This is an optimization exercise on Yosys and OpenROAD, whose aim is small area, a short achievable clock period and few clock cycles per item, not a production implementation. In this exercise RTL edits were held to simulation tests only and were not proved equivalent to the original. Power figures rest on the tool's default switching activity, not on a simulated workload.

`design/flow/config.mk`:
```
export PLATFORM = sky130hd
export DESIGN_NAME = gemm_mem
export DESIGN_NICKNAME = gemm_mem
export VERILOG_FILES = /design/flow/design.v
export SDC_FILE = /design/flow/constraint.sdc
export NUM_CORES = 4
export LEC_CHECK = 0
export CAP_MARGIN = 20
export CORE_MARGIN = 2
export CORE_UTILIZATION = 40
export SLEW_MARGIN = 20
```
`design/flow/constraint.sdc`:
```
create_clock -name core_clock -period 9.0 [get_ports {clk}]
set_input_delay 1.8000 -clock core_clock [delete_from_list [all_inputs] [get_ports {clk}]]
set_output_delay 1.8000 -clock core_clock [all_outputs]
set_load 0.01 [all_outputs]
```
`design/flow/design.v`:
```
module gemm_mem(
  input wire clk,
  input wire rst,
  input wire out_rdy,
  input wire v0__read_req_rdy,
  input wire [31:0] v0__read_resp,
  input wire v0__read_resp_vld,
  input wire v0__write_completion_vld,
  input wire v0__write_req_rdy,
  input wire [31:0] v0_in,
  input wire v0_in_vld,
  input wire v1__read_req_rdy,
  input wire [31:0] v1__read_resp,
  input wire v1__read_resp_vld,
  input wire v1__write_completion_vld,
  input wire v1__write_req_rdy,
  input wire [31:0] v1_in,
  input wire v1_in_vld,
  input wire [31:0] C_rd_data,
  output wire [31:0] out,
  output wire out_vld,
  output wire [3:0] v0__read_req,
  output wire v0__read_req_vld,
  output wire v0__read_resp_rdy,
  output wire v0__write_completion_rdy,
  output wire [35:0] v0__write_req,
  output wire v0__write_req_vld,
  output wire v0_in_rdy,
  output wire [3:0] v1__read_req,
  output wire v1__read_req_vld,
  output wire v1__read_resp_rdy,
  output wire v1__write_completion_rdy,
  output wire [35:0] v1__write_req,
  output wire v1__write_req_vld,
  output wire v1_in_rdy,
  output wire [3:0] C_rd_addr,
  output wire C_rd_en,
  output wire [3:0] C_wr_addr,
  output wire [31:0] C_wr_data,
  output wire C_wr_en
);
  function automatic [31:0] smul32b_32b_x_32b (input reg [31:0] lhs, input reg [31:0] rhs);
    reg signed [31:0] signed_lhs;
    reg signed [31:0] signed_rhs;
    reg signed [31:0] signed_result;
    begin
      signed_lhs = $signed(lhs);
      signed_rhs = $signed(rhs);
      signed_result = signed_lhs * signed_rhs;
      smul32b_32b_x_32b = $unsigned(signed_result);
    end
  endfunction
  wire [31:0] literal_11959 = 32'h0000_0000;
  wire [31:0] literal_11836 = 32'h0000_0000;
  wire [31:0] literal_11840 = 32'h0000_0000;
  wire [7:0] literal_11493;
  assign literal_11493 = {2'h0, 2'h3, 2'h2, 2'h1};
  reg ____for_5__last_iter_broke;
  reg ____for_4__last_iter_broke;
  reg ____for_2__last_iter_broke;
  reg ____for_3__last_iter_broke;
  reg [2:0] ____for_5_k;
  reg ____for_6__last_iter_broke;
  reg ____for_1__last_iter_broke;
  reg [2:0] ____for_4_j;
  reg [4:0] ____for_2__i;
  reg [2:0] ____for_3_i;
  reg [1:0] __this;
  reg [4:0] ____for_6__i;
  reg [4:0] ____for_1__i;
  reg [4:0] ____fsm_gemm_impl_state;
  reg ____fsm___for_5_loop_state_0;
  reg [4:0] p0_____fsm_gemm_impl_state__1;
  reg p0_____fsm___for_5_loop_state_0__1;
  reg p0___fsm_gemm_impl_in_state_1;
  reg p0___for_2_loop_contents_condition;
  reg p0_ctx_5__full_condition_ctx_6__ful_output;
  reg p0___fsm___for_5_loop_in_state_0;
  reg p0___fsm___for_5_loop_returns_this_activation_vars;
  reg p0___for_6_loop_contents_condition;
  reg p0_nor_11636;
  reg p0___for_1_loop_contents_condition;
  reg [3:0] p0_tuple_11671_index0;
  reg p0_nand_11745;
  reg p0_nand_11746;
  reg p0_nand_11747;
  reg p0_and_11664;
  reg p0_and_11665;
  reg p0_and_11666;
  reg p0_and_11667;
  reg [31:0] ____fsm___for_5_loop_state_1;
  reg [31:0] ____fsm___for_5_loop_state_2;
  reg [4:0] p1_____fsm_gemm_impl_state__1;
  reg p1_____fsm___for_5_loop_state_0__1;
  reg p1___fsm_gemm_impl_in_state_1;
  reg p1_ctx_5__full_condition_ctx_6__ful_output;
  reg p1___fsm___for_5_loop_in_state_0;
  reg p1___fsm___for_5_loop_returns_this_activation_vars;
  reg [31:0] p1_smul_11826;
  reg p1___for_6_loop_contents_condition;
  reg p1_nor_11636;
  reg p1_or_11828;
  reg p1_nand_11745;
  reg p1_nand_11746;
  reg p1_nand_11747;
  reg p1_and_11664;
  reg p1_and_11665;
  reg p1_and_11666;
  reg p1_and_11667;
  reg [31:0] ____fsm___for_5_loop_state_3;
  reg p2___fsm___for_5_loop_returns_this_activation_vars;
  reg p2_and_11953;
  reg p2_and_11924;
  reg p2_and_11923;
  reg p2_and_11912;
  reg p2_and_11921;
  reg p2_and_11908;
  reg p2_and_11906;
  reg p2_and_11898;
  reg p2_and_11918;
  reg p2_and_11917;
  reg p2_and_11916;
  reg p2_and_11911;
  reg p2_and_11915;
  reg p2_and_11907;
  reg p2_and_11905;
  reg p2_and_11897;
  reg p2_or_11957;
  reg p2_nand_11745;
  reg p2_nand_11970;
  reg p2_nand_11971;
  reg p2_nand_11972;
  reg p2_nand_11973;
  reg p2_nand_11974;
  reg p2_nand_11975;
  reg p2_nand_11976;
  reg p2_nand_11977;
  reg p2_nand_11978;
  reg p2_nand_11979;
  reg p2_nand_11980;
  reg p2_nand_11981;
  reg p2_nand_11982;
  reg p2_nand_11983;
  reg p2_nand_11984;
  reg p2_nand_11985;
  reg p0_valid;
  reg p1_valid;
  reg p2_valid;
  reg p3_valid;
  reg __v1__write_req_has_been_sent_reg;
  reg __v0__read_req_has_been_sent_reg;
  reg __v1__read_req_has_been_sent_reg;
  reg __v0__write_req_has_been_sent_reg;
  reg __C__read_req_has_been_sent_reg;
  reg __C__write_req_has_been_sent_reg;
  reg __out_has_been_sent_reg;
  reg __C_rd_en__1_delay_reg;
  reg [31:0] __C_ram_zero_latency0_skid_reg;
  reg __C_ram_zero_latency0_valid_skid_reg;
  wire __fsm___for_5_loop_default_next_state;
  wire [2:0] and_11575;
  wire [2:0] and_11582;
  wire [4:0] and_11589;
  wire [2:0] and_11590;
  wire [3:0] add_11592;
  wire [4:0] __fsm_gemm_impl_state_17_index;
  wire ctx_5__full_condition_ctx_6__ful_output;
  wire [4:0] and_11596;
  wire [4:0] and_11597;
  wire [3:0] add_11600;
  wire [1:0] __fsm___for_5_loop_initial_state_index;
  wire ne_11602;
  wire __for_3_not_enter_condition;
  wire __fsm___for_5_loop_in_state_0;
  wire [5:0] add_11609;
  wire [3:0] add_11610;
  wire __for_5_do_break_from_func;
  wire __fsm___for_5_loop_returns_this_activation_vars;
  wire [5:0] add_11614;
  wire [5:0] add_11617;
  wire __for_4_do_break_from_func;
  wire __for_5_do_break_with_fsm;
  wire __for_2_do_break_from_func;
  wire __for_3_do_break_from_func;
  wire __for_4_do_break_with_fsm;
  wire __for_6_do_break_from_func;
  wire [4:0] __fsm_gemm_impl_state_0_index;
  wire __for_1_do_break_from_func;
  wire ctx_5__full_condition_continuati_output;
  wire __for_3_do_break_with_fsm;
  wire ctx_6__full_condition_continuati_output;
  wire [4:0] __fsm_gemm_impl_state_1_index;
  wire __fsm_gemm_impl_in_state_0;
  wire __for_1_not_exit_state_condition;
  wire __for_2_not_exit_state_condition;
  wire __for_4_enter_condition;
  wire __for_3_not_exit_state_condition;
  wire __for_6_not_exit_state_condition;
  wire or_11828;
  wire __fsm_gemm_impl_in_state_1;
  wire __fsm_gemm_impl_go_to_next_state_in_state;
  wire [4:0] __fsm_gemm_impl_state_18_index;
  wire or_12447;
  wire p2_all_active_outputs_ready;
  wire C__read_req_not_pred;
  wire C_ram_zero_latency0_from_skid_rdy;
  wire __for_2_loop_contents_condition;
  wire __for_1_loop_contents_condition;
  wire nor_11636;
  wire [4:0] __fsm_gemm_impl_state_16_index;
  wire [4:0] __fsm_gemm_impl_state_8_index;
  wire __fsm_gemm_impl_in_state_18;
  wire p2_stage_done;
  wire p2_not_valid;
  wire p1_all_active_inputs_valid;
  wire or_12453;
  wire v0__read_req_not_pred;
  wire [4:0] __fsm_gemm_impl_state_15_index;
  wire [4:0] __fsm_gemm_impl_state_7_index;
  wire [4:0] __fsm_gemm_impl_state_14_index;
  wire [4:0] __fsm_gemm_impl_state_6_index;
  wire __fsm_gemm_impl_in_state_16;
  wire __fsm_gemm_impl_in_state_8;
  wire [4:0] __fsm_gemm_impl_state_12_index;
  wire [4:0] __fsm_gemm_impl_state_4_index;
  wire nor_11679;
  wire __fsm_gemm_impl_returns_this_activation_vars;
  wire p1_enable;
  wire p1_stage_done;
  wire [4:0] __fsm_gemm_impl_state_2_index;
  wire [4:0] __fsm_gemm_impl_state_3_index;
  wire [4:0] __fsm_gemm_impl_state_5_index;
  wire [4:0] __fsm_gemm_impl_state_9_index;
  wire [4:0] __fsm_gemm_impl_state_10_index;
  wire [4:0] __fsm_gemm_impl_state_11_index;
  wire [4:0] __fsm_gemm_impl_state_13_index;
  wire __fsm_gemm_impl_in_state_15;
  wire __fsm_gemm_impl_in_state_7;
  wire __fsm_gemm_impl_in_state_14;
  wire __fsm_gemm_impl_in_state_6;
  wire and_11897;
  wire and_11898;
  wire __fsm_gemm_impl_in_state_12;
  wire __fsm_gemm_impl_in_state_4;
  wire [1:0] ____fsm_gemm_impl_state__next_value_predicates;
  wire [1:0] ____fsm___for_5_loop_state_0__next_value_predicates;
  wire p1_data_enable;
  wire p1_not_valid;
  wire p0_all_active_inputs_valid;
  wire p0_all_active_outputs_ready;
  wire __fsm_gemm_impl_in_state_2;
  wire __fsm_gemm_impl_in_state_3;
  wire __fsm_gemm_impl_in_state_5;
  wire __fsm_gemm_impl_in_state_9;
  wire __fsm_gemm_impl_in_state_10;
  wire __fsm_gemm_impl_in_state_11;
  wire __fsm_gemm_impl_in_state_13;
  wire and_11905;
  wire and_11906;
  wire and_11907;
  wire and_11908;
  wire or_11910;
  wire and_11911;
  wire and_11912;
  wire [31:0] C_ram_zero_latency0_select;
  wire [2:0] one_hot_11692;
  wire [2:0] one_hot_11693;
  wire p0_enable;
  wire p0_stage_done;
  wire and_11953;
  wire and_11924;
  wire and_11923;
  wire and_11921;
  wire and_11918;
  wire and_11917;
  wire and_11916;
  wire and_11915;
  wire or_11919;
  wire or_11920;
  wire or_11922;
  wire [1:0] concat_11626;
  wire p0_data_enable;
  wire __v1__write_req_vld_buf;
  wire __v1__write_req_not_has_been_sent;
  wire __v0__read_req_vld_buf;
  wire __v0__read_req_not_has_been_sent;
  wire __v1__read_req_not_has_been_sent;
  wire __v0__write_req_vld_buf;
  wire __v0__write_req_not_has_been_sent;
  wire __C__read_req_vld_buf;
  wire __C__read_req_not_has_been_sent;
  wire or_11957;
  wire __out_vld_buf;
  wire __out_not_has_been_sent;
  wire and_12307;
  wire [31:0] C_write_value__16;
  wire [31:0] C__read_resp_select;
  wire [1:0] add_11673;
  wire [1:0] add_11674;
  wire __for_6_loop_contents_condition;
  wire [1:0] add_11638;
  wire and_12238;
  wire and_12239;
  wire and_12293;
  wire and_12294;
  wire __v1__write_req_valid_and_not_has_been_sent;
  wire __v0__read_req_valid_and_not_has_been_sent;
  wire __v1__read_req_valid_and_not_has_been_sent;
  wire __v0__write_req_valid_and_not_has_been_sent;
  wire C_rd_en__1;
  wire __C__write_req_vld_buf;
  wire __C__write_req_not_has_been_sent;
  wire __out_valid_and_not_has_been_sent;
  wire C_ram_zero_latency0_to_is_not_rdy;
  wire [31:0] tuple_index_11964;
  wire [3:0] v0_read_addr;
  wire [3:0] v0_write_addr;
  wire [31:0] v0_in_select;
  wire [3:0] v1_read_addr;
  wire [3:0] v1_write_addr;
  wire [31:0] v1_in_select;
  wire ____fsm_gemm_impl_state__at_most_one_next_value;
  wire ____fsm___for_5_loop_state_0__at_most_one_next_value;
  wire [1:0] concat_11648;
  wire [3:0] C_read_addr__1;
  wire [3:0] C_read_addr;
  wire [1:0] concat_12241;
  wire [4:0] __fsm_gemm_impl_state_plus_one;
  wire [31:0] v0__read_resp_select;
  wire [31:0] v1__read_resp_select;
  wire continuation_1_ctx_3__full_condi_output;
  wire __for_1_initial_loop_cond;
  wire __for_2_guarded_update_state_elements;
  wire __for_3_initial_loop_cond;
  wire __for_4_initial_loop_cond;
  wire __for_5_initial_loop_cond;
  wire __for_6_guarded_update_state_elements;
  wire [1:0] concat_12296;
  wire __v1__write_req_valid_and_all_active_outputs_ready;
  wire __v1__write_req_valid_and_ready_txfr;
  wire __v0__read_req_valid_and_all_active_outputs_ready;
  wire __v0__read_req_valid_and_ready_txfr;
  wire __v1__read_req_valid_and_ready_txfr;
  wire __v0__write_req_valid_and_all_active_outputs_ready;
  wire __v0__write_req_valid_and_ready_txfr;
  wire __C__read_req_valid_and_all_active_outputs_ready;
  wire __C__read_req_valid_and_ready_txfr;
  wire __C__write_req_valid_and_all_active_outputs_ready;
  wire C_wr_en__1;
  wire __out_valid_and_all_active_outputs_ready;
  wire __out_valid_and_ready_txfr;
  wire C_ram_zero_latency0_skid_data_load_en;
  wire C_ram_zero_latency0_skid_valid_set_zero;
  wire [3:0] tuple_11807;
  wire [35:0] tuple_11956;
  wire [31:0] C_read_response__1;
  wire and_12309;
  wire and_12311;
  wire and_12314;
  wire or_12444;
  wire or_12446;
  wire p3_enable;
  wire p2_enable;
  wire nand_11970;
  wire nand_11971;
  wire nand_11972;
  wire nand_11973;
  wire nand_11974;
  wire nand_11975;
  wire nand_11976;
  wire nand_11977;
  wire nand_11978;
  wire nand_11979;
  wire nand_11980;
  wire nand_11981;
  wire nand_11982;
  wire nand_11983;
  wire nand_11984;
  wire nand_11985;
  wire [31:0] smul_11826;
  wire [3:0] one_hot_sel_11662;
  wire nand_11745;
  wire nand_11746;
  wire nand_11747;
  wire and_11664;
  wire and_11665;
  wire and_11666;
  wire and_11667;
  wire [4:0] one_hot_sel_12242;
  wire or_12243;
  wire and_12251;
  wire and_12254;
  wire [31:0] v0_read_response;
  wire and_12260;
  wire [31:0] v1_read_response;
  wire [31:0] C_read_response;
  wire and_12266;
  wire and_12269;
  wire [1:0] unexpand_for_this_next__1_case_1;
  wire [4:0] unexpand_for___for_1__i_next__1_case_1;
  wire and_12463;
  wire [4:0] unexpand_for___for_2__i_next__1_case_1;
  wire and_12278;
  wire [2:0] unexpand_for___for_3_i_next__1_case_1;
  wire and_12464;
  wire [2:0] unexpand_for___for_4_j_next__1_case_1;
  wire and_12465;
  wire [2:0] unexpand_for___for_5_k_next__1_case_1;
  wire and_12466;
  wire [4:0] unexpand_for___for_6__i_next__1_case_1;
  wire and_12290;
  wire one_hot_sel_12297;
  wire or_12298;
  wire __v1__write_req_not_stage_load;
  wire __v1__write_req_has_been_sent_reg_load_en;
  wire __v0__read_req_not_stage_load;
  wire __v0__read_req_has_been_sent_reg_load_en;
  wire __v1__read_req_has_been_sent_reg_load_en;
  wire __v0__write_req_not_stage_load;
  wire __v0__write_req_has_been_sent_reg_load_en;
  wire __C__read_req_not_stage_load;
  wire __C__read_req_has_been_sent_reg_load_en;
  wire __C__write_req_not_stage_load;
  wire __C__write_req_has_been_sent_reg_load_en;
  wire __out_not_stage_load;
  wire __out_has_been_sent_reg_load_en;
  wire C_ram_zero_latency0_skid_valid_load_en;
  assign __fsm___for_5_loop_default_next_state = 1'h0;
  assign and_11575 = {3{~____for_5__last_iter_broke}} & ____for_5_k;
  assign and_11582 = {3{~____for_4__last_iter_broke}} & ____for_4_j;
  assign and_11589 = {5{~____for_2__last_iter_broke}} & ____for_2__i;
  assign and_11590 = {3{~____for_3__last_iter_broke}} & ____for_3_i;
  assign add_11592 = {__fsm___for_5_loop_default_next_state, and_11575} + 4'h1;
  assign __fsm_gemm_impl_state_17_index = 5'h11;
  assign ctx_5__full_condition_ctx_6__ful_output = __this == 2'h2;
  assign and_11596 = {5{~____for_6__last_iter_broke}} & ____for_6__i;
  assign and_11597 = {5{~____for_1__last_iter_broke}} & ____for_1__i;
  assign add_11600 = {__fsm___for_5_loop_default_next_state, and_11582} + 4'h1;
  assign __fsm___for_5_loop_initial_state_index = 2'h0;
  assign ne_11602 = ____fsm_gemm_impl_state != __fsm_gemm_impl_state_17_index;
  assign __for_3_not_enter_condition = ~ctx_5__full_condition_ctx_6__ful_output;
  assign __fsm___for_5_loop_in_state_0 = ~____fsm___for_5_loop_state_0;
  assign add_11609 = {__fsm___for_5_loop_default_next_state, and_11589} + 6'h01;
  assign add_11610 = {__fsm___for_5_loop_default_next_state, and_11590} + 4'h1;
  assign __for_5_do_break_from_func = add_11592[3:2] != __fsm___for_5_loop_initial_state_index;
  assign __fsm___for_5_loop_returns_this_activation_vars = ~(ne_11602 | __for_3_not_enter_condition | __fsm___for_5_loop_in_state_0);
  assign add_11614 = {__fsm___for_5_loop_default_next_state, and_11596} + 6'h01;
  assign add_11617 = {__fsm___for_5_loop_default_next_state, and_11597} + 6'h01;
  assign __for_4_do_break_from_func = add_11600[3:2] != __fsm___for_5_loop_initial_state_index;
  assign __for_5_do_break_with_fsm = __for_5_do_break_from_func & __fsm___for_5_loop_returns_this_activation_vars;
  assign __for_2_do_break_from_func = add_11609[5:4] != __fsm___for_5_loop_initial_state_index;
  assign __for_3_do_break_from_func = add_11610[3:2] != __fsm___for_5_loop_initial_state_index;
  assign __for_4_do_break_with_fsm = __for_4_do_break_from_func & __for_5_do_break_with_fsm;
  assign __for_6_do_break_from_func = add_11614[5:4] != __fsm___for_5_loop_initial_state_index;
  assign __fsm_gemm_impl_state_0_index = 5'h00;
  assign __for_1_do_break_from_func = add_11617[5:4] != __fsm___for_5_loop_initial_state_index;
  assign ctx_5__full_condition_continuati_output = __this == 2'h1;
  assign __for_3_do_break_with_fsm = __for_3_do_break_from_func & __for_4_do_break_with_fsm;
  assign ctx_6__full_condition_continuati_output = __this == 2'h3;
  assign __fsm_gemm_impl_state_1_index = 5'h01;
  assign __fsm_gemm_impl_in_state_0 = ____fsm_gemm_impl_state == __fsm_gemm_impl_state_0_index;
  assign __for_1_not_exit_state_condition = __this[0] | __this[1] | __for_1_do_break_from_func;
  assign __for_2_not_exit_state_condition = ~(ctx_5__full_condition_continuati_output & ~__for_2_do_break_from_func);
  assign __for_4_enter_condition = 1'h1;
  assign __for_3_not_exit_state_condition = __for_3_not_enter_condition | __for_3_do_break_with_fsm;
  assign __for_6_not_exit_state_condition = ~(ctx_6__full_condition_continuati_output & ~__for_6_do_break_from_func);
  assign or_11828 = p0_nor_11636 | p0___for_6_loop_contents_condition;
  assign __fsm_gemm_impl_in_state_1 = ____fsm_gemm_impl_state == __fsm_gemm_impl_state_1_index;
  assign __fsm_gemm_impl_go_to_next_state_in_state = ____fsm_gemm_impl_state == 5'h00 ? __for_1_not_exit_state_condition : (____fsm_gemm_impl_state == 5'h01 ? __for_2_not_exit_state_condition : (____fsm_gemm_impl_state == 5'h02 ? __for_4_enter_condition : (____fsm_gemm_impl_state == 5'h03 ? __for_4_enter_condition : (____fsm_gemm_impl_state == 5'h04 ? __for_4_enter_condition : (____fsm_gemm_impl_state == 5'h05 ? __for_4_enter_condition : (____fsm_gemm_impl_state == 5'h06 ? __for_4_enter_condition : (____fsm_gemm_impl_state == 5'h07 ? __for_4_enter_condition : (____fsm_gemm_impl_state == 5'h08 ? __for_4_enter_condition : (____fsm_gemm_impl_state == 5'h09 ? __for_4_enter_condition : (____fsm_gemm_impl_state == 5'h0a ? __for_4_enter_condition : (____fsm_gemm_impl_state == 5'h0b ? __for_4_enter_condition : (____fsm_gemm_impl_state == 5'h0c ? __for_4_enter_condition : (____fsm_gemm_impl_state == 5'h0d ? __for_4_enter_condition : (____fsm_gemm_impl_state == 5'h0e ? __for_4_enter_condition : (____fsm_gemm_impl_state == 5'h0f ? __for_4_enter_condition : (____fsm_gemm_impl_state == 5'h10 ? __for_4_enter_condition : (____fsm_gemm_impl_state == 5'h11 ? __for_3_not_exit_state_condition : (____fsm_gemm_impl_state == 5'h12 ? __for_6_not_exit_state_condition : __fsm___for_5_loop_default_next_state))))))))))))))))));
  assign __fsm_gemm_impl_state_18_index = 5'h12;
  assign or_12447 = ~p1_or_11828 | __C_rd_en__1_delay_reg | __C_ram_zero_latency0_valid_skid_reg;
  assign p2_all_active_outputs_ready = ~p1___for_6_loop_contents_condition | out_rdy | __out_has_been_sent_reg;
  assign C__read_req_not_pred = ~or_11828;
  assign C_ram_zero_latency0_from_skid_rdy = ~__C_ram_zero_latency0_valid_skid_reg;
  assign __for_2_loop_contents_condition = __fsm_gemm_impl_in_state_1 & ctx_5__full_condition_continuati_output;
  assign __for_1_loop_contents_condition = ~(~__fsm_gemm_impl_in_state_0 | __this[0] | __this[1]);
  assign nor_11636 = ~(ne_11602 | __for_3_not_enter_condition | ____fsm___for_5_loop_state_0);
  assign __fsm_gemm_impl_state_16_index = 5'h10;
  assign __fsm_gemm_impl_state_8_index = 5'h08;
  assign __fsm_gemm_impl_in_state_18 = ____fsm_gemm_impl_state == __fsm_gemm_impl_state_18_index;
  assign p2_stage_done = p1_valid & or_12447 & p2_all_active_outputs_ready;
  assign p2_not_valid = ~p1_valid;
  assign p1_all_active_inputs_valid = (~p0___for_2_loop_contents_condition | v1__write_completion_vld) & (~p0_nor_11636 | v0__read_resp_vld) & (~p0_nor_11636 | v1__read_resp_vld) & (~p0___for_1_loop_contents_condition | v0__write_completion_vld);
  assign or_12453 = C__read_req_not_pred | C_ram_zero_latency0_from_skid_rdy | __C__read_req_has_been_sent_reg;
  assign v0__read_req_not_pred = ~nor_11636;
  assign __fsm_gemm_impl_state_15_index = 5'h0f;
  assign __fsm_gemm_impl_state_7_index = 5'h07;
  assign __fsm_gemm_impl_state_14_index = 5'h0e;
  assign __fsm_gemm_impl_state_6_index = 5'h06;
  assign __fsm_gemm_impl_in_state_16 = p1_____fsm_gemm_impl_state__1 == __fsm_gemm_impl_state_16_index;
  assign __fsm_gemm_impl_in_state_8 = p1_____fsm_gemm_impl_state__1 == __fsm_gemm_impl_state_8_index;
  assign __fsm_gemm_impl_state_12_index = 5'h0c;
  assign __fsm_gemm_impl_state_4_index = 5'h04;
  assign nor_11679 = ~(~__fsm_gemm_impl_go_to_next_state_in_state | __fsm_gemm_impl_in_state_18);
  assign __fsm_gemm_impl_returns_this_activation_vars = __fsm_gemm_impl_in_state_18 & __fsm_gemm_impl_go_to_next_state_in_state;
  assign p1_enable = p2_stage_done | p2_not_valid;
  assign p1_stage_done = p0_valid & p1_all_active_inputs_valid & or_12453;
  assign __fsm_gemm_impl_state_2_index = 5'h02;
  assign __fsm_gemm_impl_state_3_index = 5'h03;
  assign __fsm_gemm_impl_state_5_index = 5'h05;
  assign __fsm_gemm_impl_state_9_index = 5'h09;
  assign __fsm_gemm_impl_state_10_index = 5'h0a;
  assign __fsm_gemm_impl_state_11_index = 5'h0b;
  assign __fsm_gemm_impl_state_13_index = 5'h0d;
  assign __fsm_gemm_impl_in_state_15 = p1_____fsm_gemm_impl_state__1 == __fsm_gemm_impl_state_15_index;
  assign __fsm_gemm_impl_in_state_7 = p1_____fsm_gemm_impl_state__1 == __fsm_gemm_impl_state_7_index;
  assign __fsm_gemm_impl_in_state_14 = p1_____fsm_gemm_impl_state__1 == __fsm_gemm_impl_state_14_index;
  assign __fsm_gemm_impl_in_state_6 = p1_____fsm_gemm_impl_state__1 == __fsm_gemm_impl_state_6_index;
  assign and_11897 = p1_ctx_5__full_condition_ctx_6__ful_output & __fsm_gemm_impl_in_state_16;
  assign and_11898 = p1_ctx_5__full_condition_ctx_6__ful_output & __fsm_gemm_impl_in_state_8;
  assign __fsm_gemm_impl_in_state_12 = p1_____fsm_gemm_impl_state__1 == __fsm_gemm_impl_state_12_index;
  assign __fsm_gemm_impl_in_state_4 = p1_____fsm_gemm_impl_state__1 == __fsm_gemm_impl_state_4_index;
  assign ____fsm_gemm_impl_state__next_value_predicates = {nor_11679, __fsm_gemm_impl_returns_this_activation_vars};
  assign ____fsm___for_5_loop_state_0__next_value_predicates = {nor_11636, __fsm___for_5_loop_returns_this_activation_vars};
  assign p1_data_enable = p1_enable & p1_stage_done;
  assign p1_not_valid = ~p0_valid;
  assign p0_all_active_inputs_valid = (~__for_2_loop_contents_condition | v1_in_vld) & (~__for_1_loop_contents_condition | v0_in_vld);
  assign p0_all_active_outputs_ready = (~__for_2_loop_contents_condition | v1__write_req_rdy | __v1__write_req_has_been_sent_reg) & (v0__read_req_not_pred | v0__read_req_rdy | __v0__read_req_has_been_sent_reg) & (v0__read_req_not_pred | v1__read_req_rdy | __v1__read_req_has_been_sent_reg) & (~__for_1_loop_contents_condition | v0__write_req_rdy | __v0__write_req_has_been_sent_reg);
  assign __fsm_gemm_impl_in_state_2 = p1_____fsm_gemm_impl_state__1 == __fsm_gemm_impl_state_2_index;
  assign __fsm_gemm_impl_in_state_3 = p1_____fsm_gemm_impl_state__1 == __fsm_gemm_impl_state_3_index;
  assign __fsm_gemm_impl_in_state_5 = p1_____fsm_gemm_impl_state__1 == __fsm_gemm_impl_state_5_index;
  assign __fsm_gemm_impl_in_state_9 = p1_____fsm_gemm_impl_state__1 == __fsm_gemm_impl_state_9_index;
  assign __fsm_gemm_impl_in_state_10 = p1_____fsm_gemm_impl_state__1 == __fsm_gemm_impl_state_10_index;
  assign __fsm_gemm_impl_in_state_11 = p1_____fsm_gemm_impl_state__1 == __fsm_gemm_impl_state_11_index;
  assign __fsm_gemm_impl_in_state_13 = p1_____fsm_gemm_impl_state__1 == __fsm_gemm_impl_state_13_index;
  assign and_11905 = p1_ctx_5__full_condition_ctx_6__ful_output & __fsm_gemm_impl_in_state_15;
  assign and_11906 = p1_ctx_5__full_condition_ctx_6__ful_output & __fsm_gemm_impl_in_state_7;
  assign and_11907 = p1_ctx_5__full_condition_ctx_6__ful_output & __fsm_gemm_impl_in_state_14;
  assign and_11908 = p1_ctx_5__full_condition_ctx_6__ful_output & __fsm_gemm_impl_in_state_6;
  assign or_11910 = and_11897 | and_11898;
  assign and_11911 = p1_ctx_5__full_condition_ctx_6__ful_output & __fsm_gemm_impl_in_state_12;
  assign and_11912 = p1_ctx_5__full_condition_ctx_6__ful_output & __fsm_gemm_impl_in_state_4;
  assign C_ram_zero_latency0_select = __C_ram_zero_latency0_valid_skid_reg ? __C_ram_zero_latency0_skid_reg : C_rd_data;
  assign one_hot_11692 = {____fsm_gemm_impl_state__next_value_predicates[1:0] == 2'h0, ____fsm_gemm_impl_state__next_value_predicates[1] && !____fsm_gemm_impl_state__next_value_predicates[0], ____fsm_gemm_impl_state__next_value_predicates[0]};
  assign one_hot_11693 = {____fsm___for_5_loop_state_0__next_value_predicates[1:0] == 2'h0, ____fsm___for_5_loop_state_0__next_value_predicates[1] && !____fsm___for_5_loop_state_0__next_value_predicates[0], ____fsm___for_5_loop_state_0__next_value_predicates[0]};
  assign p0_enable = p1_data_enable | p1_not_valid;
  assign p0_stage_done = p0_all_active_inputs_valid & p0_all_active_outputs_ready;
  assign and_11953 = p1_ctx_5__full_condition_ctx_6__ful_output & p1___fsm_gemm_impl_in_state_1;
  assign and_11924 = p1_ctx_5__full_condition_ctx_6__ful_output & __fsm_gemm_impl_in_state_2;
  assign and_11923 = p1_ctx_5__full_condition_ctx_6__ful_output & __fsm_gemm_impl_in_state_3;
  assign and_11921 = p1_ctx_5__full_condition_ctx_6__ful_output & __fsm_gemm_impl_in_state_5;
  assign and_11918 = p1_ctx_5__full_condition_ctx_6__ful_output & __fsm_gemm_impl_in_state_9;
  assign and_11917 = p1_ctx_5__full_condition_ctx_6__ful_output & __fsm_gemm_impl_in_state_10;
  assign and_11916 = p1_ctx_5__full_condition_ctx_6__ful_output & __fsm_gemm_impl_in_state_11;
  assign and_11915 = p1_ctx_5__full_condition_ctx_6__ful_output & __fsm_gemm_impl_in_state_13;
  assign or_11919 = and_11905 | and_11906;
  assign or_11920 = and_11907 | and_11908;
  assign or_11922 = or_11910 | and_11911 | and_11912;
  assign concat_11626 = {__fsm___for_5_loop_default_next_state, and_11582[2]};
  assign p0_data_enable = p0_enable & p0_stage_done;
  assign __v1__write_req_vld_buf = p0_all_active_inputs_valid & p0_enable & __for_2_loop_contents_condition;
  assign __v1__write_req_not_has_been_sent = ~__v1__write_req_has_been_sent_reg;
  assign __v0__read_req_vld_buf = p0_all_active_inputs_valid & p0_enable & nor_11636;
  assign __v0__read_req_not_has_been_sent = ~__v0__read_req_has_been_sent_reg;
  assign __v1__read_req_not_has_been_sent = ~__v1__read_req_has_been_sent_reg;
  assign __v0__write_req_vld_buf = p0_all_active_inputs_valid & p0_enable & __for_1_loop_contents_condition;
  assign __v0__write_req_not_has_been_sent = ~__v0__write_req_has_been_sent_reg;
  assign __C__read_req_vld_buf = p1_all_active_inputs_valid & p0_valid & p1_enable & or_11828;
  assign __C__read_req_not_has_been_sent = ~__C__read_req_has_been_sent_reg;
  assign or_11957 = p1___fsm___for_5_loop_returns_this_activation_vars | and_11953 | and_11924 | and_11923 | and_11912 | and_11921 | and_11908 | and_11906 | and_11898 | and_11918 | and_11917 | and_11916 | and_11911 | and_11915 | and_11907 | and_11905 | and_11897;
  assign __out_vld_buf = or_12447 & p1_valid & p1___for_6_loop_contents_condition;
  assign __out_not_has_been_sent = ~__out_has_been_sent_reg;
  assign and_12307 = p2_stage_done & p1_or_11828;
  assign C_write_value__16 = ____fsm___for_5_loop_state_3 + p1_smul_11826;
  assign C__read_resp_select = p1_or_11828 ? {C_ram_zero_latency0_select} : literal_11959;
  assign add_11673 = and_11590[1:0] + {__fsm___for_5_loop_default_next_state, and_11575[2]};
  assign add_11674 = and_11575[1:0] + concat_11626;
  assign __for_6_loop_contents_condition = __fsm_gemm_impl_in_state_18 & ctx_6__full_condition_continuati_output;
  assign add_11638 = and_11590[1:0] + concat_11626;
  assign and_12238 = nor_11679 & p0_data_enable;
  assign and_12239 = __fsm_gemm_impl_returns_this_activation_vars & p0_data_enable;
  assign and_12293 = nor_11636 & p0_data_enable;
  assign and_12294 = __fsm___for_5_loop_returns_this_activation_vars & p0_data_enable;
  assign __v1__write_req_valid_and_not_has_been_sent = __v1__write_req_vld_buf & __v1__write_req_not_has_been_sent;
  assign __v0__read_req_valid_and_not_has_been_sent = __v0__read_req_vld_buf & __v0__read_req_not_has_been_sent;
  assign __v1__read_req_valid_and_not_has_been_sent = __v0__read_req_vld_buf & __v1__read_req_not_has_been_sent;
  assign __v0__write_req_valid_and_not_has_been_sent = __v0__write_req_vld_buf & __v0__write_req_not_has_been_sent;
  assign C_rd_en__1 = __C__read_req_vld_buf & __C__read_req_not_has_been_sent;
  assign __C__write_req_vld_buf = or_12447 & p1_valid & or_11957;
  assign __C__write_req_not_has_been_sent = ~__C__write_req_has_been_sent_reg;
  assign __out_valid_and_not_has_been_sent = __out_vld_buf & __out_not_has_been_sent;
  assign C_ram_zero_latency0_to_is_not_rdy = ~and_12307;
  assign tuple_index_11964 = C__read_resp_select[31:0];
  assign v0_read_addr = {add_11673, and_11575[1:0]};
  assign v0_write_addr = and_11597[3:0];
  assign v0_in_select = __for_1_loop_contents_condition ? v0_in : 32'h0000_0000;
  assign v1_read_addr = {add_11674, and_11582[1:0]};
  assign v1_write_addr = and_11589[3:0];
  assign v1_in_select = __for_2_loop_contents_condition ? v1_in : 32'h0000_0000;
  assign ____fsm_gemm_impl_state__at_most_one_next_value = nor_11679 == one_hot_11692[1] & __fsm_gemm_impl_returns_this_activation_vars == one_hot_11692[0];
  assign ____fsm___for_5_loop_state_0__at_most_one_next_value = nor_11636 == one_hot_11693[1] & __fsm___for_5_loop_returns_this_activation_vars == one_hot_11693[0];
  assign concat_11648 = {nor_11636, __for_6_loop_contents_condition};
  assign C_read_addr__1 = and_11596[3:0];
  assign C_read_addr = {add_11638, and_11582[1:0]};
  assign concat_12241 = {and_12238, and_12239};
  assign __fsm_gemm_impl_state_plus_one = ____fsm_gemm_impl_state + __fsm_gemm_impl_state_1_index;
  assign v0__read_resp_select = p0_nor_11636 ? v0__read_resp : literal_11836;
  assign v1__read_resp_select = p0_nor_11636 ? v1__read_resp : literal_11840;
  assign continuation_1_ctx_3__full_condi_output = ~(__this[0] | __this[1]);
  assign __for_1_initial_loop_cond = ~and_11597[4];
  assign __for_2_guarded_update_state_elements = ~(~__fsm_gemm_impl_in_state_1 | ~ctx_5__full_condition_continuati_output | and_11589[4]);
  assign __for_3_initial_loop_cond = ~and_11590[2];
  assign __for_4_initial_loop_cond = ~and_11582[2];
  assign __for_5_initial_loop_cond = ~and_11575[2];
  assign __for_6_guarded_update_state_elements = ~(~__fsm_gemm_impl_in_state_18 | ~ctx_6__full_condition_continuati_output | and_11596[4]);
  assign concat_12296 = {and_12293, and_12294};
  assign __v1__write_req_valid_and_all_active_outputs_ready = __v1__write_req_vld_buf & p0_all_active_outputs_ready;
  assign __v1__write_req_valid_and_ready_txfr = __v1__write_req_valid_and_not_has_been_sent & v1__write_req_rdy;
  assign __v0__read_req_valid_and_all_active_outputs_ready = __v0__read_req_vld_buf & p0_all_active_outputs_ready;
  assign __v0__read_req_valid_and_ready_txfr = __v0__read_req_valid_and_not_has_been_sent & v0__read_req_rdy;
  assign __v1__read_req_valid_and_ready_txfr = __v1__read_req_valid_and_not_has_been_sent & v1__read_req_rdy;
  assign __v0__write_req_valid_and_all_active_outputs_ready = __v0__write_req_vld_buf & p0_all_active_outputs_ready;
  assign __v0__write_req_valid_and_ready_txfr = __v0__write_req_valid_and_not_has_been_sent & v0__write_req_rdy;
  assign __C__read_req_valid_and_all_active_outputs_ready = __C__read_req_vld_buf & or_12453;
  assign __C__read_req_valid_and_ready_txfr = C_rd_en__1 & C_ram_zero_latency0_from_skid_rdy;
  assign __C__write_req_valid_and_all_active_outputs_ready = __C__write_req_vld_buf & p2_all_active_outputs_ready;
  assign C_wr_en__1 = __C__write_req_vld_buf & __C__write_req_not_has_been_sent;
  assign __out_valid_and_all_active_outputs_ready = __out_vld_buf & p2_all_active_outputs_ready;
  assign __out_valid_and_ready_txfr = __out_valid_and_not_has_been_sent & out_rdy;
  assign C_ram_zero_latency0_skid_data_load_en = __C_rd_en__1_delay_reg & C_ram_zero_latency0_from_skid_rdy & C_ram_zero_latency0_to_is_not_rdy;
  assign C_ram_zero_latency0_skid_valid_set_zero = __C_ram_zero_latency0_valid_skid_reg & and_12307;
  assign tuple_11807 = {p0_tuple_11671_index0};
  assign tuple_11956 = {{and_11897 | and_11905 | and_11907 | and_11915 | and_11911 | and_11916 | and_11917 | and_11918 | p1_and_11664, or_11910 | or_11919 | or_11920 | and_11915 | and_11921 | p1_and_11665, or_11922 | or_11919 | and_11916 | and_11923 | p1_and_11666, or_11922 | or_11920 | and_11917 | and_11924 | p1_and_11667}, C_write_value__16 & {32{p1___fsm___for_5_loop_returns_this_activation_vars}}};
  assign C_read_response__1 = tuple_index_11964 & {32{p1___for_6_loop_contents_condition}};
  assign and_12309 = p1_data_enable & p0_nor_11636;
  assign and_12311 = p0_data_enable & __for_1_loop_contents_condition;
  assign and_12314 = p0_data_enable & __for_2_loop_contents_condition;
  assign or_12444 = ~p0_stage_done | ____fsm_gemm_impl_state__at_most_one_next_value | rst;
  assign or_12446 = ~p0_stage_done | ____fsm___for_5_loop_state_0__at_most_one_next_value | rst;
  assign p3_enable = 1'h1;
  assign p2_enable = 1'h1;
  assign nand_11970 = ~(p1_ctx_5__full_condition_ctx_6__ful_output & p1___fsm_gemm_impl_in_state_1);
  assign nand_11971 = ~(p1_ctx_5__full_condition_ctx_6__ful_output & __fsm_gemm_impl_in_state_2);
  assign nand_11972 = ~(p1_ctx_5__full_condition_ctx_6__ful_output & __fsm_gemm_impl_in_state_3);
  assign nand_11973 = ~(p1_ctx_5__full_condition_ctx_6__ful_output & __fsm_gemm_impl_in_state_4);
  assign nand_11974 = ~(p1_ctx_5__full_condition_ctx_6__ful_output & __fsm_gemm_impl_in_state_5);
  assign nand_11975 = ~(p1_ctx_5__full_condition_ctx_6__ful_output & __fsm_gemm_impl_in_state_6);
  assign nand_11976 = ~(p1_ctx_5__full_condition_ctx_6__ful_output & __fsm_gemm_impl_in_state_7);
  assign nand_11977 = ~(p1_ctx_5__full_condition_ctx_6__ful_output & __fsm_gemm_impl_in_state_8);
  assign nand_11978 = ~(p1_ctx_5__full_condition_ctx_6__ful_output & __fsm_gemm_impl_in_state_9);
  assign nand_11979 = ~(p1_ctx_5__full_condition_ctx_6__ful_output & __fsm_gemm_impl_in_state_10);
  assign nand_11980 = ~(p1_ctx_5__full_condition_ctx_6__ful_output & __fsm_gemm_impl_in_state_11);
  assign nand_11981 = ~(p1_ctx_5__full_condition_ctx_6__ful_output & __fsm_gemm_impl_in_state_12);
  assign nand_11982 = ~(p1_ctx_5__full_condition_ctx_6__ful_output & __fsm_gemm_impl_in_state_13);
  assign nand_11983 = ~(p1_ctx_5__full_condition_ctx_6__ful_output & __fsm_gemm_impl_in_state_14);
  assign nand_11984 = ~(p1_ctx_5__full_condition_ctx_6__ful_output & __fsm_gemm_impl_in_state_15);
  assign nand_11985 = ~(p1_ctx_5__full_condition_ctx_6__ful_output & __fsm_gemm_impl_in_state_16);
  assign smul_11826 = smul32b_32b_x_32b(____fsm___for_5_loop_state_1, ____fsm___for_5_loop_state_2);
  assign one_hot_sel_11662 = C_read_addr__1 & {4{concat_11648[0]}} | C_read_addr & {4{concat_11648[1]}};
  assign nand_11745 = ~(~ne_11602 & ctx_5__full_condition_ctx_6__ful_output & ____fsm___for_5_loop_state_0);
  assign nand_11746 = ~(__fsm_gemm_impl_in_state_18 & ctx_6__full_condition_continuati_output);
  assign nand_11747 = ~(~ne_11602 & ctx_5__full_condition_ctx_6__ful_output & __fsm___for_5_loop_in_state_0);
  assign and_11664 = __fsm___for_5_loop_returns_this_activation_vars & add_11638[1];
  assign and_11665 = __fsm___for_5_loop_returns_this_activation_vars & add_11638[0];
  assign and_11666 = __fsm___for_5_loop_returns_this_activation_vars & and_11582[1];
  assign and_11667 = __fsm___for_5_loop_returns_this_activation_vars & and_11582[0];
  assign one_hot_sel_12242 = __fsm_gemm_impl_state_0_index & {5{concat_12241[0]}} | __fsm_gemm_impl_state_plus_one & {5{concat_12241[1]}};
  assign or_12243 = and_12238 | and_12239;
  assign and_12251 = __for_4_do_break_with_fsm & p0_data_enable;
  assign and_12254 = __for_5_do_break_with_fsm & p0_data_enable;
  assign v0_read_response = v0__read_resp_select[31:0];
  assign and_12260 = p0___fsm___for_5_loop_in_state_0 & p1_data_enable;
  assign v1_read_response = v1__read_resp_select[31:0];
  assign C_read_response = tuple_index_11964 & {32{p1_nor_11636}};
  assign and_12266 = p1___fsm___for_5_loop_in_state_0 & p2_stage_done;
  assign and_12269 = __for_6_loop_contents_condition & p0_data_enable;
  assign unexpand_for_this_next__1_case_1 = literal_11493[{__this, 1'b0} +: 2];
  assign unexpand_for___for_1__i_next__1_case_1 = add_11617[4:0];
  assign and_12463 = __fsm_gemm_impl_in_state_0 & continuation_1_ctx_3__full_condi_output & __for_1_initial_loop_cond & p0_data_enable;
  assign unexpand_for___for_2__i_next__1_case_1 = add_11609[4:0];
  assign and_12278 = __for_2_guarded_update_state_elements & p0_data_enable;
  assign unexpand_for___for_3_i_next__1_case_1 = add_11610[2:0];
  assign and_12464 = __for_4_do_break_with_fsm & __for_3_initial_loop_cond & p0_data_enable;
  assign unexpand_for___for_4_j_next__1_case_1 = add_11600[2:0];
  assign and_12465 = __for_5_do_break_with_fsm & __for_4_initial_loop_cond & p0_data_enable;
  assign unexpand_for___for_5_k_next__1_case_1 = add_11592[2:0];
  assign and_12466 = __fsm___for_5_loop_returns_this_activation_vars & __for_5_initial_loop_cond & p0_data_enable;
  assign unexpand_for___for_6__i_next__1_case_1 = add_11614[4:0];
  assign and_12290 = __for_6_guarded_update_state_elements & p0_data_enable;
  assign one_hot_sel_12297 = __fsm___for_5_loop_default_next_state & concat_12296[0] | __for_4_enter_condition & concat_12296[1];
  assign or_12298 = and_12293 | and_12294;
  assign __v1__write_req_not_stage_load = ~__v1__write_req_valid_and_all_active_outputs_ready;
  assign __v1__write_req_has_been_sent_reg_load_en = __v1__write_req_valid_and_ready_txfr | __v1__write_req_valid_and_all_active_outputs_ready;
  assign __v0__read_req_not_stage_load = ~__v0__read_req_valid_and_all_active_outputs_ready;
  assign __v0__read_req_has_been_sent_reg_load_en = __v0__read_req_valid_and_ready_txfr | __v0__read_req_valid_and_all_active_outputs_ready;
  assign __v1__read_req_has_been_sent_reg_load_en = __v1__read_req_valid_and_ready_txfr | __v0__read_req_valid_and_all_active_outputs_ready;
  assign __v0__write_req_not_stage_load = ~__v0__write_req_valid_and_all_active_outputs_ready;
  assign __v0__write_req_has_been_sent_reg_load_en = __v0__write_req_valid_and_ready_txfr | __v0__write_req_valid_and_all_active_outputs_ready;
  assign __C__read_req_not_stage_load = ~__C__read_req_valid_and_all_active_outputs_ready;
  assign __C__read_req_has_been_sent_reg_load_en = __C__read_req_valid_and_ready_txfr | __C__read_req_valid_and_all_active_outputs_ready;
  assign __C__write_req_not_stage_load = ~__C__write_req_valid_and_all_active_outputs_ready;
  assign __C__write_req_has_been_sent_reg_load_en = C_wr_en__1 | __C__write_req_valid_and_all_active_outputs_ready;
  assign __out_not_stage_load = ~__out_valid_and_all_active_outputs_ready;
  assign __out_has_been_sent_reg_load_en = __out_valid_and_ready_txfr | __out_valid_and_all_active_outputs_ready;
  assign C_ram_zero_latency0_skid_valid_load_en = C_ram_zero_latency0_skid_data_load_en | C_ram_zero_latency0_skid_valid_set_zero;
  always_ff @ (posedge clk) begin
    if (rst) begin
      ____for_5__last_iter_broke <= 1'h1;
      ____for_4__last_iter_broke <= 1'h1;
      ____for_2__last_iter_broke <= 1'h1;
      ____for_3__last_iter_broke <= 1'h1;
      ____for_5_k <= 3'h0;
      ____for_6__last_iter_broke <= 1'h1;
      ____for_1__last_iter_broke <= 1'h1;
      ____for_4_j <= 3'h0;
      ____for_2__i <= 5'h00;
      ____for_3_i <= 3'h0;
      __this <= 2'h0;
      ____for_6__i <= 5'h00;
      ____for_1__i <= 5'h00;
      ____fsm_gemm_impl_state <= 5'h00;
      ____fsm___for_5_loop_state_0 <= 1'h0;
      p0_____fsm_gemm_impl_state__1 <= 5'h00;
      p0_____fsm___for_5_loop_state_0__1 <= 1'h0;
      p0___fsm_gemm_impl_in_state_1 <= 1'h0;
      p0___for_2_loop_contents_condition <= 1'h0;
      p0_ctx_5__full_condition_ctx_6__ful_output <= 1'h0;
      p0___fsm___for_5_loop_in_state_0 <= 1'h0;
      p0___fsm___for_5_loop_returns_this_activation_vars <= 1'h0;
      p0___for_6_loop_contents_condition <= 1'h0;
      p0_nor_11636 <= 1'h0;
      p0___for_1_loop_contents_condition <= 1'h0;
      p0_tuple_11671_index0 <= 4'h0;
      p0_nand_11745 <= 1'h0;
      p0_nand_11746 <= 1'h0;
      p0_nand_11747 <= 1'h0;
      p0_and_11664 <= 1'h0;
      p0_and_11665 <= 1'h0;
      p0_and_11666 <= 1'h0;
      p0_and_11667 <= 1'h0;
      ____fsm___for_5_loop_state_1 <= 32'h0000_0000;
      ____fsm___for_5_loop_state_2 <= 32'h0000_0000;
      p1_____fsm_gemm_impl_state__1 <= 5'h00;
      p1_____fsm___for_5_loop_state_0__1 <= 1'h0;
      p1___fsm_gemm_impl_in_state_1 <= 1'h0;
      p1_ctx_5__full_condition_ctx_6__ful_output <= 1'h0;
      p1___fsm___for_5_loop_in_state_0 <= 1'h0;
      p1___fsm___for_5_loop_returns_this_activation_vars <= 1'h0;
      p1_smul_11826 <= 32'h0000_0000;
      p1___for_6_loop_contents_condition <= 1'h0;
      p1_nor_11636 <= 1'h0;
      p1_or_11828 <= 1'h0;
      p1_nand_11745 <= 1'h0;
      p1_nand_11746 <= 1'h0;
      p1_nand_11747 <= 1'h0;
      p1_and_11664 <= 1'h0;
      p1_and_11665 <= 1'h0;
      p1_and_11666 <= 1'h0;
      p1_and_11667 <= 1'h0;
      ____fsm___for_5_loop_state_3 <= 32'h0000_0000;
      p2___fsm___for_5_loop_returns_this_activation_vars <= 1'h0;
      p2_and_11953 <= 1'h0;
      p2_and_11924 <= 1'h0;
      p2_and_11923 <= 1'h0;
      p2_and_11912 <= 1'h0;
      p2_and_11921 <= 1'h0;
      p2_and_11908 <= 1'h0;
      p2_and_11906 <= 1'h0;
      p2_and_11898 <= 1'h0;
      p2_and_11918 <= 1'h0;
      p2_and_11917 <= 1'h0;
      p2_and_11916 <= 1'h0;
      p2_and_11911 <= 1'h0;
      p2_and_11915 <= 1'h0;
      p2_and_11907 <= 1'h0;
      p2_and_11905 <= 1'h0;
      p2_and_11897 <= 1'h0;
      p2_or_11957 <= 1'h0;
      p2_nand_11745 <= 1'h0;
      p2_nand_11970 <= 1'h0;
      p2_nand_11971 <= 1'h0;
      p2_nand_11972 <= 1'h0;
      p2_nand_11973 <= 1'h0;
      p2_nand_11974 <= 1'h0;
      p2_nand_11975 <= 1'h0;
      p2_nand_11976 <= 1'h0;
      p2_nand_11977 <= 1'h0;
      p2_nand_11978 <= 1'h0;
      p2_nand_11979 <= 1'h0;
      p2_nand_11980 <= 1'h0;
      p2_nand_11981 <= 1'h0;
      p2_nand_11982 <= 1'h0;
      p2_nand_11983 <= 1'h0;
      p2_nand_11984 <= 1'h0;
      p2_nand_11985 <= 1'h0;
      p0_valid <= 1'h0;
      p1_valid <= 1'h0;
      p2_valid <= 1'h0;
      p3_valid <= 1'h0;
      __v1__write_req_has_been_sent_reg <= 1'h0;
      __v0__read_req_has_been_sent_reg <= 1'h0;
      __v1__read_req_has_been_sent_reg <= 1'h0;
      __v0__write_req_has_been_sent_reg <= 1'h0;
      __C__read_req_has_been_sent_reg <= 1'h0;
      __C__write_req_has_been_sent_reg <= 1'h0;
      __out_has_been_sent_reg <= 1'h0;
      __C_rd_en__1_delay_reg <= 1'h0;
      __C_ram_zero_latency0_skid_reg <= 32'h0000_0000;
      __C_ram_zero_latency0_valid_skid_reg <= 1'h0;
    end else begin
      ____for_5__last_iter_broke <= and_12294 ? __for_5_do_break_from_func : ____for_5__last_iter_broke;
      ____for_4__last_iter_broke <= and_12254 ? __for_4_do_break_from_func : ____for_4__last_iter_broke;
      ____for_2__last_iter_broke <= and_12314 ? __for_2_do_break_from_func : ____for_2__last_iter_broke;
      ____for_3__last_iter_broke <= and_12251 ? __for_3_do_break_from_func : ____for_3__last_iter_broke;
      ____for_5_k <= and_12466 ? unexpand_for___for_5_k_next__1_case_1 : ____for_5_k;
      ____for_6__last_iter_broke <= and_12269 ? __for_6_do_break_from_func : ____for_6__last_iter_broke;
      ____for_1__last_iter_broke <= and_12311 ? __for_1_do_break_from_func : ____for_1__last_iter_broke;
      ____for_4_j <= and_12465 ? unexpand_for___for_4_j_next__1_case_1 : ____for_4_j;
      ____for_2__i <= and_12278 ? unexpand_for___for_2__i_next__1_case_1 : ____for_2__i;
      ____for_3_i <= and_12464 ? unexpand_for___for_3_i_next__1_case_1 : ____for_3_i;
      __this <= and_12239 ? unexpand_for_this_next__1_case_1 : __this;
      ____for_6__i <= and_12290 ? unexpand_for___for_6__i_next__1_case_1 : ____for_6__i;
      ____for_1__i <= and_12463 ? unexpand_for___for_1__i_next__1_case_1 : ____for_1__i;
      ____fsm_gemm_impl_state <= or_12243 ? one_hot_sel_12242 : ____fsm_gemm_impl_state;
      ____fsm___for_5_loop_state_0 <= or_12298 ? one_hot_sel_12297 : ____fsm___for_5_loop_state_0;
      p0_____fsm_gemm_impl_state__1 <= p0_data_enable ? ____fsm_gemm_impl_state : p0_____fsm_gemm_impl_state__1;
      p0_____fsm___for_5_loop_state_0__1 <= p0_data_enable ? ____fsm___for_5_loop_state_0 : p0_____fsm___for_5_loop_state_0__1;
      p0___fsm_gemm_impl_in_state_1 <= p0_data_enable ? __fsm_gemm_impl_in_state_1 : p0___fsm_gemm_impl_in_state_1;
      p0___for_2_loop_contents_condition <= p0_data_enable ? __for_2_loop_contents_condition : p0___for_2_loop_contents_condition;
      p0_ctx_5__full_condition_ctx_6__ful_output <= p0_data_enable ? ctx_5__full_condition_ctx_6__ful_output : p0_ctx_5__full_condition_ctx_6__ful_output;
      p0___fsm___for_5_loop_in_state_0 <= p0_data_enable ? __fsm___for_5_loop_in_state_0 : p0___fsm___for_5_loop_in_state_0;
      p0___fsm___for_5_loop_returns_this_activation_vars <= p0_data_enable ? __fsm___for_5_loop_returns_this_activation_vars : p0___fsm___for_5_loop_returns_this_activation_vars;
      p0___for_6_loop_contents_condition <= p0_data_enable ? __for_6_loop_contents_condition : p0___for_6_loop_contents_condition;
      p0_nor_11636 <= p0_data_enable ? nor_11636 : p0_nor_11636;
      p0___for_1_loop_contents_condition <= p0_data_enable ? __for_1_loop_contents_condition : p0___for_1_loop_contents_condition;
      p0_tuple_11671_index0 <= p0_data_enable ? one_hot_sel_11662 : p0_tuple_11671_index0;
      p0_nand_11745 <= p0_data_enable ? nand_11745 : p0_nand_11745;
      p0_nand_11746 <= p0_data_enable ? nand_11746 : p0_nand_11746;
      p0_nand_11747 <= p0_data_enable ? nand_11747 : p0_nand_11747;
      p0_and_11664 <= p0_data_enable ? and_11664 : p0_and_11664;
      p0_and_11665 <= p0_data_enable ? and_11665 : p0_and_11665;
      p0_and_11666 <= p0_data_enable ? and_11666 : p0_and_11666;
      p0_and_11667 <= p0_data_enable ? and_11667 : p0_and_11667;
      ____fsm___for_5_loop_state_1 <= and_12260 ? v0_read_response : ____fsm___for_5_loop_state_1;
      ____fsm___for_5_loop_state_2 <= and_12260 ? v1_read_response : ____fsm___for_5_loop_state_2;
      p1_____fsm_gemm_impl_state__1 <= p1_data_enable ? p0_____fsm_gemm_impl_state__1 : p1_____fsm_gemm_impl_state__1;
      p1_____fsm___for_5_loop_state_0__1 <= p1_data_enable ? p0_____fsm___for_5_loop_state_0__1 : p1_____fsm___for_5_loop_state_0__1;
      p1___fsm_gemm_impl_in_state_1 <= p1_data_enable ? p0___fsm_gemm_impl_in_state_1 : p1___fsm_gemm_impl_in_state_1;
      p1_ctx_5__full_condition_ctx_6__ful_output <= p1_data_enable ? p0_ctx_5__full_condition_ctx_6__ful_output : p1_ctx_5__full_condition_ctx_6__ful_output;
      p1___fsm___for_5_loop_in_state_0 <= p1_data_enable ? p0___fsm___for_5_loop_in_state_0 : p1___fsm___for_5_loop_in_state_0;
      p1___fsm___for_5_loop_returns_this_activation_vars <= p1_data_enable ? p0___fsm___for_5_loop_returns_this_activation_vars : p1___fsm___for_5_loop_returns_this_activation_vars;
      p1_smul_11826 <= p1_data_enable ? smul_11826 : p1_smul_11826;
      p1___for_6_loop_contents_condition <= p1_data_enable ? p0___for_6_loop_contents_condition : p1___for_6_loop_contents_condition;
      p1_nor_11636 <= p1_data_enable ? p0_nor_11636 : p1_nor_11636;
      p1_or_11828 <= p1_data_enable ? or_11828 : p1_or_11828;
      p1_nand_11745 <= p1_data_enable ? p0_nand_11745 : p1_nand_11745;
      p1_nand_11746 <= p1_data_enable ? p0_nand_11746 : p1_nand_11746;
      p1_nand_11747 <= p1_data_enable ? p0_nand_11747 : p1_nand_11747;
      p1_and_11664 <= p1_data_enable ? p0_and_11664 : p1_and_11664;
      p1_and_11665 <= p1_data_enable ? p0_and_11665 : p1_and_11665;
      p1_and_11666 <= p1_data_enable ? p0_and_11666 : p1_and_11666;
      p1_and_11667 <= p1_data_enable ? p0_and_11667 : p1_and_11667;
      ____fsm___for_5_loop_state_3 <= and_12266 ? C_read_response : ____fsm___for_5_loop_state_3;
      p2___fsm___for_5_loop_returns_this_activation_vars <= p2_stage_done ? p1___fsm___for_5_loop_returns_this_activation_vars : p2___fsm___for_5_loop_returns_this_activation_vars;
      p2_and_11953 <= p2_stage_done ? and_11953 : p2_and_11953;
      p2_and_11924 <= p2_stage_done ? and_11924 : p2_and_11924;
      p2_and_11923 <= p2_stage_done ? and_11923 : p2_and_11923;
      p2_and_11912 <= p2_stage_done ? and_11912 : p2_and_11912;
      p2_and_11921 <= p2_stage_done ? and_11921 : p2_and_11921;
      p2_and_11908 <= p2_stage_done ? and_11908 : p2_and_11908;
      p2_and_11906 <= p2_stage_done ? and_11906 : p2_and_11906;
      p2_and_11898 <= p2_stage_done ? and_11898 : p2_and_11898;
      p2_and_11918 <= p2_stage_done ? and_11918 : p2_and_11918;
      p2_and_11917 <= p2_stage_done ? and_11917 : p2_and_11917;
      p2_and_11916 <= p2_stage_done ? and_11916 : p2_and_11916;
      p2_and_11911 <= p2_stage_done ? and_11911 : p2_and_11911;
      p2_and_11915 <= p2_stage_done ? and_11915 : p2_and_11915;
      p2_and_11907 <= p2_stage_done ? and_11907 : p2_and_11907;
      p2_and_11905 <= p2_stage_done ? and_11905 : p2_and_11905;
      p2_and_11897 <= p2_stage_done ? and_11897 : p2_and_11897;
      p2_or_11957 <= p2_stage_done ? or_11957 : p2_or_11957;
      p2_nand_11745 <= p2_stage_done ? p1_nand_11745 : p2_nand_11745;
      p2_nand_11970 <= p2_stage_done ? nand_11970 : p2_nand_11970;
      p2_nand_11971 <= p2_stage_done ? nand_11971 : p2_nand_11971;
      p2_nand_11972 <= p2_stage_done ? nand_11972 : p2_nand_11972;
      p2_nand_11973 <= p2_stage_done ? nand_11973 : p2_nand_11973;
      p2_nand_11974 <= p2_stage_done ? nand_11974 : p2_nand_11974;
      p2_nand_11975 <= p2_stage_done ? nand_11975 : p2_nand_11975;
      p2_nand_11976 <= p2_stage_done ? nand_11976 : p2_nand_11976;
      p2_nand_11977 <= p2_stage_done ? nand_11977 : p2_nand_11977;
      p2_nand_11978 <= p2_stage_done ? nand_11978 : p2_nand_11978;
      p2_nand_11979 <= p2_stage_done ? nand_11979 : p2_nand_11979;
      p2_nand_11980 <= p2_stage_done ? nand_11980 : p2_nand_11980;
      p2_nand_11981 <= p2_stage_done ? nand_11981 : p2_nand_11981;
      p2_nand_11982 <= p2_stage_done ? nand_11982 : p2_nand_11982;
      p2_nand_11983 <= p2_stage_done ? nand_11983 : p2_nand_11983;
      p2_nand_11984 <= p2_stage_done ? nand_11984 : p2_nand_11984;
      p2_nand_11985 <= p2_stage_done ? nand_11985 : p2_nand_11985;
      p0_valid <= p0_enable ? p0_stage_done : p0_valid;
      p1_valid <= p1_enable ? p1_stage_done : p1_valid;
      p2_valid <= p2_enable ? p2_stage_done : p2_valid;
      p3_valid <= p3_enable ? p2_valid : p3_valid;
      __v1__write_req_has_been_sent_reg <= __v1__write_req_has_been_sent_reg_load_en ? __v1__write_req_not_stage_load : __v1__write_req_has_been_sent_reg;
      __v0__read_req_has_been_sent_reg <= __v0__read_req_has_been_sent_reg_load_en ? __v0__read_req_not_stage_load : __v0__read_req_has_been_sent_reg;
      __v1__read_req_has_been_sent_reg <= __v1__read_req_has_been_sent_reg_load_en ? __v0__read_req_not_stage_load : __v1__read_req_has_been_sent_reg;
      __v0__write_req_has_been_sent_reg <= __v0__write_req_has_been_sent_reg_load_en ? __v0__write_req_not_stage_load : __v0__write_req_has_been_sent_reg;
      __C__read_req_has_been_sent_reg <= __C__read_req_has_been_sent_reg_load_en ? __C__read_req_not_stage_load : __C__read_req_has_been_sent_reg;
      __C__write_req_has_been_sent_reg <= __C__write_req_has_been_sent_reg_load_en ? __C__write_req_not_stage_load : __C__write_req_has_been_sent_reg;
      __out_has_been_sent_reg <= __out_has_been_sent_reg_load_en ? __out_not_stage_load : __out_has_been_sent_reg;
      __C_rd_en__1_delay_reg <= C_rd_en__1;
      __C_ram_zero_latency0_skid_reg <= C_ram_zero_latency0_skid_data_load_en ? C_rd_data : __C_ram_zero_latency0_skid_reg;
      __C_ram_zero_latency0_valid_skid_reg <= C_ram_zero_latency0_skid_valid_load_en ? C_ram_zero_latency0_from_skid_rdy : __C_ram_zero_latency0_valid_skid_reg;
    end
  end
  assign out = C_read_response__1;
  assign out_vld = __out_valid_and_not_has_been_sent;
  assign v0__read_req = {v0_read_addr};
  assign v0__read_req_vld = __v0__read_req_valid_and_not_has_been_sent;
  assign v0__read_resp_rdy = and_12309;
  assign v0__write_completion_rdy = p1_data_enable & p0___for_1_loop_contents_condition;
  assign v0__write_req = {v0_write_addr, v0_in_select};
  assign v0__write_req_vld = __v0__write_req_valid_and_not_has_been_sent;
  assign v0_in_rdy = and_12311;
  assign v1__read_req = {v1_read_addr};
  assign v1__read_req_vld = __v1__read_req_valid_and_not_has_been_sent;
  assign v1__read_resp_rdy = and_12309;
  assign v1__write_completion_rdy = p1_data_enable & p0___for_2_loop_contents_condition;
  assign v1__write_req = {v1_write_addr, v1_in_select};
  assign v1__write_req_vld = __v1__write_req_valid_and_not_has_been_sent;
  assign v1_in_rdy = and_12314;
  assign C_rd_addr = tuple_11807[3:0];
  assign C_rd_en = C_rd_en__1;
  assign C_wr_addr = tuple_11956[35:32];
  assign C_wr_data = tuple_11956[31:0];
  assign C_wr_en = C_wr_en__1;
endmodule
```
`design/flow/run.sh`:
```
#!/bin/bash
# synth_recipe.tcl (not shown) runs the flow's synth.tcl, then flattens the netlist and writes it again
# the make line also repeats each setting of config.mk as NAME=value (left out here)
make -C /OpenROAD-flow-scripts/flow DESIGN_CONFIG=/design/flow/config.mk WORK_HOME=/design/flow/orfs CLKGATE_MAP_FILE= SYNTH_SCRIPT=/design/flow/synth_recipe.tcl finish
```
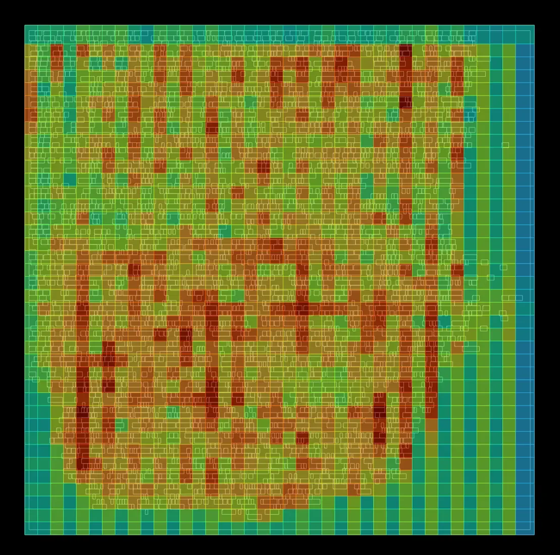
(routing congestion map)
GR Util met2: 38.1%
Top Usage Layer GRT: met2
all-layer global routing usage: 22.9%

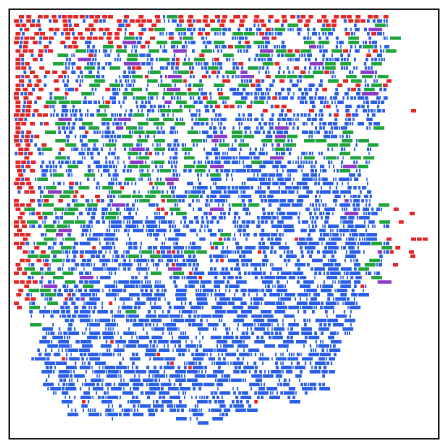
(cell classes on the final placement)
| class | colour | cells | share of their area |
|---|---|---|---|
| remaining logic cells | blue | 2950 | 70% |
| sequential cells | green | 246 | 15% |
| clock drivers and dummy loads | purple | 54 | 3.1% |
| remaining buffers and delay cells | red | 383 | 11% |

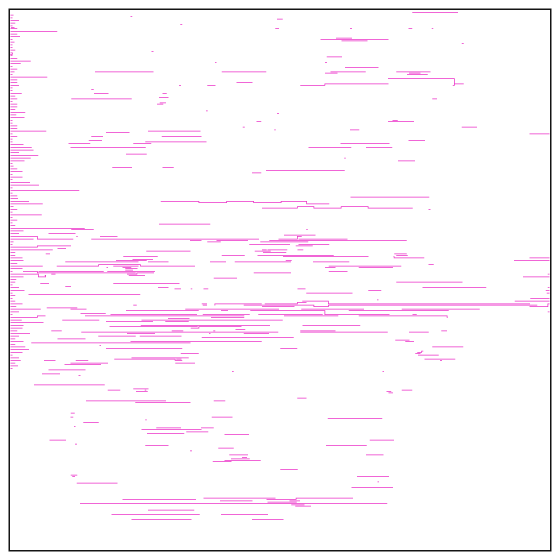
(M3 wires)
wire length on this layer: 5830 µm
main direction: horizontal
nets with wire on the layer: 299
share of all routed wire: 6.9%
longest straight run: 155 µm

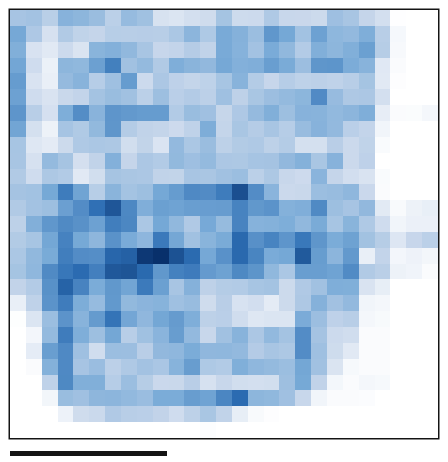
(wire density map)
Scale bar: 100 µm. The die is cut into 27 by 27 equal tiles; white is low, dark blue is high, scaled to the fullest tile. Values are wire area over tile area, all layers added.
mean over tiles: 0.18
tiles over half the peak: 19%
nearly empty tiles: 14%

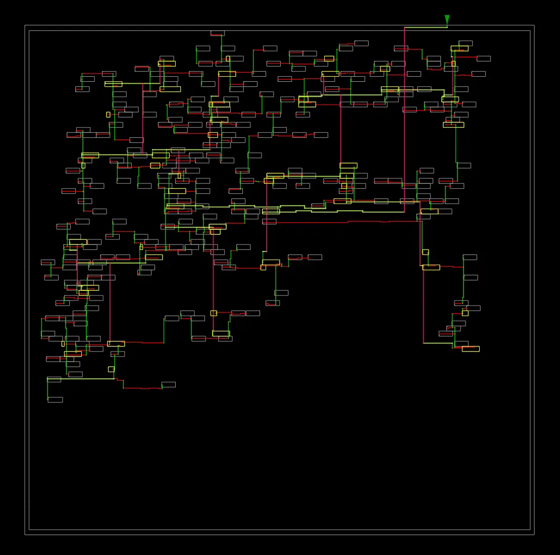
(clock routing)
Worst Skew: 0.0352 ns
Worst-Skew Late Latency: 0.59 ns
sequential cell count: 246
clk pwr: 1.24 mW
Clock Buffer Count: 40

==> out/qor.yml <==
global_routing:
  grt_max_degree: 151
sta:
  timing.final.crit_period_ns: 7.62
  rsz0062_at_grt: "false"
  fin_ws_ns: 1.38
  setup_viol: 0
  finalHoldViolCount: 0
  post-route-period-util_pct: 84.7
  fmax_mhz: 131
drt:
  vias_per_cell: 5.06
  dr.pass1.iters: 5
  wl_per_cell_um: 18.4
  first_iter_violations: 1601
  vias: 23200
synthesis:
  synth_area_leader_cell: "fa_1"
  syn_area_mm2: 0.0288
  synth.distinct_cells: 65
  yosys_most_used_dff: "dfxtp_1"
worst_hold_path:
  hp-class: "register to register"
  whs_path_depth: 2
place:
  preCtsSetupSlack_ns: 1.50
  dp_hpwl_um: 66000
  dp.cells: 4528
clock_network:
  htreeDepth: 1
  holdBufCountCts: 0
  cts_setup_buffers: 0
  cts.sink_count: 246
  cts_tree: "done"
status:
  status: "timing/DRC/antenna clean"
floorplan:
  dieWidth_um: 272
  initial_core_util_pct: 40.3
  die_height_um: 272
setup_path:
  worstPathCellList: "nand2_1 > fa_1 > inv_1 > fa_1 > fa_1 > inv_1 > fa_1 > inv_1 > fa_1 > inv_1 > fa_1 > inv_1 > fa_1 > fa_1 > ha_1 > a21oi_1 > o21ai_0 > a221oi_1 > nand3b_1 > o22ai_1 > o21ai_0 > xnor2_1 > nand2_1 > a21oi_1"
  slowest_delay_ns: 1.10
  critPathMaxFanout: 25
  path_common_cell: "fa_1"
  crit_cells: 24
final_layout:
  final_nets: 4391
  layout-drive-gt1-share_pct: 3.41
  area_delta_synth_final_pct: 18.0
run:
  drv_cap: 0
pwr:
  total_power_mw: 2.52
  power_switching_mw: 0.607
Testbench counts, summed over its fixed seeds: cycles 23,824, items 96.
[worst register-to-register path, delay by kind of cell, from the launching register on]
kind                     cells  cell delay (ns)
flip-flops                   1             1.10
AO/OA/AOI/OAI                6             1.37
XOR/XNOR                     1             0.17
adder cells (fa/ha/maj)      9             4.22
AND/OR/NAND/NOR              3             0.40
buffers and inverters        5             0.27
[final cells by class]
| cell class | count | area, µm² |
|---|---|---|
| antenna | 2 | 5.00 |
| clock buffer | 40 | 847 |
| clock inverter | 14 | 155 |
| fill | 7038 | 37400 |
| inverter | 455 | 1710 |
| multi-input combinational | 2495 | 21400 |
| sequential | 246 | 4930 |
| tap | 950 | 1190 |
| timing repair buffer | 383 | 3730 |
[cells by family (layout without fill, tap and decap cells)]
| family | count (synthesis) | in the layout | synth area share (%) |
|---|---|---|---|
| AOI/OAI and AO/OA | 458 | 458 | 9.81 |
| xor gates and xnor gates | 112 | 112 | 3.46 |
| adders and majority gates | 608 | 608 | 37.1 |
| buffers and inverters | 658 | 892 | 8.65 |
| DFF | 246 | 246 | 17.1 |
| muxes | 39 | 39 | 1.36 |
| other | 0 | 2 | 0 |
| and+or+nand+nor | 1278 | 1278 | 22.5 |
[layout by cell type (no fill, tap or decap), types with 7 or more instances in the layout]
| cell | n |
|---|---|
| clkdlybuf4s50_1 | 336 |
| a211oi_1 | 16 |
| nand3b_1 | 11 |
| dfxtp_1 | 242 |
| or3_1 | 11 |
| inv_1 | 455 |
| and3_1 | 13 |
| xor2_1 | 24 |
| nor3_1 | 33 |
| nor2_1 | 155 |
| nor2b_1 | 59 |
| clkbuf_8 | 9 |
| a221oi_1 | 7 |
| mux2i_1 | 39 |
| ha_1 | 199 |
| and2_1 | 471 |
| nand2b_1 | 9 |
| clkbuf_16 | 29 |
| nand2_1 | 430 |
| a22oi_1 | 68 |
| fa_1 | 409 |
| a21o_1 | 22 |
| a21oi_1 | 211 |
| buf_4 | 45 |
| xnor2_1 | 87 |
| nand3_1 | 53 |
| o21ai_0 | 54 |
| o21a_1 | 9 |
| a31oi_1 | 10 |
[per-layer routing]
layer | routed length [µm] | vias up | GRT usage, % | part of all wire, %
met3 | 5830 | 101 | 4.42 | 6.9
met1 | 36500 | 11300 | 30.7 | 43
li1 | - | 11100 | - | -
met5 | 22 | - | 0 | 0.026
met4 | 1980 | 4 | 5.19 | 2.3
met2 | 40100 | 680 | 38.1 | 48

## static timing again, ports no longer ideal
How much do the figures lean on ideal ports? The routed layout below was timed once more, with nothing changed but the port constraints. Step 1 sets driving cells, clkbuf_16 on the clock port and buf_2 on the other inputs (assumed; they add their load-dependent delay and slew). Step 2 times the ports against the registers' clock, not the clock port: input delays grow and output delays shrink by t, the midpoint of the rising clock arrivals with the driver on. Slacks: ideal / step 1 / step 2; pairs: ideal / step 1.
shift t [ns]: 0.629
setup WS [ns]: 1.377 / 1.377 / 1.377
latest minus earliest clock arrival (ns): 0.037 / 0.037
slew at the worst register clock pin (ns): 0.07 / 0.07
worst slew at a driven data input, ns: 0.09
After both steps setup and hold are still met in this run. The setup slack of this run moves by 0.000 ns with the drivers and by 0.000 ns with both steps.
